Background: an optimization exercise with open tools, aiming at small area. Do not read the settings as production practice. In this exercise RTL edits were held to simulation tests only and were not proved equivalent to the original. Some runs may be left out. An edit can pass the tests and still lose a function that they never use. No activity file was given, so power comes from the tool's default toggle rates. The flow treats the clock pin as an ideal source, which a real chip does not have.

**flow/design.v**
```verilog
module router(clk, reset, polarity, 
N_S_di_v0, N_S_di_v1, N_S_si_v0, N_S_si_v1, N_S_ri_v0, N_S_ri_v1, S_N_do_v0, S_N_do_v1, S_N_so_v0, S_N_so_v1, S_N_ro_v0, S_N_ro_v1,  
S_N_di_v0, S_N_di_v1, S_N_si_v0, S_N_si_v1, S_N_ri_v0, S_N_ri_v1, N_S_do_v0, N_S_do_v1, N_S_so_v0, N_S_so_v1, N_S_ro_v0, N_S_ro_v1,  
E_W_di_v0, E_W_di_v1, E_W_si_v0, E_W_si_v1, E_W_ri_v0, E_W_ri_v1, W_E_do_v0, W_E_do_v1, W_E_so_v0, W_E_so_v1, W_E_ro_v0, W_E_ro_v1,  
W_E_di_v0, W_E_di_v1, W_E_si_v0, W_E_si_v1, W_E_ri_v0, W_E_ri_v1, E_W_do_v0, E_W_do_v1, E_W_so_v0, E_W_so_v1, E_W_ro_v0, E_W_ro_v1,  
pedi_v0, pedi_v1, pesi_v0, pesi_v1, peri_v0, peri_v1, pedo_v0, pedo_v1, peso_v0, peso_v1, pero_v0, pero_v1                           
);
input clk, reset;
output polarity;
reg polarity;
input[63:0] N_S_di_v0, N_S_di_v1;
input N_S_si_v0, N_S_si_v1;
output N_S_ri_v0, N_S_ri_v1;
output[63:0] S_N_do_v0, S_N_do_v1;
output S_N_so_v0, S_N_so_v1;
input S_N_ro_v0, S_N_ro_v1;
input[63:0] S_N_di_v0, S_N_di_v1;
input S_N_si_v0, S_N_si_v1;
output S_N_ri_v0, S_N_ri_v1;
output[63:0] N_S_do_v0, N_S_do_v1;
output N_S_so_v0, N_S_so_v1;
input N_S_ro_v0, N_S_ro_v1;
input[63:0] E_W_di_v0, E_W_di_v1;
input E_W_si_v0, E_W_si_v1;
output E_W_ri_v0, E_W_ri_v1;
output[63:0] W_E_do_v0, W_E_do_v1;
output W_E_so_v0, W_E_so_v1;
input W_E_ro_v0, W_E_ro_v1;
input[63:0] W_E_di_v0, W_E_di_v1;
input W_E_si_v0, W_E_si_v1;
output W_E_ri_v0, W_E_ri_v1;
output[63:0] E_W_do_v0, E_W_do_v1;           
output E_W_so_v0, E_W_so_v1;                 
input E_W_ro_v0, E_W_ro_v1;
input[63:0] pedi_v0, pedi_v1;
input pesi_v0, pesi_v1;
output peri_v0, peri_v1;
output[63:0] pedo_v0, pedo_v1;
output peso_v0, peso_v1;
input pero_v0, pero_v1;
reg[63:0] N_S_dir_v0, N_S_dir_v1; 
reg N_S_ri_v0, N_S_ri_v1;
reg[63:0] S_N_dir_v0, S_N_dir_v1; 
reg S_N_ri_v0, S_N_ri_v1;
reg[63:0] E_W_dir_v0, E_W_dir_v1; 
reg E_W_ri_v0, E_W_ri_v1;
reg[63:0] W_E_dir_v0, W_E_dir_v1; 
reg W_E_ri_v0, W_E_ri_v1;
reg[63:0] pedir_v0, pedir_v1; 
reg peri_v0, peri_v1;
reg E_W_so_v0, E_W_so_v1;
reg[63:0] E_W_do_v0, E_W_do_v1;
reg W_E_so_v0, W_E_so_v1;
reg[63:0] W_E_do_v0, W_E_do_v1;
reg S_N_so_v0, S_N_so_v1;
reg[63:0] S_N_do_v0, S_N_do_v1;
reg N_S_so_v0, N_S_so_v1;
reg[63:0] N_S_do_v0, N_S_do_v1;
reg peso_v0, peso_v1;
reg[63:0] pedo_v0, pedo_v1;
always@(posedge clk)
begin
if(reset) 
       begin
	   polarity <= 0;
	   N_S_ri_v1 <= 1; N_S_ri_v0 <= 1; N_S_dir_v0 <= 64'hFFFFFFFF_FFFFFFFF; N_S_dir_v1 <= 64'hFFFFFFFF_FFFFFFFF;	    
	   S_N_ri_v1 <= 1; S_N_ri_v0 <= 1; S_N_dir_v0 <= 64'hFFFFFFFF_FFFFFFFF; S_N_dir_v1 <= 64'hFFFFFFFF_FFFFFFFF;	    
	   E_W_ri_v1 <= 1; E_W_ri_v0 <= 1; E_W_dir_v0 <= 64'hFFFFFFFF_FFFFFFFF; E_W_dir_v1 <= 64'hFFFFFFFF_FFFFFFFF;	    
	   W_E_ri_v1 <= 1; W_E_ri_v0 <= 1; W_E_dir_v0 <= 64'hFFFFFFFF_FFFFFFFF; W_E_dir_v1 <= 64'hFFFFFFFF_FFFFFFFF;	    
	   peri_v1 <= 1; peri_v0 <= 1; pedir_v0 <= 64'hFFFFFFFF_FFFFFFFF; pedir_v1 <= 64'hFFFFFFFF_FFFFFFFF;	    
	   E_W_so_v0 <= 0; E_W_so_v1 <= 0;    E_W_do_v0 <=64'hFFFFFFFF_FFFFFFFF; E_W_do_v1 <=64'hFFFFFFFF_FFFFFFFF;  
	   W_E_so_v0 <= 0; W_E_so_v1 <= 0;    W_E_do_v0 <=64'hFFFFFFFF_FFFFFFFF; W_E_do_v1 <=64'hFFFFFFFF_FFFFFFFF;  
	   S_N_so_v0 <= 0; S_N_so_v1 <= 0;    S_N_do_v0 <=64'hFFFFFFFF_FFFFFFFF; S_N_do_v1 <=64'hFFFFFFFF_FFFFFFFF;  
	   N_S_so_v0 <= 0; N_S_so_v1 <= 0;    N_S_do_v0 <=64'hFFFFFFFF_FFFFFFFF; N_S_do_v1 <=64'hFFFFFFFF_FFFFFFFF;  
	   peso_v0 <= 0;   peso_v1 <= 0;      pedo_v0 <=64'hFFFFFFFF_FFFFFFFF;   pedo_v1 <=64'hFFFFFFFF_FFFFFFFF;    
	   end
else  
       begin
	   polarity <= ~polarity;
	   if( (polarity==0) & (N_S_di_v0[63]==0)&(N_S_si_v0==1)&(N_S_ri_v0==1)   )  
	      begin
		  N_S_dir_v0[63:56] <= N_S_di_v0[63:56]; N_S_dir_v0[55:52] <= {N_S_di_v0[55:52]}; N_S_dir_v0[51:48] <= {1'b0,  N_S_di_v0[51:49]}; 
		  N_S_dir_v0[47:0] <= N_S_di_v0[47:0];                      N_S_ri_v0 <= 0;  
		  end
	   if( (polarity==1) & (N_S_di_v1[63]==1)&(N_S_si_v1==1)&(N_S_ri_v1==1)   )  
	      begin
		  N_S_dir_v1[63:56] <= N_S_di_v1[63:56]; N_S_dir_v1[55:52] <= {N_S_di_v1[55:52]}; N_S_dir_v1[51:48] <= {1'b0,  N_S_di_v1[51:49]}; 
		  N_S_dir_v1[47:0] <= N_S_di_v1[47:0];                      N_S_ri_v1 <= 0;  
		  end
	   if( (polarity==0) & (S_N_di_v0[63]==0)&(S_N_si_v0==1)&(S_N_ri_v0==1)  )  
	      begin
		  S_N_dir_v0[63:56] <= S_N_di_v0[63:56]; S_N_dir_v0[55:52] <= {S_N_di_v0[55:52]}; S_N_dir_v0[51:48] <= {1'b0,  S_N_di_v0[51:49]}; 
		  S_N_dir_v0[47:0] <= S_N_di_v0[47:0];                      S_N_ri_v0 <= 0;  
		  end
	   if( (polarity==1) & (S_N_di_v1[63]==1)&(S_N_si_v1==1)&(S_N_ri_v1==1)  )  
	      begin
		  S_N_dir_v1[63:56] <= S_N_di_v1[63:56]; S_N_dir_v1[55:52] <= {S_N_di_v1[55:52]}; S_N_dir_v1[51:48] <= {1'b0,  S_N_di_v1[51:49]}; 
		  S_N_dir_v1[47:0] <= S_N_di_v1[47:0];                      S_N_ri_v1 <= 0;  
		  end
	   if( (polarity==0) & (E_W_di_v0[63]==0)&(E_W_si_v0==1)&(E_W_ri_v0==1)   )  
	      begin                                            
		  E_W_dir_v0[63:56] <= E_W_di_v0[63:56]; E_W_dir_v0[55:52] <= {1'b0, E_W_di_v0[55:53]}; E_W_dir_v0[51:48] <= {E_W_di_v0[51:48]}; 
		  E_W_dir_v0[47:0] <= E_W_di_v0[47:0];                      E_W_ri_v0 <= 0;  
		  end
	   if( (polarity==1) & (E_W_di_v1[63]==1)&(E_W_si_v1==1)&(E_W_ri_v1==1)   )  
	      begin
		  E_W_dir_v1[63:56] <= E_W_di_v1[63:56]; E_W_dir_v1[55:52] <= {1'b0, E_W_di_v1[55:53]}; E_W_dir_v1[51:48] <= {E_W_di_v1[51:48]}; 
		  E_W_dir_v1[47:0] <= E_W_di_v1[47:0];                      E_W_ri_v1 <= 0;  
		  end
	   if( (polarity==0) & (W_E_di_v0[63]==0)&(W_E_si_v0==1)&(W_E_ri_v0==1)   )  
	      begin
		  W_E_dir_v0[63:56] <= W_E_di_v0[63:56]; W_E_dir_v0[55:52] <= {1'b0, W_E_di_v0[55:53]}; W_E_dir_v0[51:48] <= {W_E_di_v0[51:48]}; 
		  W_E_dir_v0[47:0] <= W_E_di_v0[47:0];                      W_E_ri_v0 <= 0;  
		  end
	   if( (polarity==1) & (W_E_di_v1[63]==1)&(W_E_si_v1==1)&(W_E_ri_v1==1) )  
          begin
		  W_E_dir_v1[63:56] <= W_E_di_v1[63:56]; W_E_dir_v1[55:52] <= {1'b0,  W_E_di_v1[55:53]}; W_E_dir_v1[51:48] <= {W_E_di_v1[51:48]}; 
		  W_E_dir_v1[47:0] <= W_E_di_v1[47:0];                      W_E_ri_v1 <= 0;  
		  end	   
	   if( (polarity==0) & (pedi_v0[63]==0)&(pesi_v0==1)&(peri_v0==1)   )  
	      begin
		  pedir_v0 <=  pedi_v0; peri_v0 <= 0;
		  end
	   if( (polarity==1) & (pedi_v1[63]==1)&(pesi_v1==1)&(peri_v1==1)   )  
	      begin
		  pedir_v1 <=  pedi_v1; peri_v1 <= 0;
		  end
	  if(  (polarity==1) & (E_W_so_v0==0)   )   
	       begin
    	   if(  (E_W_ri_v0==0) & (E_W_dir_v0[63]==0) & (E_W_dir_v0[62]==0) & (E_W_dir_v0[55:52]!=4'b0000)   ) 
                begin 
				E_W_do_v0 <= E_W_dir_v0;  E_W_ri_v0 <= 1;
                E_W_so_v0 <= 1;
                end				
    	   else if(   (peri_v0==0) & (pedir_v0[63]==0) & (pedir_v0[62]==0) & (pedir_v0[55:52]!=4'b0000)   ) 
                begin 
				E_W_do_v0 <= pedir_v0;  peri_v0 <= 1;
                E_W_so_v0 <= 1;
                end				                 		   
           end
      else if(  (polarity==0) & (E_W_so_v1==0)   )   
		   begin
    	   if(  (E_W_ri_v1==0) & (E_W_dir_v1[63]==1) & (E_W_dir_v1[62]==0) & (E_W_dir_v1[55:52]!=4'b0000)   ) 
                begin 
				E_W_do_v1 <= E_W_dir_v1;  E_W_ri_v1 <= 1;
                E_W_so_v1 <= 1;
                end				
    	   else if(   (peri_v1==0) & (pedir_v1[63]==1) & (pedir_v1[62]==0) & (pedir_v1[55:52]!=4'b0000)   ) 
                begin 
				E_W_do_v1 <= pedir_v1;  peri_v1 <= 1;
                E_W_so_v1 <= 1;
                end				                 		   
           end
	  if(  (polarity==1) & (W_E_so_v0==0)   )   
	       begin
    	   if(  (W_E_ri_v0==0) & (W_E_dir_v0[63]==0) & (W_E_dir_v0[62]==1) & (W_E_dir_v0[55:52]!=4'b0000)   ) 
                begin 
				W_E_do_v0 <= W_E_dir_v0;  W_E_ri_v0 <= 1;
                W_E_so_v0 <= 1;
                end				
    	   else if(   (peri_v0==0) & (pedir_v0[63]==0) & (pedir_v0[62]==1) & (pedir_v0[55:52]!=4'b0000)   ) 
                begin 
				W_E_do_v0 <= pedir_v0;  peri_v0 <= 1;
                W_E_so_v0 <= 1;
                end				                 		   
           end
      else if(  (polarity==0) & (W_E_so_v1==0)   )   
		   begin
    	   if(  (W_E_ri_v1==0) & (W_E_dir_v1[63]==1) & (W_E_dir_v1[62]==1) & (W_E_dir_v1[55:52]!=4'b0000)   ) 
                begin 
				W_E_do_v1 <= W_E_dir_v1;  W_E_ri_v1 <= 1;
                W_E_so_v1 <= 1;
                end				
    	   else if(   (peri_v1==0) & (pedir_v1[63]==1) & (pedir_v1[62]==1) & (pedir_v1[55:52]!=4'b0000)   ) 
                begin 
				W_E_do_v1 <= pedir_v1;  peri_v1 <= 1;
                W_E_so_v1 <= 1;
                end				                 		   
           end
	  if(  (polarity==1) & (S_N_so_v0==0)   )   
	       begin                                     
		   if( (S_N_ri_v0==0) & (S_N_dir_v0[63]==0) & (S_N_dir_v0[61]==0) & (S_N_dir_v0[55:52]==4'b0000) & (S_N_dir_v0[51:48]!=4'b0000) ) 
                begin 
				S_N_do_v0 <= S_N_dir_v0;  S_N_ri_v0 <= 1; S_N_so_v0 <= 1;
				end
		   else if( (W_E_ri_v0==0) & (W_E_dir_v0[63]==0) & (W_E_dir_v0[61]==0) & (W_E_dir_v0[55:52]==4'b0000) & (W_E_dir_v0[51:48]!=4'b0000) ) 
		        begin
				S_N_do_v0 <= W_E_dir_v0;  W_E_ri_v0 <= 1; S_N_so_v0 <= 1;
				end
		   else if( (E_W_ri_v0==0) & (E_W_dir_v0[63]==0) & (E_W_dir_v0[61]==0) & (E_W_dir_v0[55:52]==4'b0000) & (E_W_dir_v0[51:48]!=4'b0000) ) 
		        begin
				S_N_do_v0 <= E_W_dir_v0;  E_W_ri_v0 <= 1; S_N_so_v0 <= 1;
				end
		   else if( (peri_v0==0) & (pedir_v0[63]==0) & (pedir_v0[55:52]==4'b0000)& (pedir_v0[61]==0) & (pedir_v0[51:48]!=4'b0000) ) 
		        begin
				S_N_do_v0 <= pedir_v0;  peri_v0 <= 1; S_N_so_v0 <= 1;
				end				
		   end
	  else if(  (polarity==0) & (S_N_so_v1==0)   )   
		   begin                                    
		   if( (S_N_ri_v1==0) & (S_N_dir_v1[63]==1) & (S_N_dir_v1[61]==0) & (S_N_dir_v1[55:52]==4'b0000) & (S_N_dir_v1[51:48]!=4'b0000) ) 
                begin 
				S_N_do_v1 <= S_N_dir_v1;  S_N_ri_v1 <= 1; S_N_so_v1 <= 1;
				end
		   else if( (W_E_ri_v1==0) & (W_E_dir_v1[63]==1) & (W_E_dir_v1[61]==0) & (W_E_dir_v1[55:52]==4'b0000) & (W_E_dir_v1[51:48]!=4'b0000) ) 
		        begin
				S_N_do_v1 <= W_E_dir_v1;  W_E_ri_v1 <= 1; S_N_so_v1 <= 1;
				end
		   else if( (E_W_ri_v1==0) & (E_W_dir_v1[63]==1) & (E_W_dir_v1[61]==0) & (E_W_dir_v1[55:52]==4'b0000) & (E_W_dir_v1[51:48]!=4'b0000) ) 
		        begin
				S_N_do_v1 <= E_W_dir_v1;  E_W_ri_v1 <= 1; S_N_so_v1 <= 1;
				end
		   else if( (peri_v1==0) & (pedir_v1[63]==1) & (pedir_v1[55:52]==4'b0000) & (pedir_v1[61]==0) & (pedir_v1[51:48]!=4'b0000) ) 
		        begin
				S_N_do_v1 <= pedir_v1;  peri_v1 <= 1; S_N_so_v1 <= 1;
				end						
		   end	
	  if(  (polarity==1) & (N_S_so_v0==0)   )   
	       begin                                     
		   if( (N_S_ri_v0==0) & (N_S_dir_v0[63]==0) & (N_S_dir_v0[61]==1) & (N_S_dir_v0[55:52]==4'b0000) & (N_S_dir_v0[51:48]!=4'b0000) ) 
                begin 
				N_S_do_v0 <= N_S_dir_v0;  N_S_ri_v0 <= 1; N_S_so_v0 <= 1;
				end
		   else if( (W_E_ri_v0==0) & (W_E_dir_v0[63]==0) & (W_E_dir_v0[61]==1) & (W_E_dir_v0[55:52]==4'b0000) & (W_E_dir_v0[51:48]!=4'b0000) ) 
		        begin
				N_S_do_v0 <= W_E_dir_v0;  W_E_ri_v0 <= 1; N_S_so_v0 <= 1;
				end
		   else if( (E_W_ri_v0==0) & (E_W_dir_v0[63]==0) & (E_W_dir_v0[61]==1) & (E_W_dir_v0[55:52]==4'b0000) & (E_W_dir_v0[51:48]!=4'b0000) ) 
		        begin
				N_S_do_v0 <= E_W_dir_v0;  E_W_ri_v0 <= 1; N_S_so_v0 <= 1;
				end
		   else if( (peri_v0==0) & (pedir_v0[63]==0) & (pedir_v0[55:52]==4'b0000) &(pedir_v0[61]==1)& (pedir_v0[51:48]!=4'b0000) ) 
		        begin
				N_S_do_v0 <= pedir_v0;  peri_v0 <= 1; N_S_so_v0 <= 1;
				end				
		   end
	  else if(  (polarity==0) & (N_S_so_v1==0)   )   
		   begin                                    
		   if( (N_S_ri_v1==0) & (N_S_dir_v1[63]==1) & (N_S_dir_v1[61]==1) & (N_S_dir_v1[55:52]==4'b0000) & (N_S_dir_v1[51:48]!=4'b0000) ) 
                begin 
				N_S_do_v1 <= N_S_dir_v1;  N_S_ri_v1 <= 1; N_S_so_v1 <= 1;
				end
		   else if( (W_E_ri_v1==0) & (W_E_dir_v1[63]==1) & (W_E_dir_v1[61]==1) & (W_E_dir_v1[55:52]==4'b0000) & (W_E_dir_v1[51:48]!=4'b0000) ) 
		        begin
				N_S_do_v1 <= W_E_dir_v1;  W_E_ri_v1 <= 1; N_S_so_v1 <= 1;
				end
		   else if( (E_W_ri_v1==0) & (E_W_dir_v1[63]==1) & (E_W_dir_v1[61]==1) & (E_W_dir_v1[55:52]==4'b0000) & (E_W_dir_v1[51:48]!=4'b0000) ) 
		        begin
				N_S_do_v1 <= E_W_dir_v1;  E_W_ri_v1 <= 1; N_S_so_v1 <= 1;
				end
		   else if( (peri_v1==0) & (pedir_v1[63]==1) & (pedir_v1[55:52]==4'b0000)& (pedir_v1[61]==1) & (pedir_v1[51:48]!=4'b0000) ) 
		        begin
				N_S_do_v1 <= pedir_v1;  peri_v1 <= 1; N_S_so_v1 <= 1;
				end						
		   end
	  if(  (polarity==1) & (peso_v0==0)   )   
	       begin                                     
		   if( (N_S_ri_v0==0) & (N_S_dir_v0[63]==0) & (N_S_dir_v0[55:52]==4'b0000) & (N_S_dir_v0[51:48]==4'b0000) )       
                begin 
				pedo_v0 <= N_S_dir_v0;  N_S_ri_v0 <= 1; peso_v0 <= 1;
				end
		   else if( (W_E_ri_v0==0) & (W_E_dir_v0[63]==0) & (W_E_dir_v0[55:52]==4'b0000) & (W_E_dir_v0[51:48]==4'b0000) )  
		        begin
				pedo_v0 <= W_E_dir_v0;  W_E_ri_v0 <= 1; peso_v0 <= 1;
				end
		   else if( (E_W_ri_v0==0) & (E_W_dir_v0[63]==0) & (E_W_dir_v0[55:52]==4'b0000) & (E_W_dir_v0[51:48]==4'b0000) )  
		        begin
				pedo_v0 <= E_W_dir_v0;  E_W_ri_v0 <= 1; peso_v0 <= 1;
				end
		   else if( (S_N_ri_v0==0) & (S_N_dir_v0[63]==0) & (S_N_dir_v0[55:52]==4'b0000) & (S_N_dir_v0[51:48]==4'b0000) ) 
		        begin
				pedo_v0 <= S_N_dir_v0;  S_N_ri_v0 <= 1; peso_v0 <= 1;
				end				
		   end
	  else if(  (polarity==0) & (peso_v1==0)   )   
		   begin                                    
		   if( (N_S_ri_v1==0) & (N_S_dir_v1[63]==1) &  (N_S_dir_v1[55:52]==4'b0000) & (N_S_dir_v1[51:48]==4'b0000) ) 
                begin 
				pedo_v1 <= N_S_dir_v1;  N_S_ri_v1 <= 1; peso_v1 <= 1;
				end
		   else if( (W_E_ri_v1==0) & (W_E_dir_v1[63]==1) &  (W_E_dir_v1[55:52]==4'b0000) & (W_E_dir_v1[51:48]==4'b0000) ) 
		        begin
				pedo_v1 <= W_E_dir_v1;  W_E_ri_v1 <= 1; peso_v1 <= 1;
				end
		   else if( (E_W_ri_v1==0) & (E_W_dir_v1[63]==1) &  (E_W_dir_v1[55:52]==4'b0000) & (E_W_dir_v1[51:48]==4'b0000) ) 
		        begin
				pedo_v1 <= E_W_dir_v1;  E_W_ri_v1 <= 1; peso_v1 <= 1;
				end
		   else if( (S_N_ri_v1==0) & (S_N_dir_v1[63]==1) &  (S_N_dir_v1[55:52]==4'b0000) & (S_N_dir_v1[51:48]==4'b0000) ) 
		        begin
				pedo_v1 <= S_N_dir_v1;  S_N_ri_v1 <= 1; peso_v1 <= 1;
				end						
		   end
		 if(  (polarity == 0)&(E_W_ro_v0==1)&(E_W_so_v0==1)    )
               	E_W_so_v0 <= 0;  				 
		 else if(  (polarity == 1)&(E_W_ro_v1==1)&(E_W_so_v1==1)   )  
                E_W_so_v1 <= 0;		             
		 if(  (polarity == 0)&(W_E_ro_v0==1)&(W_E_so_v0==1)    )
               	W_E_so_v0 <= 0;  				 
		 else if(  (polarity == 1)&(W_E_ro_v1==1)&(W_E_so_v1==1)   )  
                W_E_so_v1 <= 0;		             
		 if(  (polarity == 0)&(S_N_ro_v0==1)&(S_N_so_v0==1)    )
               	S_N_so_v0 <= 0;  				 
		 else if(  (polarity == 1)&(S_N_ro_v1==1)&(S_N_so_v1==1)   )  
                S_N_so_v1 <= 0;		             
		 if(  (polarity == 0)&(N_S_ro_v0==1)&(N_S_so_v0==1)    )
               	N_S_so_v0 <= 0;  				 
		 else if(  (polarity == 1)&(N_S_ro_v1==1)&(N_S_so_v1==1)   )  
                N_S_so_v1 <= 0;		             
		 if(  (polarity == 0)&(pero_v0==1)&(peso_v0==1)    )
               	peso_v0 <= 0;  				 
		 else if(  (polarity == 1)&(pero_v1==1)&(peso_v1==1)   )  
                peso_v1 <= 0;		             
		end 
end 
endmodule
```
**flow/run.sh**
```bash
#!/bin/bash
# synth_recipe.tcl (not shown) runs the flow's synth.tcl, then flattens the netlist and writes it again
# the make line also repeats each setting of config.mk as NAME=value (left out here)
make -C /OpenROAD-flow-scripts/flow DESIGN_CONFIG=/design/flow/config.mk WORK_HOME=/design/flow/orfs CLKGATE_MAP_FILE= SYNTH_SCRIPT=/design/flow/synth_recipe.tcl finish
```
**flow/config.mk**
```make
export PLATFORM = sky130hd
export DESIGN_NAME = router
export DESIGN_NICKNAME = router
export VERILOG_FILES = /design/flow/design.v
export SDC_FILE = /design/flow/constraint.sdc
export NUM_CORES = 4
export LEC_CHECK = 0
export CAP_MARGIN = 20
export CORE_AREA = 5 5 445 445
export DIE_AREA = 0 0 450 450
export SLEW_MARGIN = 20
```
**flow/constraint.sdc**
```tcl
create_clock -name core_clock -period 4.0 [get_ports {clk}]
set_input_delay 0.8000 -clock core_clock [delete_from_list [all_inputs] [get_ports {clk}]]
set_output_delay 0.8000 -clock core_clock [all_outputs]
set_load 0.01 [all_outputs]
```
### Wiring by layer, run 1

Only two layers are drawn.
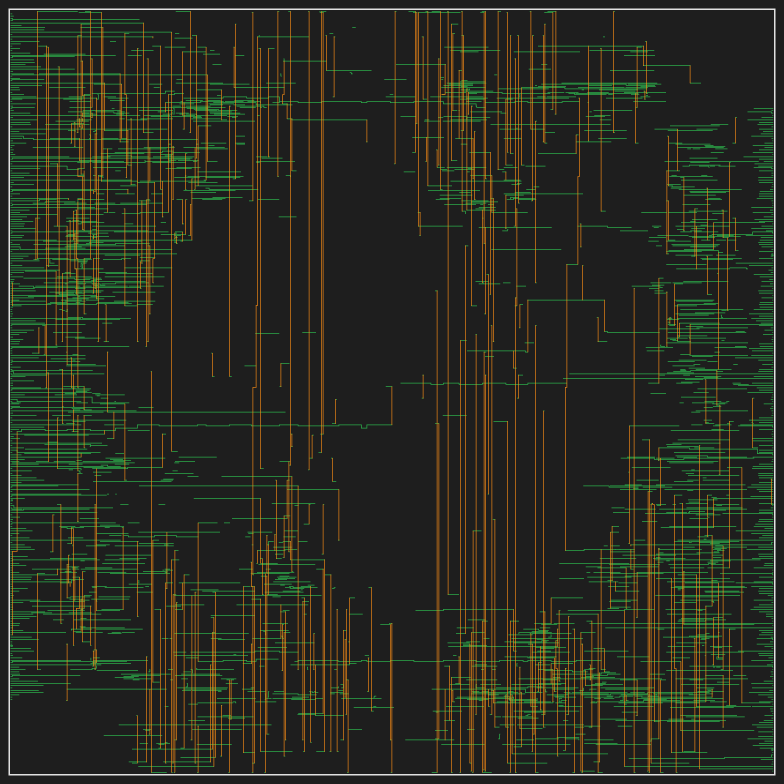
M3 -> green  # wire length 29.4 mm
M4 -> orange  # wire length 24.9 mm
combined global-route utilization of all metal layers: 29.8%
Total Wirelength: 319,000 µm
final routed wire length divided by cell count: 30.3 µm
via count of the routed design: 59,800

### The metal 2 layer, run 1

Bar = 100 µm.
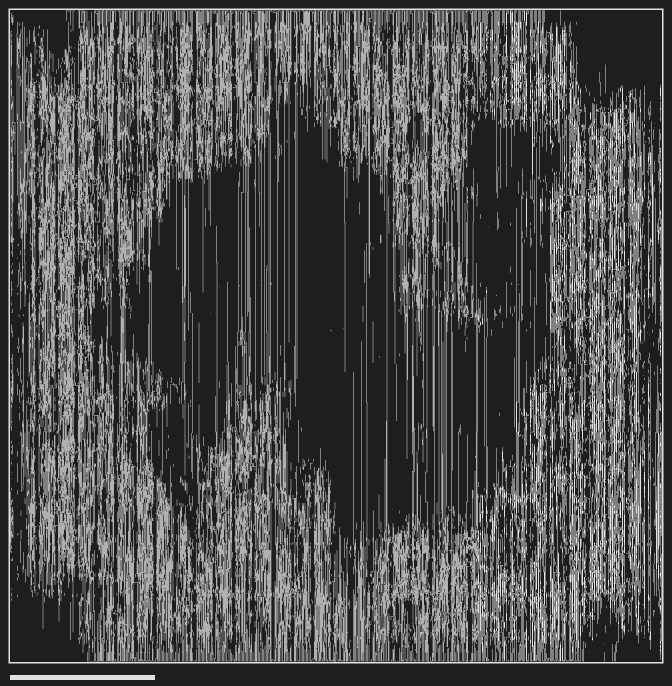
share of all routed wire = 47%
wire length on this layer = 149 mm
longest straight run = 256 µm
main direction = vertical
nets with wire on the layer = 7,034

### Clock distribution, run 1

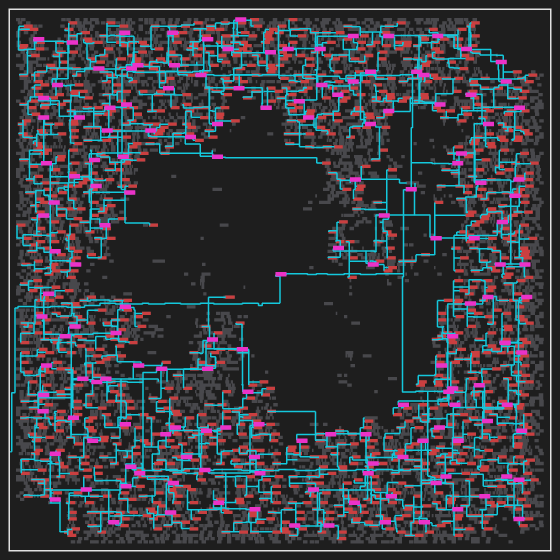
clock-net drivers -> magenta  # count 155
flip-flops -> red  # count 1,301
clock wires -> cyan  # length 19,000 µm
flops lie = all over the die
routed clock nets = 156

### IR drop map, run 1

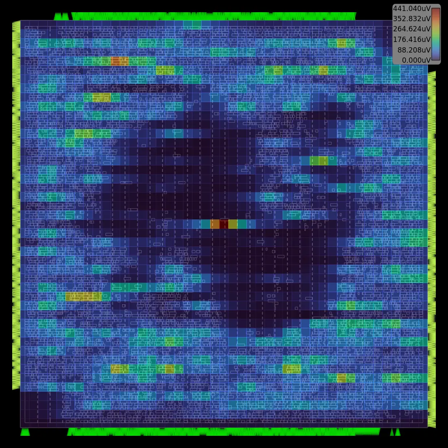
NetSw: 8250 µW
Overall Power: 31,500 µW
PwrDens: 401 nW/µm²
Int Pwr: 23,300 µW

==> impl_results.rst, run 1 <==
.. list-table::
   :header-rows: 1

   * - Metric
     - Value
   * - Worst clock skew on the final layout
     - 0.0561 ns
   * - Hold Path Sink
     - pedo_v1[63]
   * - Result of the run
     - timing/DRC/antenna clean
   * - Cts bufs inserted
     - 155
   * - Number of sinks on the clock net
     - 1,301
   * - Sequential portion of the cell area
     - 33.1%
   * - Placed instance count
     - 10,200
   * - Number of buffer and inverter stages on the critical path
     - 2
   * - Number of nets in the final layout
     - 8,474
   * - Number of flops mapped to enable cells by yosys
     - 0
   * - Share of the final layout cell area in multi-input gates
     - 36.9%
   * - Final cycle utilization of the critical path
     - 82.8%
   * - P_comb
     - 2840 µW
   * - Pleak
     - 0.0321 µW
   * - Core region area
     - 193,000 µm²
   * - Die height
     - 450 µm
   * - Maximum fanout along the worst path
     - 59
   * - Antenna fix cells
     - 50
   * - Fraction of area in non-clock buffers
     - 19.1%
   * - Flip-flop and latch count after synthesis
     - 1,301
   * - Most numerous cell in the Yosys netlist
     - sky130_fd_sc_hd__nand2_1
   * - Startpoint of the tightest hold check path
     - pedo_v1[63]
   * - Vias per cell
     - 5.70
   * - Clk tree area frac
     - 6.65%
   * - Setup tns final
     - 0 ns
   * - Clock Root Buffer
     - sky130_fd_sc_hd__clkbuf_16
   * - Post-placement cell area
     - 73,300 µm²
   * - Number of synthesis warnings
     - 1
   * - Global Route met1 Usage
     - 33.6%
   * - Vias in the first global route
     - 57,600
--- run 2 (changed files replaced; the others as in run 1) ---
==> flow/design.v <==
module router(clk, reset, polarity,
N_S_di_v0, N_S_di_v1, N_S_si_v0, N_S_si_v1, N_S_ri_v0, N_S_ri_v1, S_N_do_v0, S_N_do_v1, S_N_so_v0, S_N_so_v1, S_N_ro_v0, S_N_ro_v1,
S_N_di_v0, S_N_di_v1, S_N_si_v0, S_N_si_v1, S_N_ri_v0, S_N_ri_v1, N_S_do_v0, N_S_do_v1, N_S_so_v0, N_S_so_v1, N_S_ro_v0, N_S_ro_v1,
E_W_di_v0, E_W_di_v1, E_W_si_v0, E_W_si_v1, E_W_ri_v0, E_W_ri_v1, W_E_do_v0, W_E_do_v1, W_E_so_v0, W_E_so_v1, W_E_ro_v0, W_E_ro_v1,
W_E_di_v0, W_E_di_v1, W_E_si_v0, W_E_si_v1, W_E_ri_v0, W_E_ri_v1, E_W_do_v0, E_W_do_v1, E_W_so_v0, E_W_so_v1, E_W_ro_v0, E_W_ro_v1,
pedi_v0, pedi_v1, pesi_v0, pesi_v1, peri_v0, peri_v1, pedo_v0, pedo_v1, peso_v0, peso_v1, pero_v0, pero_v1
);
input clk, reset;
output reg polarity;
input [63:0] N_S_di_v0, N_S_di_v1, S_N_di_v0, S_N_di_v1, E_W_di_v0, E_W_di_v1, W_E_di_v0, W_E_di_v1, pedi_v0, pedi_v1;
input N_S_si_v0, N_S_si_v1, S_N_si_v0, S_N_si_v1, E_W_si_v0, E_W_si_v1, W_E_si_v0, W_E_si_v1, pesi_v0, pesi_v1;
output reg N_S_ri_v0, N_S_ri_v1, S_N_ri_v0, S_N_ri_v1, E_W_ri_v0, E_W_ri_v1, W_E_ri_v0, W_E_ri_v1, peri_v0, peri_v1;
output [63:0] N_S_do_v0, N_S_do_v1, S_N_do_v0, S_N_do_v1, E_W_do_v0, E_W_do_v1, W_E_do_v0, W_E_do_v1, pedo_v0, pedo_v1;
output reg N_S_so_v0, N_S_so_v1, S_N_so_v0, S_N_so_v1, E_W_so_v0, E_W_so_v1, W_E_so_v0, W_E_so_v1, peso_v0, peso_v1;
input N_S_ro_v0, N_S_ro_v1, S_N_ro_v0, S_N_ro_v1, E_W_ro_v0, E_W_ro_v1, W_E_ro_v0, W_E_ro_v1, pero_v0, pero_v1;
reg [57:0] ns0, ns1, sn0, sn1;
reg [61:0] ew0, ew1, we0, we1;
reg [62:0] pe0, pe1;
reg full_ns0, full_ns1, full_sn0, full_sn1, full_ew0, full_ew1, full_we0, full_we1, full_pe0, full_pe1;
wire nsx0 = |N_S_di_v0[55:52], nsx1 = |N_S_di_v1[55:52];
wire snx0 = |S_N_di_v0[55:52], snx1 = |S_N_di_v1[55:52];
always @(posedge clk) begin
  ns0 <= ({58{N_S_ri_v0}} & {N_S_di_v0[62], N_S_di_v0[61] & ~nsx0, N_S_di_v0[60:56], N_S_di_v0[51:50], N_S_di_v0[49] | nsx0, N_S_di_v0[47:0]}) | ({58{full_ns0}} & ns0);
  ns1 <= ({58{N_S_ri_v1}} & {N_S_di_v1[62], N_S_di_v1[61] & ~nsx1, N_S_di_v1[60:56], N_S_di_v1[51:50], N_S_di_v1[49] | nsx1, N_S_di_v1[47:0]}) | ({58{full_ns1}} & ns1);
  sn0 <= ({58{S_N_ri_v0}} & {S_N_di_v0[62], S_N_di_v0[61] | snx0, S_N_di_v0[60:56], S_N_di_v0[51:50], S_N_di_v0[49] | snx0, S_N_di_v0[47:0]}) | ({58{full_sn0}} & sn0);
  sn1 <= ({58{S_N_ri_v1}} & {S_N_di_v1[62], S_N_di_v1[61] | snx1, S_N_di_v1[60:56], S_N_di_v1[51:50], S_N_di_v1[49] | snx1, S_N_di_v1[47:0]}) | ({58{full_sn1}} & sn1);
  ew0 <= ({62{E_W_ri_v0}} & {E_W_di_v0[62:56], E_W_di_v0[55:53], E_W_di_v0[51:0]}) | ({62{full_ew0}} & ew0);
  ew1 <= ({62{E_W_ri_v1}} & {E_W_di_v1[62:56], E_W_di_v1[55:53], E_W_di_v1[51:0]}) | ({62{full_ew1}} & ew1);
  we0 <= ({62{W_E_ri_v0}} & {W_E_di_v0[62:56], W_E_di_v0[55:53], W_E_di_v0[51:0]}) | ({62{full_we0}} & we0);
  we1 <= ({62{W_E_ri_v1}} & {W_E_di_v1[62:56], W_E_di_v1[55:53], W_E_di_v1[51:0]}) | ({62{full_we1}} & we1);
  pe0 <= ({63{peri_v0}} & pedi_v0[62:0]) | ({63{full_pe0}} & pe0);
  pe1 <= ({63{peri_v1}} & pedi_v1[62:0]) | ({63{full_pe1}} & pe1);
end
wire [62:0] vns0 = {ns0[57:51], 4'b0000, 1'b0, ns0[50:0]};
wire [62:0] vns1 = {ns1[57:51], 4'b0000, 1'b0, ns1[50:0]};
wire [62:0] vsn0 = {sn0[57:51], 4'b0000, 1'b0, sn0[50:0]};
wire [62:0] vsn1 = {sn1[57:51], 4'b0000, 1'b0, sn1[50:0]};
wire [62:0] vew0 = {ew0[61:55], 1'b0, ew0[54:0]};
wire [62:0] vew1 = {ew1[61:55], 1'b0, ew1[54:0]};
wire [62:0] vwe0 = {we0[61:55], 1'b0, we0[54:0]};
wire [62:0] vwe1 = {we1[61:55], 1'b0, we1[54:0]};
wire [62:0] vpe0 = pe0, vpe1 = pe1;
wire ns0_ns = ~N_S_ri_v0 & vns0[61] & ~(vns0[51:48] == 4'b0000),  ns0_pe = ~N_S_ri_v0 & (vns0[51:48] == 4'b0000);
wire ns1_ns = ~N_S_ri_v1 & vns1[61] & ~(vns1[51:48] == 4'b0000),  ns1_pe = ~N_S_ri_v1 & (vns1[51:48] == 4'b0000);
wire sn0_sn = ~S_N_ri_v0 & ~vsn0[61] & ~(vsn0[51:48] == 4'b0000), sn0_pe = ~S_N_ri_v0 & (vsn0[51:48] == 4'b0000);
wire sn1_sn = ~S_N_ri_v1 & ~vsn1[61] & ~(vsn1[51:48] == 4'b0000), sn1_pe = ~S_N_ri_v1 & (vsn1[51:48] == 4'b0000);
wire ew0_ew = ~E_W_ri_v0 & ~vew0[62] & ~(vew0[55:52] == 4'b0000);
wire ew0_sn = ~E_W_ri_v0 & (vew0[55:52] == 4'b0000) & ~vew0[61] & ~(vew0[51:48] == 4'b0000);
wire ew0_ns = ~E_W_ri_v0 & (vew0[55:52] == 4'b0000) &  vew0[61] & ~(vew0[51:48] == 4'b0000);
wire ew0_pe = ~E_W_ri_v0 & (vew0[55:52] == 4'b0000) & (vew0[51:48] == 4'b0000);
wire ew1_ew = ~E_W_ri_v1 & ~vew1[62] & ~(vew1[55:52] == 4'b0000);
wire ew1_sn = ~E_W_ri_v1 & (vew1[55:52] == 4'b0000) & ~vew1[61] & ~(vew1[51:48] == 4'b0000);
wire ew1_ns = ~E_W_ri_v1 & (vew1[55:52] == 4'b0000) &  vew1[61] & ~(vew1[51:48] == 4'b0000);
wire ew1_pe = ~E_W_ri_v1 & (vew1[55:52] == 4'b0000) & (vew1[51:48] == 4'b0000);
wire we0_we = ~W_E_ri_v0 & vwe0[62] & ~(vwe0[55:52] == 4'b0000);
wire we0_sn = ~W_E_ri_v0 & (vwe0[55:52] == 4'b0000) & ~vwe0[61] & ~(vwe0[51:48] == 4'b0000);
wire we0_ns = ~W_E_ri_v0 & (vwe0[55:52] == 4'b0000) &  vwe0[61] & ~(vwe0[51:48] == 4'b0000);
wire we0_pe = ~W_E_ri_v0 & (vwe0[55:52] == 4'b0000) & (vwe0[51:48] == 4'b0000);
wire we1_we = ~W_E_ri_v1 & vwe1[62] & ~(vwe1[55:52] == 4'b0000);
wire we1_sn = ~W_E_ri_v1 & (vwe1[55:52] == 4'b0000) & ~vwe1[61] & ~(vwe1[51:48] == 4'b0000);
wire we1_ns = ~W_E_ri_v1 & (vwe1[55:52] == 4'b0000) &  vwe1[61] & ~(vwe1[51:48] == 4'b0000);
wire we1_pe = ~W_E_ri_v1 & (vwe1[55:52] == 4'b0000) & (vwe1[51:48] == 4'b0000);
wire pe0_ew = ~peri_v0 & ~vpe0[62] & ~(vpe0[55:52] == 4'b0000);
wire pe0_we = ~peri_v0 &  vpe0[62] & ~(vpe0[55:52] == 4'b0000);
wire pe0_sn = ~peri_v0 & (vpe0[55:52] == 4'b0000) & ~vpe0[61] & ~(vpe0[51:48] == 4'b0000);
wire pe0_ns = ~peri_v0 & (vpe0[55:52] == 4'b0000) &  vpe0[61] & ~(vpe0[51:48] == 4'b0000);
wire pe1_ew = ~peri_v1 & ~vpe1[62] & ~(vpe1[55:52] == 4'b0000);
wire pe1_we = ~peri_v1 &  vpe1[62] & ~(vpe1[55:52] == 4'b0000);
wire pe1_sn = ~peri_v1 & (vpe1[55:52] == 4'b0000) & ~vpe1[61] & ~(vpe1[51:48] == 4'b0000);
wire pe1_ns = ~peri_v1 & (vpe1[55:52] == 4'b0000) &  vpe1[61] & ~(vpe1[51:48] == 4'b0000);
wire oew0_a = ew0_ew, oew0_b = ~ew0_ew & pe0_ew;
wire oew1_a = ew1_ew, oew1_b = ~ew1_ew & pe1_ew;
wire owe0_a = we0_we, owe0_b = ~we0_we & pe0_we;
wire owe1_a = we1_we, owe1_b = ~we1_we & pe1_we;
wire osn0_a = sn0_sn, osn0_b = ~sn0_sn & we0_sn, osn0_c = ~sn0_sn & ~we0_sn & ew0_sn, osn0_d = ~sn0_sn & ~we0_sn & ~ew0_sn & pe0_sn;
wire osn1_a = sn1_sn, osn1_b = ~sn1_sn & we1_sn, osn1_c = ~sn1_sn & ~we1_sn & ew1_sn, osn1_d = ~sn1_sn & ~we1_sn & ~ew1_sn & pe1_sn;
wire ons0_a = ns0_ns, ons0_b = ~ns0_ns & we0_ns, ons0_c = ~ns0_ns & ~we0_ns & ew0_ns, ons0_d = ~ns0_ns & ~we0_ns & ~ew0_ns & pe0_ns;
wire ons1_a = ns1_ns, ons1_b = ~ns1_ns & we1_ns, ons1_c = ~ns1_ns & ~we1_ns & ew1_ns, ons1_d = ~ns1_ns & ~we1_ns & ~ew1_ns & pe1_ns;
wire ope0_a = ns0_pe, ope0_b = ~ns0_pe & we0_pe, ope0_c = ~ns0_pe & ~we0_pe & ew0_pe, ope0_d = ~ns0_pe & ~we0_pe & ~ew0_pe & sn0_pe;
wire ope1_a = ns1_pe, ope1_b = ~ns1_pe & we1_pe, ope1_c = ~ns1_pe & ~we1_pe & ew1_pe, ope1_d = ~ns1_pe & ~we1_pe & ~ew1_pe & sn1_pe;
wire rew0 = ew0_ew | pe0_ew, rew1 = ew1_ew | pe1_ew;
wire rwe0 = we0_we | pe0_we, rwe1 = we1_we | pe1_we;
wire rsn0 = sn0_sn | we0_sn | ew0_sn | pe0_sn, rsn1 = sn1_sn | we1_sn | ew1_sn | pe1_sn;
wire rns0 = ns0_ns | we0_ns | ew0_ns | pe0_ns, rns1 = ns1_ns | we1_ns | ew1_ns | pe1_ns;
wire rpe0 = ns0_pe | we0_pe | ew0_pe | sn0_pe, rpe1 = ns1_pe | we1_pe | ew1_pe | sn1_pe;
reg [61:0] oew0, oew1, owe0, owe1;
reg [57:0] osn0, osn1, ons0, ons1;
reg [54:0] ope0, ope1;
wire hew0 = E_W_so_v0 & ~reset;
wire sew0_a = ~E_W_so_v0 & oew0_a;
wire sew0_b = ~E_W_so_v0 & oew0_b;
wire [62:0] mew0 = ({63{sew0_a}} & vew0) | ({63{sew0_b}} & vpe0);
wire hew1 = E_W_so_v1 & ~reset;
wire sew1_a = ~E_W_so_v1 & oew1_a;
wire sew1_b = ~E_W_so_v1 & oew1_b;
wire [62:0] mew1 = ({63{sew1_a}} & vew1) | ({63{sew1_b}} & vpe1);
wire hwe0 = W_E_so_v0 & ~reset;
wire swe0_a = ~W_E_so_v0 & owe0_a;
wire swe0_b = ~W_E_so_v0 & owe0_b;
wire [62:0] mwe0 = ({63{swe0_a}} & vwe0) | ({63{swe0_b}} & vpe0);
wire hwe1 = W_E_so_v1 & ~reset;
wire swe1_a = ~W_E_so_v1 & owe1_a;
wire swe1_b = ~W_E_so_v1 & owe1_b;
wire [62:0] mwe1 = ({63{swe1_a}} & vwe1) | ({63{swe1_b}} & vpe1);
wire hsn0 = S_N_so_v0 & ~reset;
wire ssn0_a = ~S_N_so_v0 & osn0_a;
wire ssn0_b = ~S_N_so_v0 & osn0_b;
wire ssn0_c = ~S_N_so_v0 & osn0_c;
wire ssn0_d = ~S_N_so_v0 & osn0_d;
wire [62:0] msn0 = ({63{ssn0_a}} & vsn0) | ({63{ssn0_b}} & vwe0) | ({63{ssn0_c}} & vew0) | ({63{ssn0_d}} & vpe0);
wire hsn1 = S_N_so_v1 & ~reset;
wire ssn1_a = ~S_N_so_v1 & osn1_a;
wire ssn1_b = ~S_N_so_v1 & osn1_b;
wire ssn1_c = ~S_N_so_v1 & osn1_c;
wire ssn1_d = ~S_N_so_v1 & osn1_d;
wire [62:0] msn1 = ({63{ssn1_a}} & vsn1) | ({63{ssn1_b}} & vwe1) | ({63{ssn1_c}} & vew1) | ({63{ssn1_d}} & vpe1);
wire hns0 = N_S_so_v0 & ~reset;
wire sns0_a = ~N_S_so_v0 & ons0_a;
wire sns0_b = ~N_S_so_v0 & ons0_b;
wire sns0_c = ~N_S_so_v0 & ons0_c;
wire sns0_d = ~N_S_so_v0 & ons0_d;
wire [62:0] mns0 = ({63{sns0_a}} & vns0) | ({63{sns0_b}} & vwe0) | ({63{sns0_c}} & vew0) | ({63{sns0_d}} & vpe0);
wire hns1 = N_S_so_v1 & ~reset;
wire sns1_a = ~N_S_so_v1 & ons1_a;
wire sns1_b = ~N_S_so_v1 & ons1_b;
wire sns1_c = ~N_S_so_v1 & ons1_c;
wire sns1_d = ~N_S_so_v1 & ons1_d;
wire [62:0] mns1 = ({63{sns1_a}} & vns1) | ({63{sns1_b}} & vwe1) | ({63{sns1_c}} & vew1) | ({63{sns1_d}} & vpe1);
wire hpe0 = peso_v0 & ~reset;
wire spe0_a = ~peso_v0 & ope0_a;
wire spe0_b = ~peso_v0 & ope0_b;
wire spe0_c = ~peso_v0 & ope0_c;
wire spe0_d = ~peso_v0 & ope0_d;
wire [62:0] mpe0 = ({63{spe0_a}} & vns0) | ({63{spe0_b}} & vwe0) | ({63{spe0_c}} & vew0) | ({63{spe0_d}} & vsn0);
wire hpe1 = peso_v1 & ~reset;
wire spe1_a = ~peso_v1 & ope1_a;
wire spe1_b = ~peso_v1 & ope1_b;
wire spe1_c = ~peso_v1 & ope1_c;
wire spe1_d = ~peso_v1 & ope1_d;
wire [62:0] mpe1 = ({63{spe1_a}} & vns1) | ({63{spe1_b}} & vwe1) | ({63{spe1_c}} & vew1) | ({63{spe1_d}} & vsn1);
always @(posedge clk) oew0 <= ({62{hew0}} & oew0) | {mew0[61:48], mew0[47:0]};
always @(posedge clk) oew1 <= ({62{hew1}} & oew1) | {mew1[61:48], mew1[47:0]};
always @(posedge clk) owe0 <= ({62{hwe0}} & owe0) | {mwe0[61:48], mwe0[47:0]};
always @(posedge clk) owe1 <= ({62{hwe1}} & owe1) | {mwe1[61:48], mwe1[47:0]};
always @(posedge clk) osn0 <= ({58{hsn0}} & osn0) | {msn0[62], msn0[60:56], msn0[51:0]};
always @(posedge clk) osn1 <= ({58{hsn1}} & osn1) | {msn1[62], msn1[60:56], msn1[51:0]};
always @(posedge clk) ons0 <= ({58{hns0}} & ons0) | {mns0[62], mns0[60:56], mns0[51:0]};
always @(posedge clk) ons1 <= ({58{hns1}} & ons1) | {mns1[62], mns1[60:56], mns1[51:0]};
always @(posedge clk) ope0 <= ({55{hpe0}} & ope0) | {mpe0[62:56], mpe0[47:0]};
always @(posedge clk) ope1 <= ({55{hpe1}} & ope1) | {mpe1[62:56], mpe1[47:0]};
assign E_W_do_v0 = {2'b00, oew0};
assign E_W_do_v1 = {2'b10, oew1};
assign W_E_do_v0 = {2'b01, owe0};
assign W_E_do_v1 = {2'b11, owe1};
assign S_N_do_v0 = {1'b0, osn0[57], 1'b0, osn0[56:52], 4'b0000, osn0[51:0]};
assign S_N_do_v1 = {1'b1, osn1[57], 1'b0, osn1[56:52], 4'b0000, osn1[51:0]};
assign N_S_do_v0 = {1'b0, ons0[57], 1'b1, ons0[56:52], 4'b0000, ons0[51:0]};
assign N_S_do_v1 = {1'b1, ons1[57], 1'b1, ons1[56:52], 4'b0000, ons1[51:0]};
assign pedo_v0 = {1'b0, ope0[54:48], 8'h00, ope0[47:0]};
assign pedo_v1 = {1'b1, ope1[54:48], 8'h00, ope1[47:0]};
wire p0 = ~polarity;   
wire p1 = polarity;    
wire lew0 = p1 & ~E_W_so_v0 & rew0, lew1 = p0 & ~E_W_so_v1 & rew1;
wire lwe0 = p1 & ~W_E_so_v0 & rwe0, lwe1 = p0 & ~W_E_so_v1 & rwe1;
wire lsn0 = p1 & ~S_N_so_v0 & rsn0, lsn1 = p0 & ~S_N_so_v1 & rsn1;
wire lns0 = p1 & ~N_S_so_v0 & rns0, lns1 = p0 & ~N_S_so_v1 & rns1;
wire lpe0 = p1 & ~peso_v0 & rpe0,   lpe1 = p0 & ~peso_v1 & rpe1;
wire fns0 = (lns0 & ons0_a) | (lpe0 & ope0_a);
wire fns1 = (lns1 & ons1_a) | (lpe1 & ope1_a);
wire fsn0 = (lsn0 & osn0_a) | (lpe0 & ope0_d);
wire fsn1 = (lsn1 & osn1_a) | (lpe1 & ope1_d);
wire few0 = (lew0 & oew0_a) | (lsn0 & osn0_c) | (lns0 & ons0_c) | (lpe0 & ope0_c);
wire few1 = (lew1 & oew1_a) | (lsn1 & osn1_c) | (lns1 & ons1_c) | (lpe1 & ope1_c);
wire fwe0 = (lwe0 & owe0_a) | (lsn0 & osn0_b) | (lns0 & ons0_b) | (lpe0 & ope0_b);
wire fwe1 = (lwe1 & owe1_a) | (lsn1 & osn1_b) | (lns1 & ons1_b) | (lpe1 & ope1_b);
wire fpe0 = (lew0 & oew0_b) | (lwe0 & owe0_b) | (lsn0 & osn0_d) | (lns0 & ons0_d);
wire fpe1 = (lew1 & oew1_b) | (lwe1 & owe1_b) | (lsn1 & osn1_d) | (lns1 & ons1_d);
always @(posedge clk) begin
  if (reset) begin
    polarity <= 1'b0;
    N_S_ri_v0 <= 1'b1; N_S_ri_v1 <= 1'b1; S_N_ri_v0 <= 1'b1; S_N_ri_v1 <= 1'b1;
    E_W_ri_v0 <= 1'b1; E_W_ri_v1 <= 1'b1; W_E_ri_v0 <= 1'b1; W_E_ri_v1 <= 1'b1;
    peri_v0 <= 1'b1; peri_v1 <= 1'b1;
    N_S_so_v0 <= 1'b0; N_S_so_v1 <= 1'b0; S_N_so_v0 <= 1'b0; S_N_so_v1 <= 1'b0;
    E_W_so_v0 <= 1'b0; E_W_so_v1 <= 1'b0; W_E_so_v0 <= 1'b0; W_E_so_v1 <= 1'b0;
    peso_v0 <= 1'b0; peso_v1 <= 1'b0;
  end else begin
    polarity <= ~polarity;
    N_S_ri_v0 <= N_S_ri_v0 ? ~(p0 & ~N_S_di_v0[63] & N_S_si_v0) : fns0;
    N_S_ri_v1 <= N_S_ri_v1 ? ~(p1 &  N_S_di_v1[63] & N_S_si_v1) : fns1;
    S_N_ri_v0 <= S_N_ri_v0 ? ~(p0 & ~S_N_di_v0[63] & S_N_si_v0) : fsn0;
    S_N_ri_v1 <= S_N_ri_v1 ? ~(p1 &  S_N_di_v1[63] & S_N_si_v1) : fsn1;
    E_W_ri_v0 <= E_W_ri_v0 ? ~(p0 & ~E_W_di_v0[63] & E_W_si_v0) : few0;
    E_W_ri_v1 <= E_W_ri_v1 ? ~(p1 &  E_W_di_v1[63] & E_W_si_v1) : few1;
    W_E_ri_v0 <= W_E_ri_v0 ? ~(p0 & ~W_E_di_v0[63] & W_E_si_v0) : fwe0;
    W_E_ri_v1 <= W_E_ri_v1 ? ~(p1 &  W_E_di_v1[63] & W_E_si_v1) : fwe1;
    peri_v0   <= peri_v0   ? ~(p0 & ~pedi_v0[63]   & pesi_v0)   : fpe0;
    peri_v1   <= peri_v1   ? ~(p1 &  pedi_v1[63]   & pesi_v1)   : fpe1;
    E_W_so_v0 <= E_W_so_v0 ? ~(p0 & E_W_ro_v0) : lew0;
    E_W_so_v1 <= E_W_so_v1 ? ~(p1 & E_W_ro_v1) : lew1;
    W_E_so_v0 <= W_E_so_v0 ? ~(p0 & W_E_ro_v0) : lwe0;
    W_E_so_v1 <= W_E_so_v1 ? ~(p1 & W_E_ro_v1) : lwe1;
    S_N_so_v0 <= S_N_so_v0 ? ~(p0 & S_N_ro_v0) : lsn0;
    S_N_so_v1 <= S_N_so_v1 ? ~(p1 & S_N_ro_v1) : lsn1;
    N_S_so_v0 <= N_S_so_v0 ? ~(p0 & N_S_ro_v0) : lns0;
    N_S_so_v1 <= N_S_so_v1 ? ~(p1 & N_S_ro_v1) : lns1;
    peso_v0   <= peso_v0   ? ~(p0 & pero_v0)   : lpe0;
    peso_v1   <= peso_v1   ? ~(p1 & pero_v1)   : lpe1;
  end
end
always @(posedge clk) begin
  full_ns0 <= ~reset & (N_S_ri_v0 ? (p0 & ~N_S_di_v0[63] & N_S_si_v0) : ~fns0);
  full_ns1 <= ~reset & (N_S_ri_v1 ? (p1 & N_S_di_v1[63] & N_S_si_v1) : ~fns1);
  full_sn0 <= ~reset & (S_N_ri_v0 ? (p0 & ~S_N_di_v0[63] & S_N_si_v0) : ~fsn0);
  full_sn1 <= ~reset & (S_N_ri_v1 ? (p1 & S_N_di_v1[63] & S_N_si_v1) : ~fsn1);
  full_ew0 <= ~reset & (E_W_ri_v0 ? (p0 & ~E_W_di_v0[63] & E_W_si_v0) : ~few0);
  full_ew1 <= ~reset & (E_W_ri_v1 ? (p1 & E_W_di_v1[63] & E_W_si_v1) : ~few1);
  full_we0 <= ~reset & (W_E_ri_v0 ? (p0 & ~W_E_di_v0[63] & W_E_si_v0) : ~fwe0);
  full_we1 <= ~reset & (W_E_ri_v1 ? (p1 & W_E_di_v1[63] & W_E_si_v1) : ~fwe1);
  full_pe0 <= ~reset & (peri_v0 ? (p0 & ~pedi_v0[63] & pesi_v0) : ~fpe0);
  full_pe1 <= ~reset & (peri_v1 ? (p1 & pedi_v1[63] & pesi_v1) : ~fpe1);
end
endmodule
==> flow/config.mk <==
export PLATFORM = sky130hd
export DESIGN_NAME = router
export DESIGN_NICKNAME = router
export VERILOG_FILES = /design/flow/design.v
export SDC_FILE = /design/flow/constraint.sdc
export NUM_CORES = 4
export LEC_CHECK = 0
export CAP_MARGIN = 20
export CORE_MARGIN = 2
export CORE_UTILIZATION = 50
export SLEW_MARGIN = 20
==> run 2 against run 1 <==
The flow now stops in I/O pin placement (3_2_place_iop). Synthesized cell count decreased by 36%. Area after synthesis decreased by 22%.
==> impl_results.rst, run 2 <==
.. list-table::
   :header-rows: 1

   * - Metric
     - Value
   * - Parity-gate share of the synthesized area counting xor and xnor cells
     - 0% (unchanged)
   * - Synth Flop Type
     - sky130_fd_sc_hd__dfxtp_1 (unchanged)
   * - Flip-flop and latch count after synthesis
     - 1,227 (was 1,301)
   * - Basic-gate share of the synthesized area counting and, or, nand and nor cells
     - 11.7% (was 25.3%)
   * - Total standard cell area after synthesis
     - 44,400 µm² (was 57,100 µm²)
   * - Area fraction of the dominant cell type after synthesis
     - 55.3% (was 45.6%)
   * - Effective utilization at floorplan
     - 50.3% (was 29.7%)
   * - Result of the run
     - did not finish (was timing/DRC/antenna clean)
   * - Most instantiated cells after synthesis
     - sky130_fd_sc_hd__dfxtp_1, sky130_fd_sc_hd__nand2_1, sky130_fd_sc_hd__a22o_1, sky130_fd_sc_hd__a222oi_1, sky130_fd_sc_hd__nand3_1 (was sky130_fd_sc_hd__nand2_1, sky130_fd_sc_hd__dfxtp_1, sky130_fd_sc_hd__nand3b_1, sky130_fd_sc_hd__clkbuf_1, sky130_fd_sc_hd__a21oi_1)
   * - Most area-consuming cells after synthesis
     - sky130_fd_sc_hd__dfxtp_1, sky130_fd_sc_hd__a222oi_1, sky130_fd_sc_hd__a22o_1, sky130_fd_sc_hd__nand2_1, sky130_fd_sc_hd__nand3_1 (was sky130_fd_sc_hd__dfxtp_1, sky130_fd_sc_hd__nand2_1, sky130_fd_sc_hd__nand3b_1, sky130_fd_sc_hd__mux2i_1, sky130_fd_sc_hd__a211o_1)
   * - Fail Step
     - I/O pin placement (3_2_place_iop)
   * - Most numerous cell in the Yosys netlist
     - sky130_fd_sc_hd__dfxtp_1 (was sky130_fd_sc_hd__nand2_1)
   * - Row count
     - 109 (was 161)
   * - Post-Syn Instances
     - 4,364 (was 6,808)
   * - Tool error message
     - [ERROR PPL-0024] Number of IO pins (1323) exceeds maximum number of available positions (1090). Increase the die perimeter from 1208.34um to 1799.28um.
   * - Number of synthesis warnings
     - 1 (unchanged)
   * - Number of distinct library cell variants in the gate-level netlist after synthesis
     - 62 (was 69)
   * - Die height
     - 302 µm (was 450 µm)
   * - Share of the synthesized area in compound gates (AO/OA/AOI/OAI)
     - 26.1% (was 20.2%)
   * - DIE WIDTH
     - 302 µm (was 450 µm)
   * - Mean cell area of the mapped netlist
     - 10.2 µm² (was 8.39 µm²)
   * - Yosys top cell by area
     - sky130_fd_sc_hd__dfxtp_1 (unchanged)
   * - Register area share after synthesis
     - 55.3% (was 45.6%)
   * - Dominant combinational cell family by area after synthesis
     - compound AO/OA/AOI/OAI gates (was simple AND/OR/NAND/NOR gates)
   * - Post-synthesis share of cell area spent on full adders, half adders and majority gates
     - 0% (unchanged)
   * - Proportion of register bits with asynchronous set or reset after synthesis
     - 0% (unchanged)
   * - Multiplexer fraction of the synthesized cell area
     - 0% (was 4.72%)
   * - Number of flops mapped to enable cells by yosys
     - 0 (unchanged)
==> run 3: changes to the inputs <==
--- a/flow/config.mk
+++ b/flow/config.mk
@@ -6,6 +6,6 @@
 export NUM_CORES = 4
 export LEC_CHECK = 0
 export CAP_MARGIN = 20
-export CORE_MARGIN = 2
-export CORE_UTILIZATION = 50
+export CORE_AREA = 5 5 445 445
+export DIE_AREA = 0 0 450 450
 export SLEW_MARGIN = 20
==> run 3 against run 2 <==
Now clean on timing, DRC and antenna. Synthesized cell count unchanged. Area after synthesis unchanged.
==> impl_results.rst, run 3 <==
.. list-table::
   :header-rows: 1

   * - Metric
     - Value
   * - Maximum fanout along the worst path
     - 37
   * - Share of the synthesized area in compound gates (AO/OA/AOI/OAI)
     - 26.1% (unchanged)
   * - Setup tns final
     - 0 ns
   * - Parity-gate share of the synthesized area counting xor and xnor cells
     - 0% (unchanged)
   * - Result of the run
     - timing/DRC/antenna clean (was did not finish)
   * - Number of distinct library cell variants in the gate-level netlist after synthesis
     - 62 (unchanged)
   * - Area fraction of the dominant cell type after synthesis
     - 55.3% (unchanged)
   * - Effective utilization at floorplan
     - 23.1% (was 50.3%)
   * - Proportion of register bits with asynchronous set or reset after synthesis
     - 0% (unchanged)
   * - Number of synthesis warnings
     - 1 (unchanged)
   * - Post-Syn Instances
     - 4,364 (unchanged)
   * - Vias in the first global route
     - 43,400
   * - Number of flops mapped to enable cells by yosys
     - 0 (unchanged)
   * - Hold Path Sink
     - sn0[48]
   * - Cts bufs inserted
     - 138
   * - Core region area
     - 193,000 µm²
   * - Number of nets in the final layout
     - 6,134
   * - Most instantiated cells after synthesis
     - sky130_fd_sc_hd__dfxtp_1, sky130_fd_sc_hd__nand2_1, sky130_fd_sc_hd__a22o_1, sky130_fd_sc_hd__a222oi_1, sky130_fd_sc_hd__nand3_1 (unchanged)
   * - Share of the final layout cell area in multi-input gates
     - 26.8%
   * - Dominant combinational cell family by area after synthesis
     - compound AO/OA/AOI/OAI gates (unchanged)
   * - Number of buffer and inverter stages on the critical path
     - 1
   * - Fraction of area in non-clock buffers
     - 21.5%
   * - Placed instance count
     - 7,858
   * - Sequential portion of the cell area
     - 38.1%
   * - Row count
     - 161 (was 109)
   * - Most area-consuming cells after synthesis
     - sky130_fd_sc_hd__dfxtp_1, sky130_fd_sc_hd__a222oi_1, sky130_fd_sc_hd__a22o_1, sky130_fd_sc_hd__nand2_1, sky130_fd_sc_hd__nand3_1 (unchanged)
   * - Worst clock skew on the final layout
     - 0.0367 ns
   * - Antenna fix cells
     - 43
   * - Register area share after synthesis
     - 55.3% (unchanged)
   * - Startpoint of the tightest hold check path
     - sn0[48]
   * - Final cycle utilization of the critical path
     - 78.2%
   * - Vias per cell
     - 5.62
   * - Post-placement cell area
     - 59,900 µm²
   * - Clk tree area frac
     - 7.02%
   * - Yosys top cell by area
     - sky130_fd_sc_hd__dfxtp_1 (unchanged)
   * - Global Route met1 Usage
     - 27.5%
   * - Most numerous cell in the Yosys netlist
     - sky130_fd_sc_hd__dfxtp_1 (unchanged)
   * - Basic-gate share of the synthesized area counting and, or, nand and nor cells
     - 11.7% (unchanged)
### IR drop map, run 3

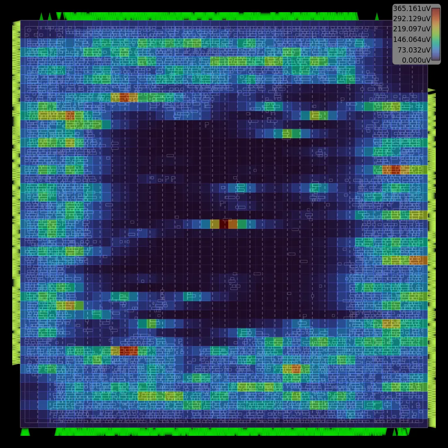
Overall Power: 30,600 µW
Int Pwr: 22,200 µW
NetSw: 8360 µW
PwrDens: 474 nW/µm²

### The metal 2 layer, run 3

Bar = 100 µm.
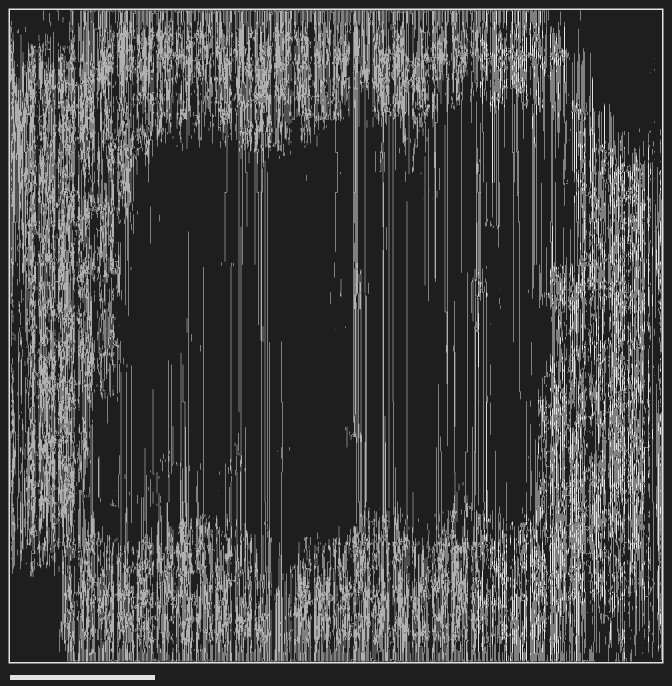
wire length on this layer = 126 mm
main direction = vertical
routing usage on met2: 41.4%
Total Wirelength: 265,000 µm
via count of the routed design: 45,800

### Wiring by layer, run 3

Only two layers are drawn.
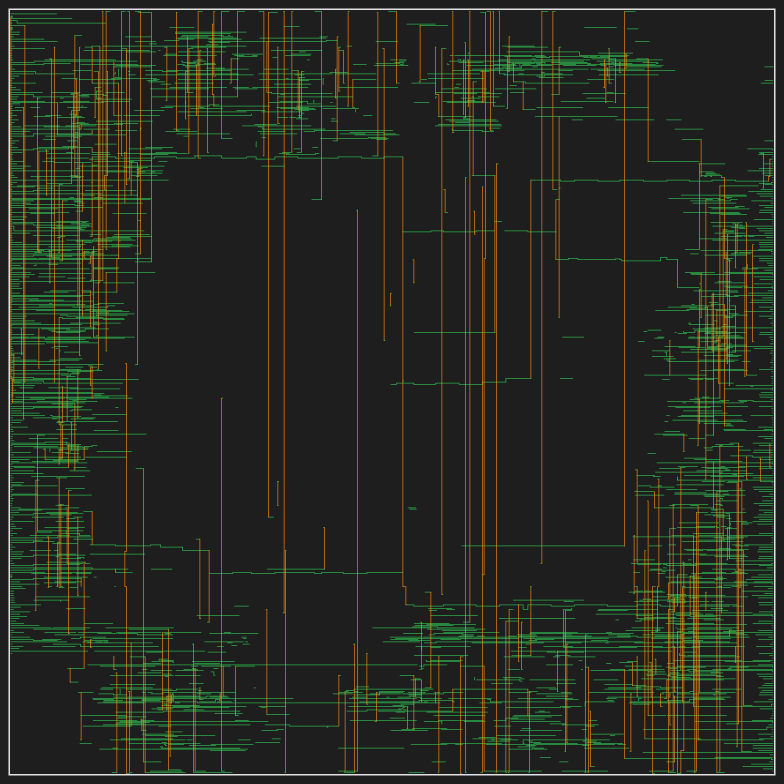
M4 -> orange  # wire length 18,900 µm
M3 -> green  # wire length 30.1 mm
combined global-route utilization of all metal layers: 24.6%
final routed wire length divided by cell count: 32.6 µm

==> run 4: changes to the inputs <==
==> flow/flow/run.sh (new file) <==
#!/bin/bash
# Own layout flow: the standard flow (standard.sh, which runs the standard
# synthesis unchanged) with two ORFS settings changed:
#  - port buffers use the smallest buffer cell instead of the default choice;
#  - clock tree synthesis builds the tree without dummy loads.
# Each tool's full output stays in the ORFS logs under orfs/logs; make's own
# output goes to flow_make.log in this folder.
set -euo pipefail
cd "$(dirname "$0")/.."
bash standard.sh \
  "BUFFER_PORTS_ARGS=-buffer_cell sky130_fd_sc_hd__buf_1" \
  "CTS_ARGS=-sink_clustering_enable -repair_clock_nets -dont_use_dummy_load" \
  finish > flow_make.log 2>&1
==> flow/standard.sh (new file) <==
#!/bin/bash
# synth_recipe.tcl (not shown) runs the flow's synth.tcl, then flattens the netlist and writes it again
# the make line also repeats each setting of config.mk as NAME=value (left out here)
make -C /OpenROAD-flow-scripts/flow DESIGN_CONFIG=/design/flow/config.mk WORK_HOME=/design/flow/orfs CLKGATE_MAP_FILE= SYNTH_SCRIPT=/design/flow/synth_recipe.tcl "${@:-finish}"
removed: flow/run.sh
==> run 4 against run 3 <==
Still clean. Synthesized cell count unchanged. Non-clock buffer count up 8. Combinational power decreased by 23%. First-iteration DRC count up 6.6%. Core utilization fell by 4.6 points. Power is 9.5% lower. Critical path depth is 1 higher. Cell count fell by 1.1%. Area after synthesis is the same. Largest cell class unchanged.
==> impl_results.rst, run 4 <==
.. list-table::
   :header-rows: 1

   * - Metric
     - Value
   * - Post-Syn Instances
     - 4,364 (unchanged)
   * - Maximum fanout along the worst path
     - 43 (was 37)
   * - Post-synthesis share of cell area spent on full adders, half adders and majority gates
     - 0% (unchanged)
   * - Parity-gate share of the synthesized area counting xor and xnor cells
     - 0% (unchanged)
   * - Flip-flop and latch count after synthesis
     - 1,227 (unchanged)
   * - Number of sinks on the clock net
     - 1,227 (unchanged)
   * - Overall Power
     - 27,700 µW (was 30,600 µW)
   * - Via count of the routed design
     - 46,100 (was 45,800)
   * - Basic-gate share of the synthesized area counting and, or, nand and nor cells
     - 11.7% (unchanged)
   * - Result of the run
     - timing/DRC/antenna clean (unchanged)
   * - Most area-consuming cells after synthesis
     - sky130_fd_sc_hd__dfxtp_1, sky130_fd_sc_hd__a222oi_1, sky130_fd_sc_hd__a22o_1, sky130_fd_sc_hd__nand2_1, sky130_fd_sc_hd__nand3_1 (unchanged)
   * - Cts bufs inserted
     - 135 (was 138)
   * - PwrDens
     - 497 nW/µm² (was 474 nW/µm²)
   * - Most instantiated cells after synthesis
     - sky130_fd_sc_hd__dfxtp_1, sky130_fd_sc_hd__nand2_1, sky130_fd_sc_hd__a22o_1, sky130_fd_sc_hd__a222oi_1, sky130_fd_sc_hd__nand3_1 (unchanged)
   * - Final cycle utilization of the critical path
     - 77.3% (was 78.2%)
   * - Dominant combinational cell family by area after synthesis
     - compound AO/OA/AOI/OAI gates (unchanged)
   * - Synth Flop Type
     - sky130_fd_sc_hd__dfxtp_1 (unchanged)
   * - Hold Path Sink
     - we0[7] (was sn0[48])
   * - Number of nets in the final layout
     - 6,139 (was 6,134)
   * - Yosys top cell by area
     - sky130_fd_sc_hd__dfxtp_1 (unchanged)
   * - Row count
     - 161 (unchanged)
   * - Share of the synthesized area in compound gates (AO/OA/AOI/OAI)
     - 26.1% (unchanged)
   * - Number of synthesis warnings
     - 1 (unchanged)
   * - Number of flops mapped to enable cells by yosys
     - 0 (unchanged)
   * - Number of distinct library cell variants in the gate-level netlist after synthesis
     - 62 (unchanged)
   * - Most numerous cell in the Yosys netlist
     - sky130_fd_sc_hd__dfxtp_1 (unchanged)
   * - Routing usage on met2
     - 39.3% (was 41.4%)
   * - Share of the final layout cell area in multi-input gates
     - 31.1% (was 26.8%)
   * - Clk tree area frac
     - 6.07% (was 7.02%)
   * - DIE WIDTH
     - 450 µm (unchanged)
   * - Multiplexer fraction of the synthesized cell area
     - 0% (unchanged)
   * - Fraction of area in non-clock buffers
     - 11.0% (was 21.5%)
   * - Pleak
     - 0.0233 µW (was 0.0270 µW)
   * - P_comb
     - 2400 µW (was 3100 µW)
   * - Mean cell area of the mapped netlist
     - 10.2 µm² (unchanged)
   * - Antenna fix cells
     - 54 (was 43)
   * - Placed instance count
     - 7,866 (was 7,858)
   * - Register area share after synthesis
     - 55.3% (unchanged)
   * - Global Route met1 Usage
     - 26.2% (was 27.5%)
   * - Proportion of register bits with asynchronous set or reset after synthesis
     - 0% (unchanged)
### IR drop map, run 4

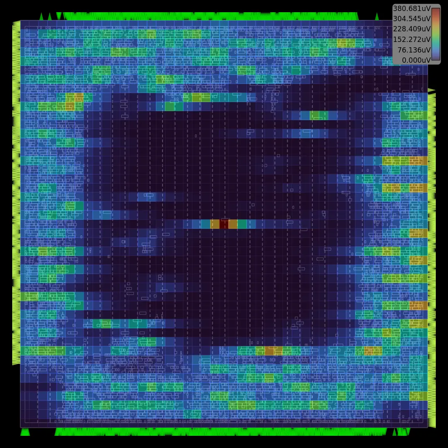
Int Pwr: 20,000 µW
NetSw: 7650 µW

### Worst path highlighted, run 4

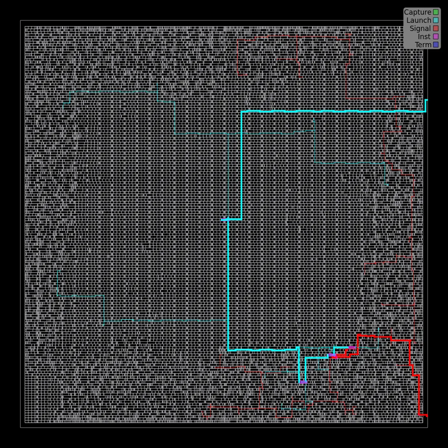
setup tns final: 0 ns
Util after Layout: 28.9%

### Clock distribution, run 4

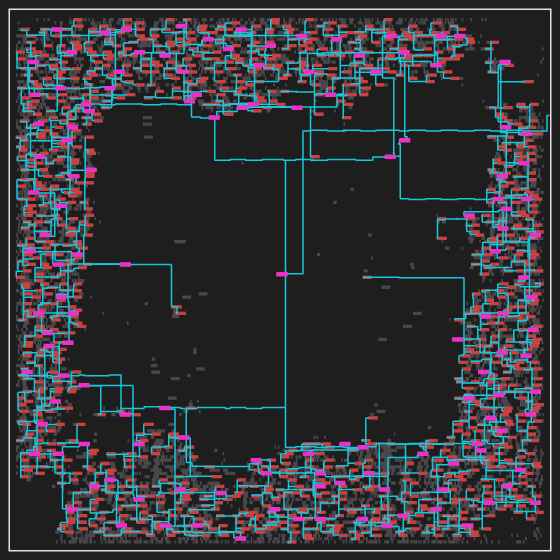
Clk pwr share: 38.9%
clock network power: 10,800 µW
worst clock skew on the final layout: 0.0748 ns

==> run 5: changes to the inputs <==
--- a/flow/flow/run.sh
+++ b/flow/flow/run.sh
@@ -9,5 +9,5 @@
 cd "$(dirname "$0")/.."
 bash standard.sh \
   "BUFFER_PORTS_ARGS=-buffer_cell sky130_fd_sc_hd__buf_1" \
-  "CTS_ARGS=-sink_clustering_enable -repair_clock_nets -dont_use_dummy_load" \
+  "CTS_ARGS=-sink_clustering_enable -repair_clock_nets -dont_use_dummy_load -sink_clustering_size 30 -sink_clustering_max_diameter 100" \
   finish > flow_make.log 2>&1
--- a/flow/config.mk
+++ b/flow/config.mk
@@ -7,5 +7,7 @@
 export LEC_CHECK = 0
 export CAP_MARGIN = 20
 export CORE_AREA = 5 5 445 445
+export CTS_CLUSTER_DIAMETER = 100
+export CTS_CLUSTER_SIZE = 30
 export DIE_AREA = 0 0 450 450
 export SLEW_MARGIN = 20
==> run 5 against run 4 <==
Die area stayed put. Area after synthesis did not move. Critical path type unchanged. Synthesized cell count did not move. Via count decreased by 0.96%. Sequential power about the same. Still clean. Combinational power about the same. Non-clock buffer count did not move. Critical path depth stayed put.
==> impl_results.rst, run 5 <==
.. list-table::
   :header-rows: 1

   * - Metric
     - Value
   * - Result of the run
     - timing/DRC/antenna clean (unchanged)
   * - Row count
     - 161 (unchanged)
   * - Final cycle utilization of the critical path
     - 78.2% (was 77.3%)
   * - Combined global-route utilization of all metal layers
     - 23.5% (was 23.8%)
   * - Total standard cell area after synthesis
     - 44,400 µm² (unchanged)
   * - Number of sinks on the clock net
     - 1,227 (unchanged)
   * - Startpoint of the tightest hold check path
     - S_N_di_v1[46] (was W_E_di_v0[7])
   * - Most instantiated cells after synthesis
     - sky130_fd_sc_hd__dfxtp_1, sky130_fd_sc_hd__nand2_1, sky130_fd_sc_hd__a22o_1, sky130_fd_sc_hd__a222oi_1, sky130_fd_sc_hd__nand3_1 (unchanged)
   * - Int Pwr
     - 16,600 µW (was 20,000 µW)
   * - Effective utilization at floorplan
     - 23.1% (unchanged)
   * - DIE WIDTH
     - 450 µm (unchanged)
   * - Vias in the first global route
     - 43,000 (was 43,800)
   * - Overall Power
     - 23,500 µW (was 27,700 µW)
   * - Global Route met1 Usage
     - 26.2% (about the same)
   * - Clk tree area frac
     - 2.61% (was 6.07%)
   * - Vias per cell
     - 5.72 (about the same)
   * - Post-Syn Instances
     - 4,364 (unchanged)
   * - Proportion of register bits with asynchronous set or reset after synthesis
     - 0% (unchanged)
   * - Most numerous cell in the Yosys netlist
     - sky130_fd_sc_hd__dfxtp_1 (unchanged)
   * - Setup tns final
     - 0 ns (unchanged)
   * - Placed instance count
     - 7,866 (unchanged)
   * - NetSw
     - 6860 µW (was 7650 µW)
   * - PwrDens
     - 437 nW/µm² (was 497 nW/µm²)
   * - Most area-consuming cells after synthesis
     - sky130_fd_sc_hd__dfxtp_1, sky130_fd_sc_hd__a222oi_1, sky130_fd_sc_hd__a22o_1, sky130_fd_sc_hd__nand2_1, sky130_fd_sc_hd__nand3_1 (unchanged)
   * - Number of nets in the final layout
     - 6,060 (was 6,139)
   * - Cts bufs inserted
     - 56 (was 135)
   * - Parity-gate share of the synthesized area counting xor and xnor cells
     - 0% (unchanged)
   * - Share of the final layout cell area in multi-input gates
     - 32.2% (was 31.1%)
   * - Hold Path Sink
     - sn1[46] (was we0[7])
   * - Number of flops mapped to enable cells by yosys
     - 0 (unchanged)
   * - Yosys top cell by area
     - sky130_fd_sc_hd__dfxtp_1 (unchanged)
   * - Clk pwr share
     - 28.0% (was 38.9%)
   * - Area fraction of the dominant cell type after synthesis
     - 55.3% (unchanged)
   * - Post-placement cell area
     - 52,100 µm² (unchanged)
   * - Final routed wire length divided by cell count
     - 32.0 µm (about the same)
   * - Number of buffer and inverter stages on the critical path
     - 2 (unchanged)
   * - Flip-flop and latch count after synthesis
     - 1,227 (unchanged)
   * - Basic-gate share of the synthesized area counting and, or, nand and nor cells
     - 11.7% (unchanged)
   * - Dominant combinational cell family by area after synthesis
     - compound AO/OA/AOI/OAI gates (unchanged)
   * - Number of distinct library cell variants in the gate-level netlist after synthesis
     - 62 (unchanged)
### The metal 2 layer, run 5

Bar = 100 µm.
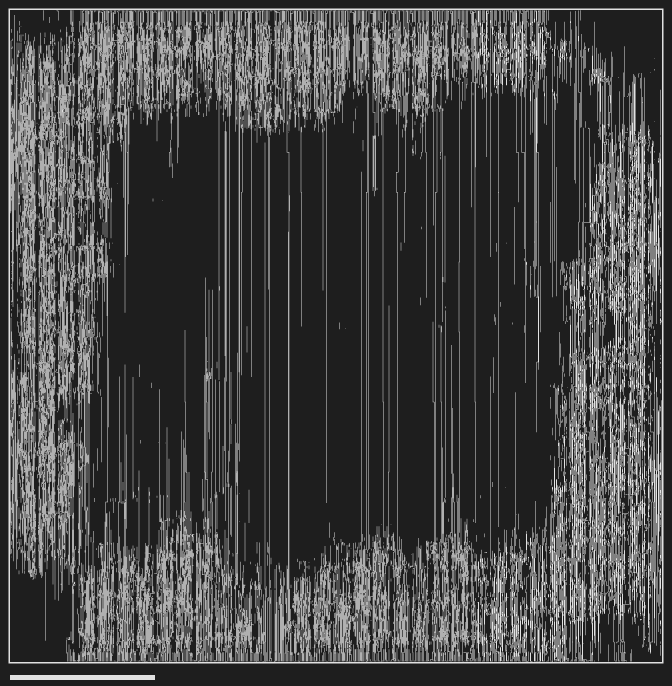
wire length on this layer = 118 mm
longest straight run = 362 µm
routing usage on met2: 39.0%
via count of the routed design: 45,600
Total Wirelength: 255,000 µm

### Worst path highlighted, run 5

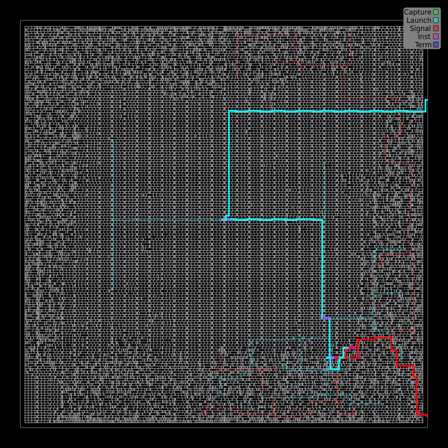
fin cells: 7,975
Util after Layout: 27.9%
post-route setup slack: 0.870 ns
minimum period implied by the final worst setup slack: 3.13 ns

### Clock distribution, run 5

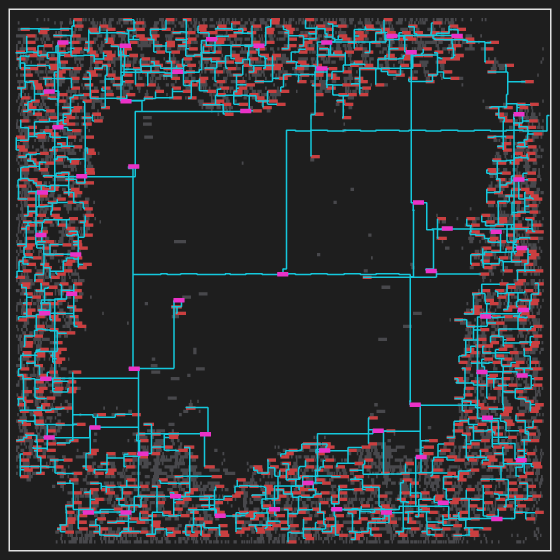
clock network power: 6570 µW
worst clock skew on the final layout: 0.140 ns

==> run 6: changes to the inputs <==
--- a/flow/flow/run.sh
+++ b/flow/flow/run.sh
@@ -10,4 +10,5 @@
 bash standard.sh \
   "BUFFER_PORTS_ARGS=-buffer_cell sky130_fd_sc_hd__buf_1" \
   "CTS_ARGS=-sink_clustering_enable -repair_clock_nets -dont_use_dummy_load -sink_clustering_size 30 -sink_clustering_max_diameter 100" \
+  "PLACE_PINS_ARGS=-min_distance 1 -min_distance_in_tracks" \
   finish > flow_make.log 2>&1
==> flow/config.mk (replaced) <==
export PLATFORM = sky130hd
export DESIGN_NAME = router
export DESIGN_NICKNAME = router
export VERILOG_FILES = /design/flow/design.v
export SDC_FILE = /design/flow/constraint.sdc
export NUM_CORES = 4
export LEC_CHECK = 0
export CAP_MARGIN = 20
export CORE_AREA = 5 5 315 315
export DIE_AREA = 0 0 320 320
export SLEW_MARGIN = 20
==> run 6 against run 5 <==
Design area down 3.9%. Area after synthesis unchanged. Cell count down 16%. Global-route usage up 18 points. Register-to-register slack better by 0.14 ns. Fmax up 0.28%. Synthesized cell count unchanged. Wire length down 11%. Sequential share of layout area up 1.8 points. Die area down 49%. Largest cell class unchanged. Largest power group unchanged.
==> impl_results.rst, run 6 <==
.. list-table::
   :header-rows: 1

   * - Metric
     - Value
   * - Most area-consuming cells after synthesis
     - sky130_fd_sc_hd__dfxtp_1, sky130_fd_sc_hd__a222oi_1, sky130_fd_sc_hd__a22o_1, sky130_fd_sc_hd__nand2_1, sky130_fd_sc_hd__nand3_1 (unchanged)
   * - Most instantiated cells after synthesis
     - sky130_fd_sc_hd__dfxtp_1, sky130_fd_sc_hd__nand2_1, sky130_fd_sc_hd__a22o_1, sky130_fd_sc_hd__a222oi_1, sky130_fd_sc_hd__nand3_1 (unchanged)
   * - Maximum fanout along the worst path
     - 35 (was 43)
   * - Worst clock skew on the final layout
     - 0.0617 ns (was 0.140 ns)
   * - Post-Syn Instances
     - 4,364 (unchanged)
   * - Vias in the first global route
     - 40,700 (was 43,000)
   * - Flip-flop and latch count after synthesis
     - 1,227 (unchanged)
   * - Row count
     - 113 (was 161)
   * - Setup tns final
     - 0 ns (unchanged)
   * - Number of flops mapped to enable cells by yosys
     - 0 (unchanged)
   * - DIE WIDTH
     - 320 µm (was 450 µm)
   * - Die height
     - 320 µm (was 450 µm)
   * - Yosys top cell by area
     - sky130_fd_sc_hd__dfxtp_1 (unchanged)
   * - Core region area
     - 95,200 µm² (was 193,000 µm²)
   * - Vias per cell
     - 6.69 (was 5.72)
   * - Final cycle utilization of the critical path
     - 78.0% (was 78.2%)
   * - Fin cells
     - 6,723 (was 7,975)
   * - Mean cell area of the mapped netlist
     - 10.2 µm² (unchanged)
   * - Synth Flop Type
     - sky130_fd_sc_hd__dfxtp_1 (unchanged)
   * - Most numerous cell in the Yosys netlist
     - sky130_fd_sc_hd__dfxtp_1 (unchanged)
   * - Global Route met1 Usage
     - 48.7% (was 26.2%)
   * - Final routed wire length divided by cell count
     - 33.9 µm (was 32.0 µm)
   * - Startpoint of the tightest hold check path
     - E_W_di_v0[40] (was S_N_di_v1[46])
   * - Number of distinct library cell variants in the gate-level netlist after synthesis
     - 62 (unchanged)
   * - Hold Path Sink
     - ew0[40] (was sn1[46])
   * - Clk pwr share
     - 26.7% (was 28.0%)
   * - Effective utilization at floorplan
     - 46.7% (was 23.1%)
   * - Number of nets in the final layout
     - 6,015 (was 6,060)
   * - Cts bufs inserted
     - 48 (was 56)
   * - Routing usage on met2
     - 61.0% (was 39.0%)
   * - Clock network power
     - 6070 µW (was 6570 µW)
   * - Post-placement cell area
     - 50,100 µm² (was 52,100 µm²)
   * - Pleak
     - 0.0220 µW (was 0.0224 µW)
   * - Util after Layout
     - 54.2% (was 27.9%)
   * - Fraction of area in non-clock buffers
     - 11.0% (was 11.4%)
   * - Combined global-route utilization of all metal layers
     - 41.8% (was 23.5%)
   * - Multiplexer fraction of the synthesized cell area
     - 0% (unchanged)
   * - Minimum period implied by the final worst setup slack
     - 3.12 ns (was 3.13 ns)
   * - Clock Root Buffer
     - sky130_fd_sc_hd__clkbuf_16 (unchanged)
   * - Overall Power
     - 22,700 µW (was 23,500 µW)
   * - Area fraction of the dominant cell type after synthesis
     - 55.3% (unchanged)
   * - Placed instance count
     - 6,567 (was 7,866)
   * - Post-route setup slack
     - 0.879 ns (was 0.870 ns)
   * - Antenna fix cells
     - 107 (was 53)
   * - Result of the run
     - timing/DRC/antenna clean (unchanged)
   * - Number of sinks on the clock net
     - 1,227 (unchanged)
   * - Post-synthesis share of cell area spent on full adders, half adders and majority gates
     - 0% (unchanged)
   * - Share of the synthesized area in compound gates (AO/OA/AOI/OAI)
     - 26.1% (unchanged)
### IR drop map, run 6

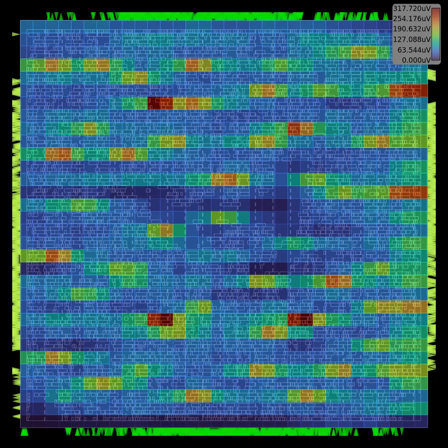
NetSw: 6450 µW
PwrDens: 440 nW/µm²
Int Pwr: 16,300 µW

### The metal 2 layer, run 6

Bar = 100 µm.
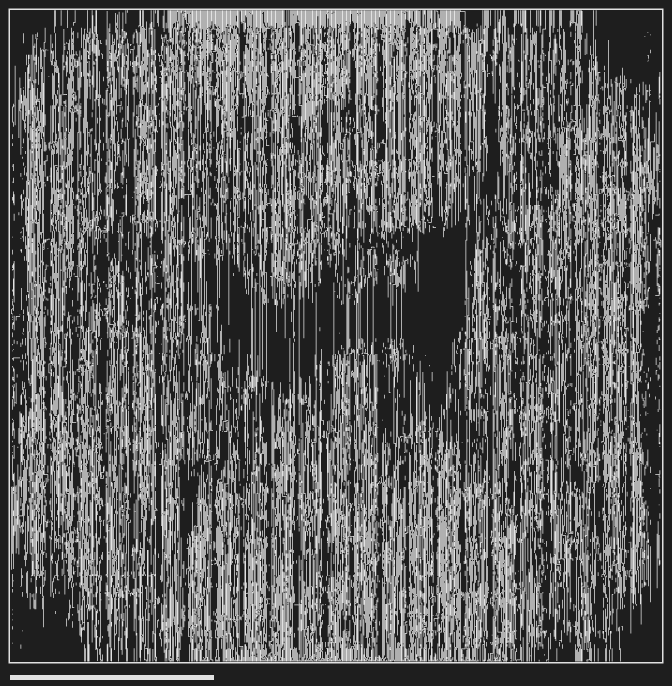
main direction = vertical
longest straight run = 108 µm
share of all routed wire = 42%
nets with wire on the layer = 5,048

### Cells by drive strength, run 6

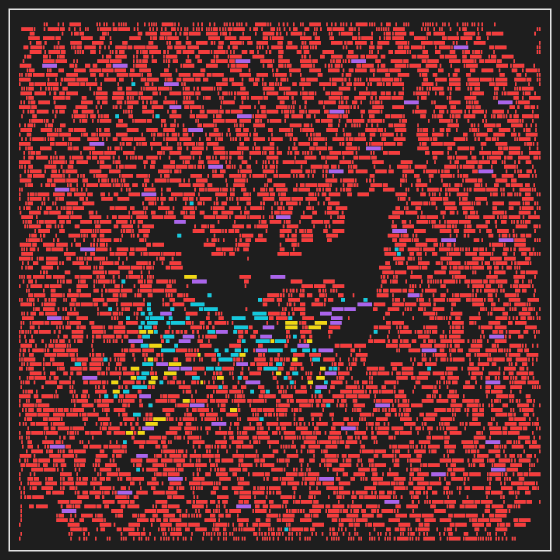
x6 and larger -> purple  # cells 73, share 1.4%
x1 and smaller -> red  # cells 5,147, share 96%
x3 and x4 -> cyan  # cells 97, share 1.8%
x2 -> yellow  # cells 34, share 0.64%

==> run 7: changes to the inputs <==
==> flow/flow/run.sh (replaced) <==
#!/bin/bash
# Own layout flow: the standard flow (standard.sh, which runs the standard
# synthesis unchanged) with these ORFS settings changed:
#  - port buffers use the smallest buffer cell instead of the default choice;
#  - clock tree synthesis uses small clock buffers and no dummy loads.
# Each tool's full output stays in the ORFS logs under orfs/logs; make's own
# output goes to flow_make.log in this folder.
set -euo pipefail
cd "$(dirname "$0")/.."
bash standard.sh \
  "BUFFER_PORTS_ARGS=-buffer_cell sky130_fd_sc_hd__buf_1" \
  "CTS_ARGS=-sink_clustering_enable -repair_clock_nets -dont_use_dummy_load -buf_list {sky130_fd_sc_hd__clkbuf_2 sky130_fd_sc_hd__clkbuf_4 sky130_fd_sc_hd__clkbuf_8}" \
  finish > flow_make.log 2>&1
--- a/flow/config.mk
+++ b/flow/config.mk
@@ -6,6 +6,6 @@
 export NUM_CORES = 4
 export LEC_CHECK = 0
 export CAP_MARGIN = 20
-export CORE_AREA = 5 5 315 315
-export DIE_AREA = 0 0 320 320
+export CORE_AREA = 5 5 445 445
+export DIE_AREA = 0 0 450 450
 export SLEW_MARGIN = 20
==> run 7 against run 6 <==
Cell count up 25%. Non-clock buffer count up 328. Setup slack worse by 0.19 ns. Design area up 13%. Die area up 98%. Clock power up 53%. Wire length up 14%. Synthesized cell count unchanged. Area after synthesis unchanged. Sequential cell count unchanged. Combinational power up 15%. Fmax down 5.8%. Critical endpoint is now E_W_ri_v1.
==> impl_results.rst, run 7 <==
.. list-table::
   :header-rows: 1

   * - Metric
     - Value
   * - Result of the run
     - timing/DRC/antenna clean (unchanged)
   * - Yosys top cell by area
     - sky130_fd_sc_hd__dfxtp_1 (unchanged)
   * - Routing usage on met2
     - 39.9% (was 61.0%)
   * - Core region area
     - 193,000 µm² (was 95,200 µm²)
   * - Area fraction of the dominant cell type after synthesis
     - 55.3% (unchanged)
   * - Setup tns final
     - 0 ns (unchanged)
   * - Flip-flop and latch count after synthesis
     - 1,227 (unchanged)
   * - Clock Root Buffer
     - sky130_fd_sc_hd__clkbuf_8 (was sky130_fd_sc_hd__clkbuf_16)
   * - DIE WIDTH
     - 450 µm (was 320 µm)
   * - Number of nets in the final layout
     - 6,503 (was 6,015)
   * - Multiplexer fraction of the synthesized cell area
     - 0% (unchanged)
   * - Row count
     - 161 (was 113)
   * - Basic-gate share of the synthesized area counting and, or, nand and nor cells
     - 11.7% (unchanged)
   * - Proportion of register bits with asynchronous set or reset after synthesis
     - 0% (unchanged)
   * - Cts bufs inserted
     - 208 (was 48)
   * - Post-Syn Instances
     - 4,364 (unchanged)
   * - Minimum period implied by the final worst setup slack
     - 3.31 ns (was 3.12 ns)
   * - Final routed wire length divided by cell count
     - 31.0 µm (was 33.9 µm)
   * - Effective utilization at floorplan
     - 23.1% (was 46.7%)
   * - Global Route met1 Usage
     - 26.2% (was 48.7%)
   * - Most area-consuming cells after synthesis
     - sky130_fd_sc_hd__dfxtp_1, sky130_fd_sc_hd__a222oi_1, sky130_fd_sc_hd__a22o_1, sky130_fd_sc_hd__nand2_1, sky130_fd_sc_hd__nand3_1 (unchanged)
   * - Dominant combinational cell family by area after synthesis
     - compound AO/OA/AOI/OAI gates (unchanged)
   * - Antenna fix cells
     - 45 (was 107)
   * - Mean cell area of the mapped netlist
     - 10.2 µm² (unchanged)
   * - Vias per cell
     - 5.68 (was 6.69)
   * - Register area share after synthesis
     - 55.3% (unchanged)
   * - Overall Power
     - 26,500 µW (was 22,700 µW)
   * - Worst clock skew on the final layout
     - 0.123 ns (was 0.0617 ns)
   * - Parity-gate share of the synthesized area counting xor and xnor cells
     - 0% (unchanged)
   * - Most numerous cell in the Yosys netlist
     - sky130_fd_sc_hd__dfxtp_1 (unchanged)
   * - Number of flops mapped to enable cells by yosys
     - 0 (unchanged)
   * - Placed instance count
     - 7,866 (was 6,567)
   * - Vias in the first global route
     - 46,300 (was 40,700)
   * - Via count of the routed design
     - 47,800 (was 45,000)
   * - Number of buffer and inverter stages on the critical path
     - 2 (unchanged)
   * - PwrDens
     - 457 nW/µm² (was 440 nW/µm²)
   * - Post-route setup slack
     - 0.687 ns (was 0.879 ns)
   * - Clock network power
     - 9300 µW (was 6070 µW)
   * - Share of the synthesized area in compound gates (AO/OA/AOI/OAI)
     - 26.1% (unchanged)
   * - Startpoint of the tightest hold check path
     - N_S_di_v0[39] (was E_W_di_v0[40])
   * - Total standard cell area after synthesis
     - 44,400 µm² (unchanged)
   * - Clk pwr share
     - 35.1% (was 26.7%)
   * - Hold Path Sink
     - ns0[39] (was ew0[40])
   * - Final cycle utilization of the critical path
     - 82.8% (was 78.0%)
   * - Die height
     - 450 µm (was 320 µm)
### IR drop map, run 7

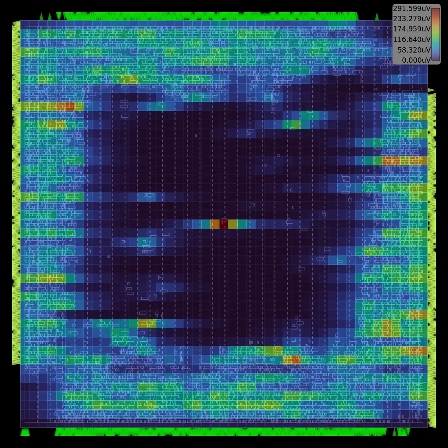
Int Pwr: 18,900 µW
NetSw: 7630 µW

### Wiring by layer, run 7

Only two layers are drawn.
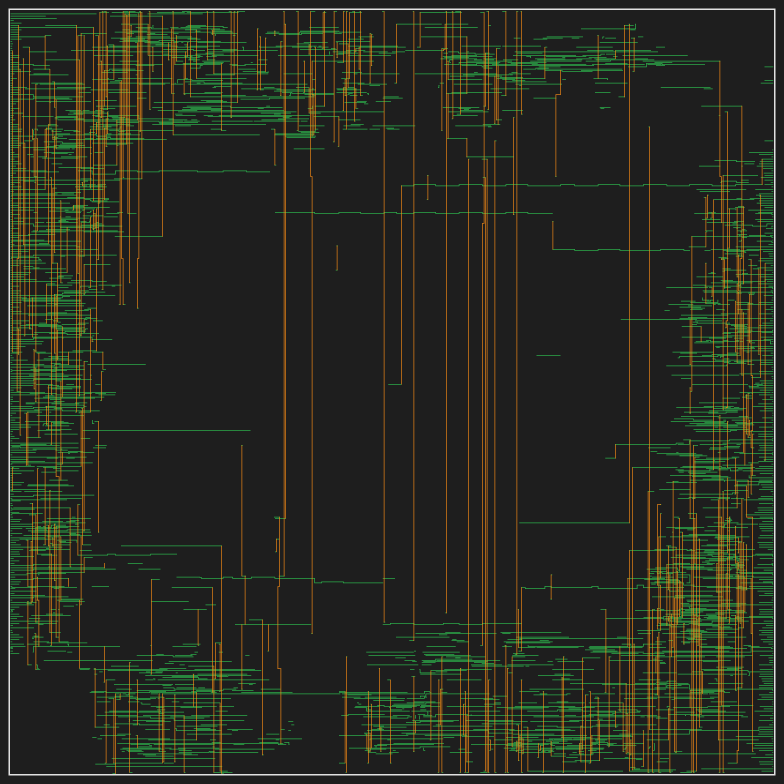
M4 -> orange  # wire length 23.3 mm
M3 -> green  # wire length 30.6 mm

### Worst path highlighted, run 7

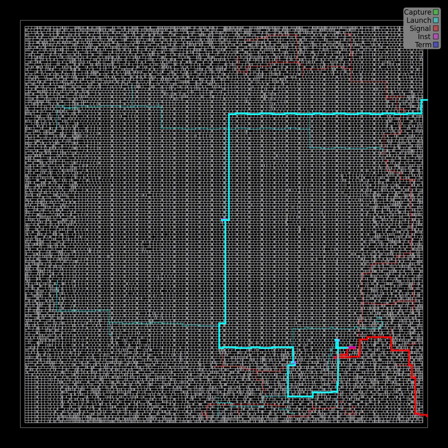
Util after Layout: 30.1%
fin cells: 8,410

==> run 8: changes to the inputs <==
==> flow/flow/run.sh (replaced) <==
#!/bin/bash
# Own layout flow: the standard flow (standard.sh, which runs the standard
# synthesis unchanged) with these ORFS settings changed:
#  - port buffers use the smallest buffer cell instead of the default choice;
#  - clock tree synthesis uses small clock buffers and no dummy loads;
#  - pins may sit on every routing track, so a smaller die holds them.
# Each tool's full output stays in the ORFS logs under orfs/logs; make's own
# output goes to flow_make.log in this folder.
set -euo pipefail
cd "$(dirname "$0")/.."
bash standard.sh \
  "BUFFER_PORTS_ARGS=-buffer_cell sky130_fd_sc_hd__buf_1" \
  "CTS_ARGS=-sink_clustering_enable -repair_clock_nets -dont_use_dummy_load -buf_list {sky130_fd_sc_hd__clkbuf_2 sky130_fd_sc_hd__clkbuf_4 sky130_fd_sc_hd__clkbuf_8}" \
  "PLACE_PINS_ARGS=-min_distance 1 -min_distance_in_tracks" \
  finish > flow_make.log 2>&1
--- a/flow/config.mk
+++ b/flow/config.mk
@@ -6,6 +6,6 @@
 export NUM_CORES = 4
 export LEC_CHECK = 0
 export CAP_MARGIN = 20
-export CORE_AREA = 5 5 445 445
-export DIE_AREA = 0 0 450 450
+export CORE_AREA = 5 5 315 315
+export DIE_AREA = 0 0 320 320
 export SLEW_MARGIN = 20
==> run 8 against run 7 <==
Largest cell class unchanged. Clock power down 3.4%. Cell count down 18%. Sequential share of layout area up 3.9 points. Hold slack worse by 0.042 ns. Fmax up 1.1%. Sequential power about the same. Highest routed layer unchanged.
==> impl_results.rst, run 8 <==
.. list-table::
   :header-rows: 1

   * - Metric
     - Value
   * - Result of the run
     - timing/DRC/antenna clean (unchanged)
   * - Post-placement cell area
     - 50,100 µm² (was 52,100 µm²)
   * - Row count
     - 113 (was 161)
   * - Register area share after synthesis
     - 55.3% (unchanged)
   * - Post-route setup slack
     - 0.725 ns (was 0.687 ns)
   * - Antenna fix cells
     - 119 (was 45)
   * - Final cycle utilization of the critical path
     - 81.9% (was 82.8%)
   * - DIE WIDTH
     - 320 µm (was 450 µm)
   * - Die height
     - 320 µm (was 450 µm)
   * - Share of the final layout cell area in multi-input gates
     - 32.5% (was 29.8%)
   * - Number of nets in the final layout
     - 6,165 (was 6,503)
   * - Effective utilization at floorplan
     - 46.7% (was 23.1%)
   * - Most instantiated cells after synthesis
     - sky130_fd_sc_hd__dfxtp_1, sky130_fd_sc_hd__nand2_1, sky130_fd_sc_hd__a22o_1, sky130_fd_sc_hd__a222oi_1, sky130_fd_sc_hd__nand3_1 (unchanged)
   * - Mean cell area of the mapped netlist
     - 10.2 µm² (unchanged)
   * - Pleak
     - 0.0229 µW (was 0.0244 µW)
   * - Area fraction of the dominant cell type after synthesis
     - 55.3% (unchanged)
   * - Fraction of area in non-clock buffers
     - 10.7% (was 15.6%)
   * - Vias in the first global route
     - 41,800 (was 46,300)
   * - Final routed wire length divided by cell count
     - 33.6 µm (was 31.0 µm)
   * - PwrDens
     - 483 nW/µm² (was 457 nW/µm²)
   * - Flip-flop and latch count after synthesis
     - 1,227 (unchanged)
   * - Clk tree area frac
     - 5.15% (was 4.93%)
   * - Int Pwr
     - 18,500 µW (was 18,900 µW)
   * - Number of buffer and inverter stages on the critical path
     - 2 (unchanged)
   * - Most area-consuming cells after synthesis
     - sky130_fd_sc_hd__dfxtp_1, sky130_fd_sc_hd__a222oi_1, sky130_fd_sc_hd__a22o_1, sky130_fd_sc_hd__nand2_1, sky130_fd_sc_hd__nand3_1 (unchanged)
   * - Multiplexer fraction of the synthesized cell area
     - 0% (unchanged)
   * - Dominant combinational cell family by area after synthesis
     - compound AO/OA/AOI/OAI gates (unchanged)
   * - Number of sinks on the clock net
     - 1,227 (unchanged)
   * - Synth Flop Type
     - sky130_fd_sc_hd__dfxtp_1 (unchanged)
   * - Global Route met1 Usage
     - 48.9% (was 26.2%)
### The metal 2 layer, run 8

Bar = 100 µm.
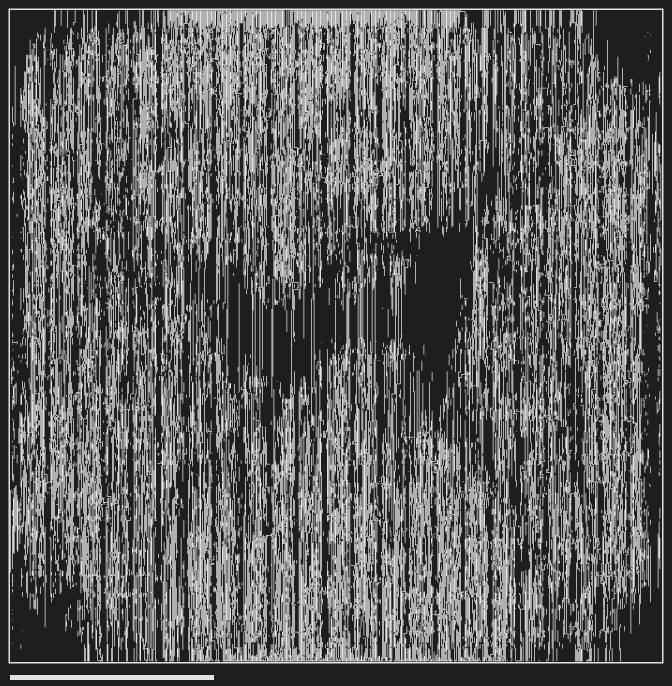
routing usage on met2: 61.1%
Total Wirelength: 231,000 µm
via count of the routed design: 45,900

### Worst path highlighted, run 8

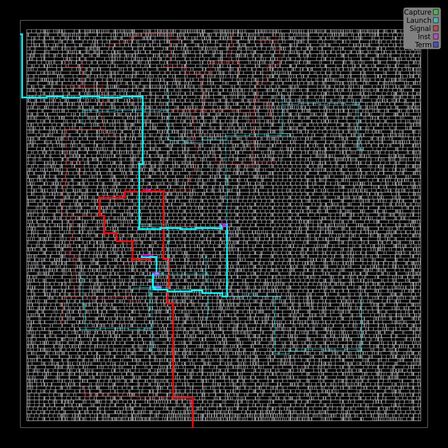
fin cells: 6,885
minimum period implied by the final worst setup slack: 3.28 ns

### Clock distribution, run 8

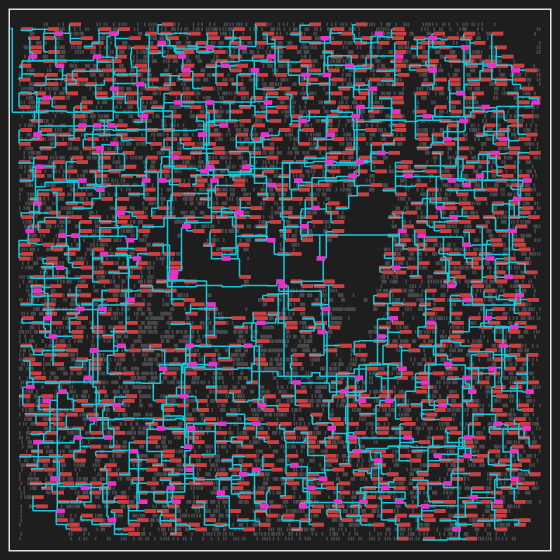
Clk pwr share: 35.0%
clock network power: 8980 µW
worst clock skew on the final layout: 0.0847 ns

==> run 9: changes to the inputs <==
==> flow/flow/run.sh (replaced) <==
#!/bin/bash
# Own layout flow: the standard flow (standard.sh, which runs the standard
# synthesis unchanged) with these ORFS settings changed:
#  - port buffers (one per port, as in the standard flow) use the smallest
#    buffer cell instead of the default choice;
#  - clock tree synthesis uses larger sink clusters and no dummy loads.
# Each tool's full output stays in the ORFS logs under orfs/logs; make's own
# output goes to flow_make.log in this folder.
set -euo pipefail
cd "$(dirname "$0")/.."
bash standard.sh \
  "BUFFER_PORTS_ARGS=-buffer_cell sky130_fd_sc_hd__buf_1" \
  "CTS_ARGS=-sink_clustering_enable -repair_clock_nets -dont_use_dummy_load -sink_clustering_size 20 -sink_clustering_max_diameter 80" \
  finish > flow_make.log 2>&1
--- a/flow/config.mk
+++ b/flow/config.mk
@@ -6,6 +6,6 @@
 export NUM_CORES = 4
 export LEC_CHECK = 0
 export CAP_MARGIN = 20
-export CORE_AREA = 5 5 315 315
-export DIE_AREA = 0 0 320 320
+export CORE_AREA = 5 5 445 445
+export DIE_AREA = 0 0 450 450
 export SLEW_MARGIN = 20
==> run 9 against run 8 <==
Clock skew up 0.019 ns. Fmax up 5.7%. Setup slack better by 0.18 ns. Via count down 0.30%. Combinational power up 3%. Die area up 98%. Critical path depth up 4. Sequential share of layout area down 0.97 points. Area after synthesis unchanged. Register-to-register slack worse by 0.12 ns. Critical endpoint is now osn1[37].
==> impl_results.rst, run 9 <==
.. list-table::
   :header-rows: 1

   * - Metric
     - Value
   * - Result of the run
     - timing/DRC/antenna clean (unchanged)
   * - Flip-flop and latch count after synthesis
     - 1,227 (unchanged)
   * - Routing usage on met2
     - 39.2% (was 61.1%)
   * - DIE WIDTH
     - 450 µm (was 320 µm)
   * - Maximum fanout along the worst path
     - 26 (was 35)
   * - Vias per cell
     - 5.73 (was 6.67)
   * - Core region area
     - 193,000 µm² (was 95,200 µm²)
   * - Multiplexer fraction of the synthesized cell area
     - 0% (unchanged)
   * - Number of synthesis warnings
     - 1 (unchanged)
   * - Combined global-route utilization of all metal layers
     - 23.6% (was 42.5%)
   * - Placed instance count
     - 7,866 (was 6,567)
   * - Mean cell area of the mapped netlist
     - 10.2 µm² (unchanged)
   * - Share of the synthesized area in compound gates (AO/OA/AOI/OAI)
     - 26.1% (unchanged)
   * - Yosys top cell by area
     - sky130_fd_sc_hd__dfxtp_1 (unchanged)
   * - Row count
     - 161 (was 113)
   * - Die height
     - 450 µm (was 320 µm)
   * - Effective utilization at floorplan
     - 23.1% (was 46.7%)
   * - Sequential portion of the cell area
     - 45.3% (was 46.3%)
   * - Register area share after synthesis
     - 55.3% (unchanged)
   * - Post-route setup slack
     - 0.902 ns (was 0.725 ns)
   * - Worst clock skew on the final layout
     - 0.103 ns (was 0.0847 ns)
   * - Most numerous cell in the Yosys netlist
     - sky130_fd_sc_hd__dfxtp_1 (unchanged)
   * - Pleak
     - 0.0227 µW (was 0.0229 µW)
   * - Clk pwr share
     - 32.0% (was 35.0%)
   * - Global Route met1 Usage
     - 26.3% (was 48.9%)
   * - Basic-gate share of the synthesized area counting and, or, nand and nor cells
     - 11.7% (unchanged)
   * - Total Wirelength
     - 256,000 µm (was 231,000 µm)
   * - Setup tns final
     - 0 ns (unchanged)
   * - Area fraction of the dominant cell type after synthesis
     - 55.3% (unchanged)
   * - Share of the final layout cell area in multi-input gates
     - 31.8% (was 32.5%)
   * - Clk tree area frac
     - 3.78% (was 5.15%)
   * - P_comb
     - 2390 µW (was 2310 µW)
   * - Most instantiated cells after synthesis
     - sky130_fd_sc_hd__dfxtp_1, sky130_fd_sc_hd__nand2_1, sky130_fd_sc_hd__a22o_1, sky130_fd_sc_hd__a222oi_1, sky130_fd_sc_hd__nand3_1 (unchanged)
   * - Final cycle utilization of the critical path
     - 77.5% (was 81.9%)
   * - Parity-gate share of the synthesized area counting xor and xnor cells
     - 0% (unchanged)
   * - Antenna fix cells
     - 49 (was 119)
   * - Post-Syn Instances
     - 4,364 (unchanged)
   * - Util after Layout
     - 28.2% (was 55.9%)
   * - Vias in the first global route
     - 43,200 (was 41,800)
   * - Hold Path Sink
     - pe1[53] (was sn1[22])
   * - Proportion of register bits with asynchronous set or reset after synthesis
     - 0% (unchanged)
   * - Via count of the routed design
     - 45,800 (was 45,900)
### Wiring by layer, run 9

Only two layers are drawn.
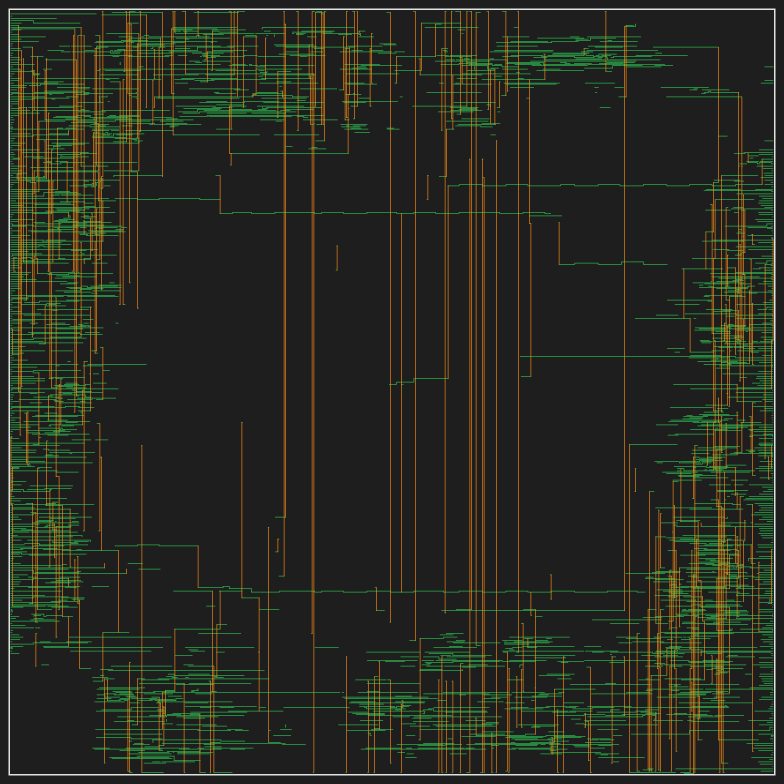
M3 -> green  # wire length 29.4 mm
M4 -> orange  # wire length 22.5 mm

### IR drop map, run 9

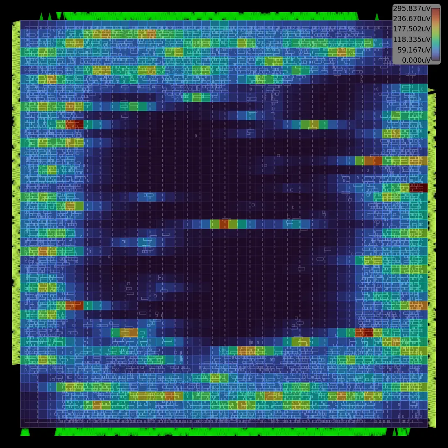
Int Pwr: 17,700 µW
PwrDens: 458 nW/µm²
NetSw: 7130 µW
Overall Power: 24,900 µW

### Worst path highlighted, run 9

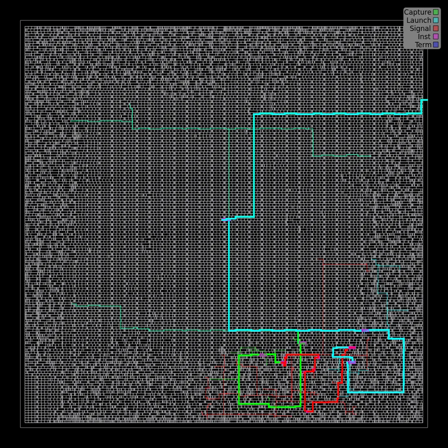
fin cells: 7,997
minimum period implied by the final worst setup slack: 3.10 ns

==> run 10: changes to the inputs <==
==> flow/flow/run.sh (replaced) <==
#!/bin/bash
# Own layout flow: the standard flow (standard.sh, which runs the standard
# synthesis unchanged) with these ORFS settings changed:
#  - port buffers (one per port, as in the standard flow) use the smallest
#    buffer cell instead of the default choice;
#  - clock tree synthesis uses larger sink clusters and no dummy loads;
set -euo pipefail
cd "$(dirname "$0")/.."
bash standard.sh \
  "BUFFER_PORTS_ARGS=-buffer_cell sky130_fd_sc_hd__buf_1" \
  "CTS_ARGS=-sink_clustering_enable -repair_clock_nets -dont_use_dummy_load -sink_clustering_size 24 -sink_clustering_max_diameter 80" \
  "PLACE_PINS_ARGS=-min_distance 1 -min_distance_in_tracks" \
  finish > flow_make.log 2>&1
==> flow/config.mk (replaced) <==
export PLATFORM = sky130hd
export DESIGN_NAME = router
export DESIGN_NICKNAME = router
export VERILOG_FILES = /design/flow/design.v
export SDC_FILE = /design/flow/constraint.sdc
export NUM_CORES = 4
export LEC_CHECK = 0
export CAP_MARGIN = 0
export CORE_AREA = 5 5 315 315
export DIE_AREA = 0 0 320 320
export SLEW_MARGIN = 0
==> run 10 against run 9 <==
Largest cell class unchanged. Non-clock buffer count down 38. Global-route usage increased by 18 points. Largest power group unchanged. Wire length shrank 11%. Sequential share of layout area is 2.1 points higher. Register-to-register slack gained 0.21 ns. Synthesized cell count unchanged. Critical path depth decreased by 4. Clock-buffer cell count fell by 23. Fmax is 1.3% lower. Critical path type is now reg2out. Core utilization increased by 26 points. Clock skew decreased by 0.062 ns.
==> impl_results.rst, run 10 <==
.. list-table::
   :header-rows: 1

   * - Metric
     - Value
   * - Cts bufs inserted
     - 59 (was 82)
   * - Via count of the routed design
     - 45,000 (was 45,800)
   * - Fraction of area in non-clock buffers
     - 11.0% (was 11.3%)
   * - Synth Flop Type
     - sky130_fd_sc_hd__dfxtp_1 (unchanged)
   * - Most numerous cell in the Yosys netlist
     - sky130_fd_sc_hd__dfxtp_1 (unchanged)
   * - Post-placement cell area
     - 50,100 µm² (was 52,100 µm²)
   * - Post-Syn Instances
     - 4,364 (unchanged)
   * - Effective utilization at floorplan
     - 46.7% (was 23.1%)
   * - Share of the final layout cell area in multi-input gates
     - 33.3% (was 31.8%)
   * - Sequential portion of the cell area
     - 47.5% (was 45.3%)
   * - Core region area
     - 95,200 µm² (was 193,000 µm²)
   * - Result of the run
     - timing/DRC/antenna clean (unchanged)
   * - Antenna fix cells
     - 112 (was 49)
   * - Placed instance count
     - 6,567 (was 7,866)
   * - Clock network power
     - 6660 µW (was 7970 µW)
   * - Number of flops mapped to enable cells by yosys
     - 0 (unchanged)
   * - Most area-consuming cells after synthesis
     - sky130_fd_sc_hd__dfxtp_1, sky130_fd_sc_hd__a222oi_1, sky130_fd_sc_hd__a22o_1, sky130_fd_sc_hd__nand2_1, sky130_fd_sc_hd__nand3_1 (unchanged)
   * - Number of synthesis warnings
     - 1 (unchanged)
   * - Total standard cell area after synthesis
     - 44,400 µm² (unchanged)
   * - Startpoint of the tightest hold check path
     - N_S_ro_v1 (was pedi_v1[53])
   * - Worst clock skew on the final layout
     - 0.0413 ns (was 0.103 ns)
   * - Global Route met1 Usage
     - 48.7% (was 26.3%)
   * - Multiplexer fraction of the synthesized cell area
     - 0% (unchanged)
   * - Hold Path Sink
     - N_S_so_v1 (was pe1[53])
   * - Number of buffer and inverter stages on the critical path
     - 2 (was 1)
   * - Dominant combinational cell family by area after synthesis
     - compound AO/OA/AOI/OAI gates (unchanged)
   * - Flip-flop and latch count after synthesis
     - 1,227 (unchanged)
   * - DIE WIDTH
     - 320 µm (was 450 µm)
   * - Final cycle utilization of the critical path
     - 78.4% (was 77.5%)
   * - Most instantiated cells after synthesis
     - sky130_fd_sc_hd__dfxtp_1, sky130_fd_sc_hd__nand2_1, sky130_fd_sc_hd__a22o_1, sky130_fd_sc_hd__a222oi_1, sky130_fd_sc_hd__nand3_1 (unchanged)
   * - Vias in the first global route
     - 40,700 (was 43,200)
   * - Share of the synthesized area in compound gates (AO/OA/AOI/OAI)
     - 26.1% (unchanged)
   * - Clk tree area frac
     - 2.85% (was 3.78%)
   * - Mean cell area of the mapped netlist
     - 10.2 µm² (unchanged)
   * - Row count
     - 113 (was 161)
   * - Total Wirelength
     - 229,000 µm (was 256,000 µm)
   * - Clk pwr share
     - 28.6% (was 32.0%)
   * - Number of nets in the final layout
     - 6,025 (was 6,086)
   * - Number of distinct library cell variants in the gate-level netlist after synthesis
     - 62 (unchanged)
   * - Final routed wire length divided by cell count
     - 34.0 µm (was 32.0 µm)
### IR drop map, run 10

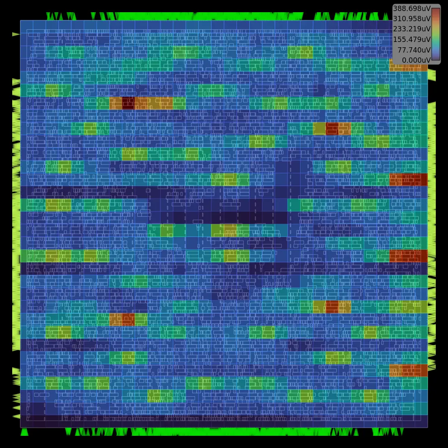
NetSw: 6590 µW
Int Pwr: 16,700 µW
Overall Power: 23,300 µW

### Cells by drive strength, run 10

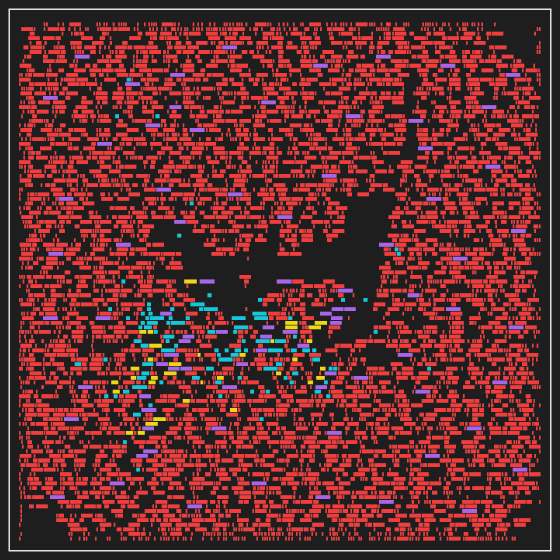
post-route setup slack: 0.862 ns
final cell area excluding filler cells: 51,900 µm²
number of buffers outside the clock class in the layout: 1,347
Area Overhead vs Synth: 16.7%

### Worst path highlighted, run 10

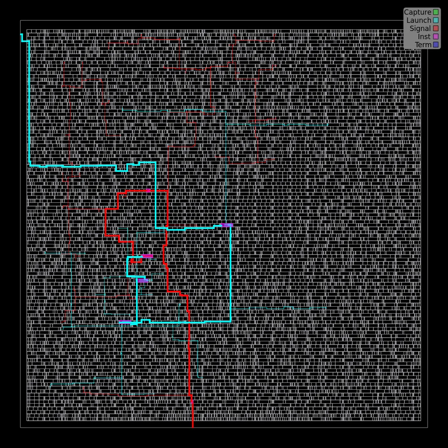
minimum period implied by the final worst setup slack: 3.14 ns
fin cells: 6,738
Util after Layout: 54.5%

==> run 11: changes to the inputs <==
--- a/flow/config.mk
+++ b/flow/config.mk
@@ -5,7 +5,7 @@
 export SDC_FILE = /design/flow/constraint.sdc
 export NUM_CORES = 4
 export LEC_CHECK = 0
-export CAP_MARGIN = 0
+export CAP_MARGIN = 20
 export CORE_AREA = 5 5 315 315
 export DIE_AREA = 0 0 320 320
-export SLEW_MARGIN = 0
+export SLEW_MARGIN = 20
==> run 11 against run 10 <==
Global-route usage unchanged. Sequential cell count unchanged. Critical path depth stayed put. Power unchanged. Area after synthesis unchanged. Combinational power hardly changed. Hold slack unchanged. Critical endpoint unchanged. Non-clock buffer count unchanged. Sequential power about the same. Die area is the same. Synthesized cell count unchanged.
==> impl_results.rst, run 11 <==
.. list-table::
   :header-rows: 1

   * - Metric
     - Value
   * - Result of the run
     - timing/DRC/antenna clean (unchanged)
   * - Flip-flop and latch count after synthesis
     - 1,227 (unchanged)
   * - Final routed wire length divided by cell count
     - 34.0 µm (unchanged)
   * - Post-route setup slack
     - 0.862 ns (unchanged)
   * - Share of the synthesized area in compound gates (AO/OA/AOI/OAI)
     - 26.1% (unchanged)
   * - Number of buffers outside the clock class in the layout
     - 1,347 (unchanged)
   * - Area fraction of the dominant cell type after synthesis
     - 55.3% (unchanged)
   * - Startpoint of the tightest hold check path
     - N_S_ro_v1 (unchanged)
   * - Parity-gate share of the synthesized area counting xor and xnor cells
     - 0% (unchanged)
   * - Maximum fanout along the worst path
     - 35 (unchanged)
   * - NetSw
     - 6590 µW (unchanged)
   * - Placed instance count
     - 6,567 (unchanged)
   * - Number of sinks on the clock net
     - 1,227 (unchanged)
   * - Effective utilization at floorplan
     - 46.7% (unchanged)
   * - Fraction of area in non-clock buffers
     - 11.0% (unchanged)
   * - Number of synthesis warnings
     - 1 (unchanged)
   * - Vias per cell
     - 6.68 (unchanged)
   * - Pleak
     - 0.0222 µW (unchanged)
   * - Number of buffer and inverter stages on the critical path
     - 2 (unchanged)
   * - Proportion of register bits with asynchronous set or reset after synthesis
     - 0% (unchanged)
   * - Multiplexer fraction of the synthesized cell area
     - 0% (unchanged)
   * - Register area share after synthesis
     - 55.3% (unchanged)
   * - Setup tns final
     - 0 ns (unchanged)
   * - Share of the final layout cell area in multi-input gates
     - 33.3% (unchanged)
   * - Synth Flop Type
     - sky130_fd_sc_hd__dfxtp_1 (unchanged)
   * - Overall Power
     - 23,300 µW (unchanged)
   * - Number of flops mapped to enable cells by yosys
     - 0 (unchanged)
   * - Total standard cell area after synthesis
     - 44,400 µm² (unchanged)
   * - Post-placement cell area
     - 50,100 µm² (unchanged)
   * - Most area-consuming cells after synthesis
     - sky130_fd_sc_hd__dfxtp_1, sky130_fd_sc_hd__a222oi_1, sky130_fd_sc_hd__a22o_1, sky130_fd_sc_hd__nand2_1, sky130_fd_sc_hd__nand3_1 (unchanged)
   * - Clock Root Buffer
     - sky130_fd_sc_hd__clkbuf_16 (unchanged)
   * - Clk tree area frac
     - 2.85% (unchanged)
   * - Number of nets in the final layout
     - 6,025 (unchanged)
   * - Core region area
     - 95,200 µm² (unchanged)
   * - Basic-gate share of the synthesized area counting and, or, nand and nor cells
     - 11.7% (unchanged)
   * - Most numerous cell in the Yosys netlist
     - sky130_fd_sc_hd__dfxtp_1 (unchanged)
   * - Mean cell area of the mapped netlist
     - 10.2 µm² (unchanged)
   * - Sequential portion of the cell area
     - 47.5% (unchanged)
   * - Post-synthesis share of cell area spent on full adders, half adders and majority gates
     - 0% (unchanged)
   * - PwrDens
     - 450 nW/µm² (unchanged)
   * - Die height
     - 320 µm (unchanged)
   * - P_comb
     - 2300 µW (about the same)
   * - Area Overhead vs Synth
     - 16.7% (unchanged)
   * - Number of distinct library cell variants in the gate-level netlist after synthesis
     - 62 (unchanged)
   * - Dominant combinational cell family by area after synthesis
     - compound AO/OA/AOI/OAI gates (unchanged)
   * - Vias in the first global route
     - 40,700 (unchanged)
   * - Combined global-route utilization of all metal layers
     - 42.0% (unchanged)
### Wiring by layer, run 11

Only two layers are drawn.
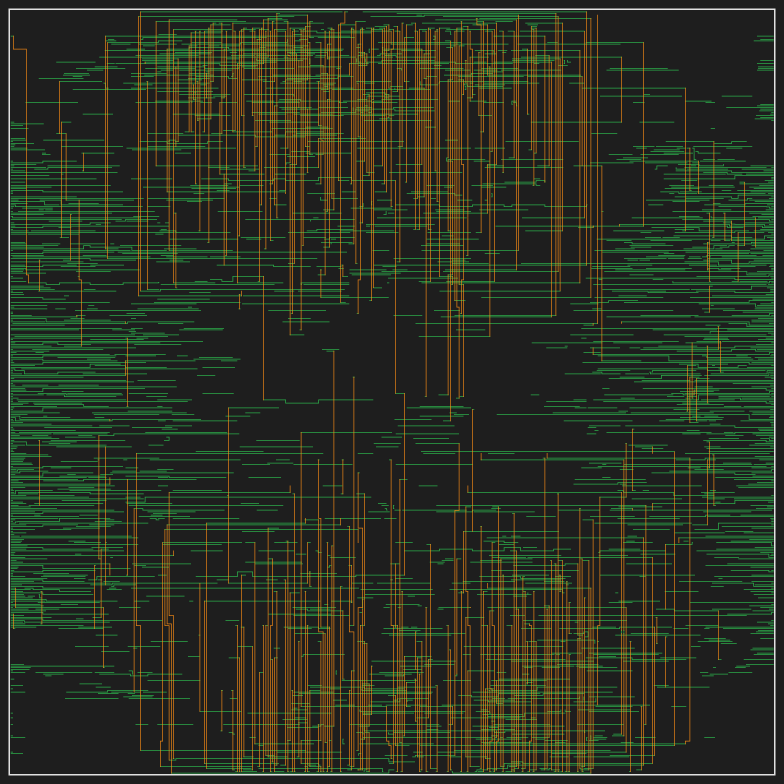
M3 -> green  # wire length 33.2 mm
M4 -> orange  # wire length 21.2 mm

### The metal 2 layer, run 11

Bar = 100 µm.
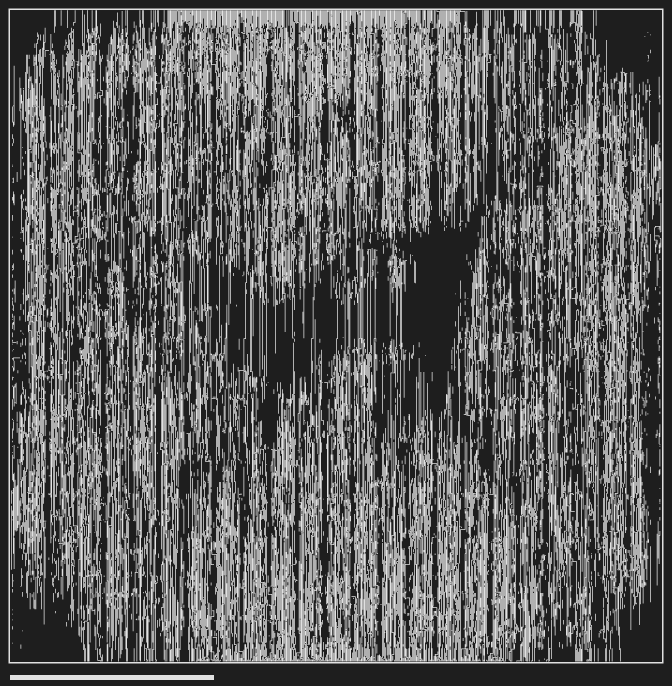
main direction = vertical
nets with wire on the layer = 5,057
share of all routed wire = 42%
longest straight run = 108 µm
Total Wirelength: 229,000 µm
via count of the routed design: 45,000
routing usage on met2: 60.5%

### Clock distribution, run 11

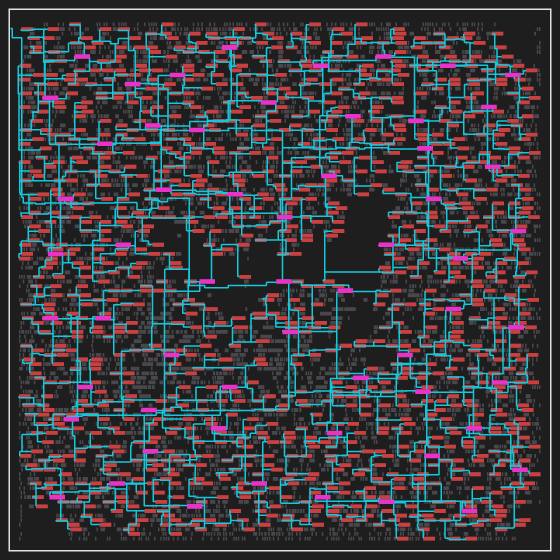
clock latency at the later pin of the worst-skew pair: 0.72 ns
clock network power: 6660 µW
Clk pwr share: 28.6%
worst clock skew on the final layout: 0.0413 ns

==> run 12: changes to the inputs <==
--- a/flow/config.mk
+++ b/flow/config.mk
@@ -8,4 +8,6 @@
 export CAP_MARGIN = 20
 export CORE_AREA = 5 5 315 315
 export DIE_AREA = 0 0 320 320
+export GPL_TIMING_DRIVEN = 0
+export PLACE_DENSITY = 0.7
 export SLEW_MARGIN = 20
==> run 12 against run 11 <==
Critical path depth up 6. Sequential cell count unchanged. Sequential share of layout area down 0.84 points. Hold slack better by 0.022 ns. Clock-buffer cell count unchanged. Area after synthesis unchanged. Die area unchanged. Design area up 1.6%. Fmax down 16%. Sequential power about the same. Clock power about the same. Critical endpoint is now owe1[45]. Largest cell class unchanged.
==> impl_results.rst, run 12 <==
.. list-table::
   :header-rows: 1

   * - Metric
     - Value
   * - Result of the run
     - timing/DRC/antenna clean (unchanged)
   * - Combined global-route utilization of all metal layers
     - 43.7% (was 42.0%)
   * - Placed instance count
     - 6,944 (was 6,567)
   * - Pleak
     - 0.0227 µW (was 0.0222 µW)
   * - Post-synthesis share of cell area spent on full adders, half adders and majority gates
     - 0% (unchanged)
   * - Register area share after synthesis
     - 55.3% (unchanged)
   * - Dominant combinational cell family by area after synthesis
     - compound AO/OA/AOI/OAI gates (unchanged)
   * - Most instantiated cells after synthesis
     - sky130_fd_sc_hd__dfxtp_1, sky130_fd_sc_hd__nand2_1, sky130_fd_sc_hd__a22o_1, sky130_fd_sc_hd__a222oi_1, sky130_fd_sc_hd__nand3_1 (unchanged)
   * - Yosys top cell by area
     - sky130_fd_sc_hd__dfxtp_1 (unchanged)
   * - Clk tree area frac
     - 2.80% (was 2.85%)
   * - Parity-gate share of the synthesized area counting xor and xnor cells
     - 0% (unchanged)
   * - Clock network power
     - 6650 µW (was 6660 µW)
   * - Effective utilization at floorplan
     - 46.7% (unchanged)
   * - Number of buffer and inverter stages on the critical path
     - 5 (was 2)
   * - Final cycle utilization of the critical path
     - 93.5% (was 78.4%)
   * - Maximum fanout along the worst path
     - 10 (was 35)
   * - Basic-gate share of the synthesized area counting and, or, nand and nor cells
     - 11.7% (unchanged)
   * - Fraction of area in non-clock buffers
     - 13.0% (was 11.0%)
   * - Startpoint of the tightest hold check path
     - N_S_ro_v1 (unchanged)
   * - Share of the final layout cell area in multi-input gates
     - 32.3% (was 33.3%)
   * - Post-placement cell area
     - 51,000 µm² (was 50,100 µm²)
   * - Setup tns final
     - 0 ns (unchanged)
   * - Proportion of register bits with asynchronous set or reset after synthesis
     - 0% (unchanged)
   * - Post-Syn Instances
     - 4,364 (unchanged)
   * - Via count of the routed design
     - 47,700 (was 45,000)
   * - Clk pwr share
     - 28.3% (was 28.6%)
   * - Sequential portion of the cell area
     - 46.6% (was 47.5%)
   * - Number of distinct library cell variants in the gate-level netlist after synthesis
     - 62 (unchanged)
   * - Row count
     - 113 (unchanged)
   * - Routing usage on met2
     - 62.0% (was 60.5%)
   * - P_comb
     - 2630 µW (was 2300 µW)
   * - Flip-flop and latch count after synthesis
     - 1,227 (unchanged)
   * - Vias per cell
     - 6.72 (was 6.68)
   * - Worst clock skew on the final layout
     - 0.0689 ns (was 0.0413 ns)
   * - Multiplexer fraction of the synthesized cell area
     - 0% (unchanged)
### IR drop map, run 12

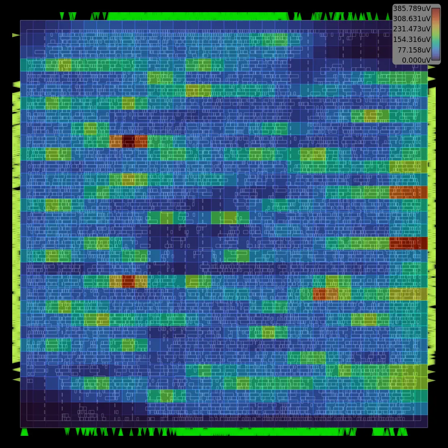
PwrDens: 447 nW/µm²
NetSw: 6780 µW
Int Pwr: 16,800 µW
Overall Power: 23,500 µW

### Worst path highlighted, run 12

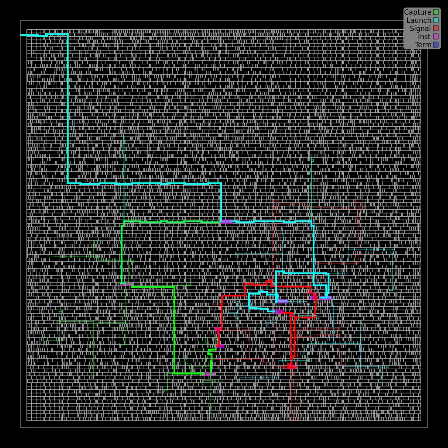
minimum period implied by the final worst setup slack: 3.74 ns
post-route setup slack: 0.260 ns

### Cells by drive strength, run 12

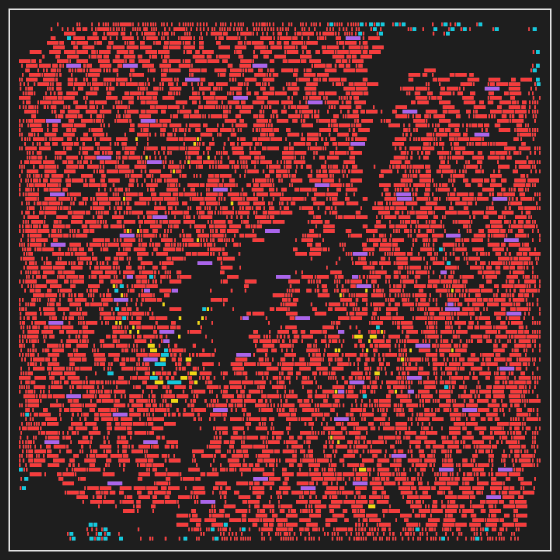
x2 -> yellow  # cells 55, share 0.96%
x3 and x4 -> cyan  # cells 67, share 1.2%
x6 and larger -> purple  # cells 70, share 1.2%
x1 and smaller -> red  # cells 5,546, share 97%
Area Overhead vs Synth: 18.6%
number of buffers outside the clock class in the layout: 1,724
final cell area excluding filler cells: 52,700 µm²

[afterwards: timing with drivers on the ports]
In the flow no input, the clock included, has a driving cell. The finished layouts below were timed again as built, in two steps.
Step 1 assumes that a clkbuf_16 drives the clock port and a buf_2 every other input.
Step 2, shift: input delay + t, output delay - t, t = (earliest + latest rising clock arrival at the registers) / 2. This alone moves slack from input paths to output paths.
Three values: ideal ports, drivers, drivers and shift; two values: the first two.
| run | t, ns | setup WS [ns] | hold slack, ns |
|---|---|---|---|
| run 1 | 0.889 | 0.688 / 0.688 / 0.688 | 0.443 / 0.443 / 0.443 |
| run 3 | 0.845 | 0.871 / 0.800 / 0.941 | 0.475 / 0.475 / 0.475 |
| run 4 | 0.812 | 0.907 / 0.833 / 0.826 | 0.225 / 0.177 / 0.471 |
| run 5 | 0.755 | 0.870 / 0.796 / 0.882 | 0.239 / 0.197 / 0.476 |
| run 6 | 0.720 | 0.879 / 0.806 / 0.894 | 0.311 / 0.266 / 0.479 |
| run 7 | 0.944 | 0.687 / 0.618 / 0.843 | 0.143 / 0.103 / 0.425 |
| run 8 | 0.939 | 0.725 / 0.653 / 0.879 | 0.101 / 0.063 / 0.463 |
| run 9 | 0.748 | 0.902 / 0.835 / 0.877 | 0.277 / 0.229 / 0.473 |
| run 10 | 0.783 | 0.862 / 0.785 / 0.920 | 0.254 / 0.214 / 0.476 |
| run 11 | 0.783 | 0.862 / 0.785 / 0.920 | 0.254 / 0.214 / 0.476 |
| run 12 | 0.753 | 0.260 / 0.260 / 0.041 | 0.276 / 0.245 / 0.453 |
After both steps every run listed still meets setup and hold. The setup slack of run 12, which loses most, moves by 0.000 ns with the drivers and by -0.219 ns with both steps.
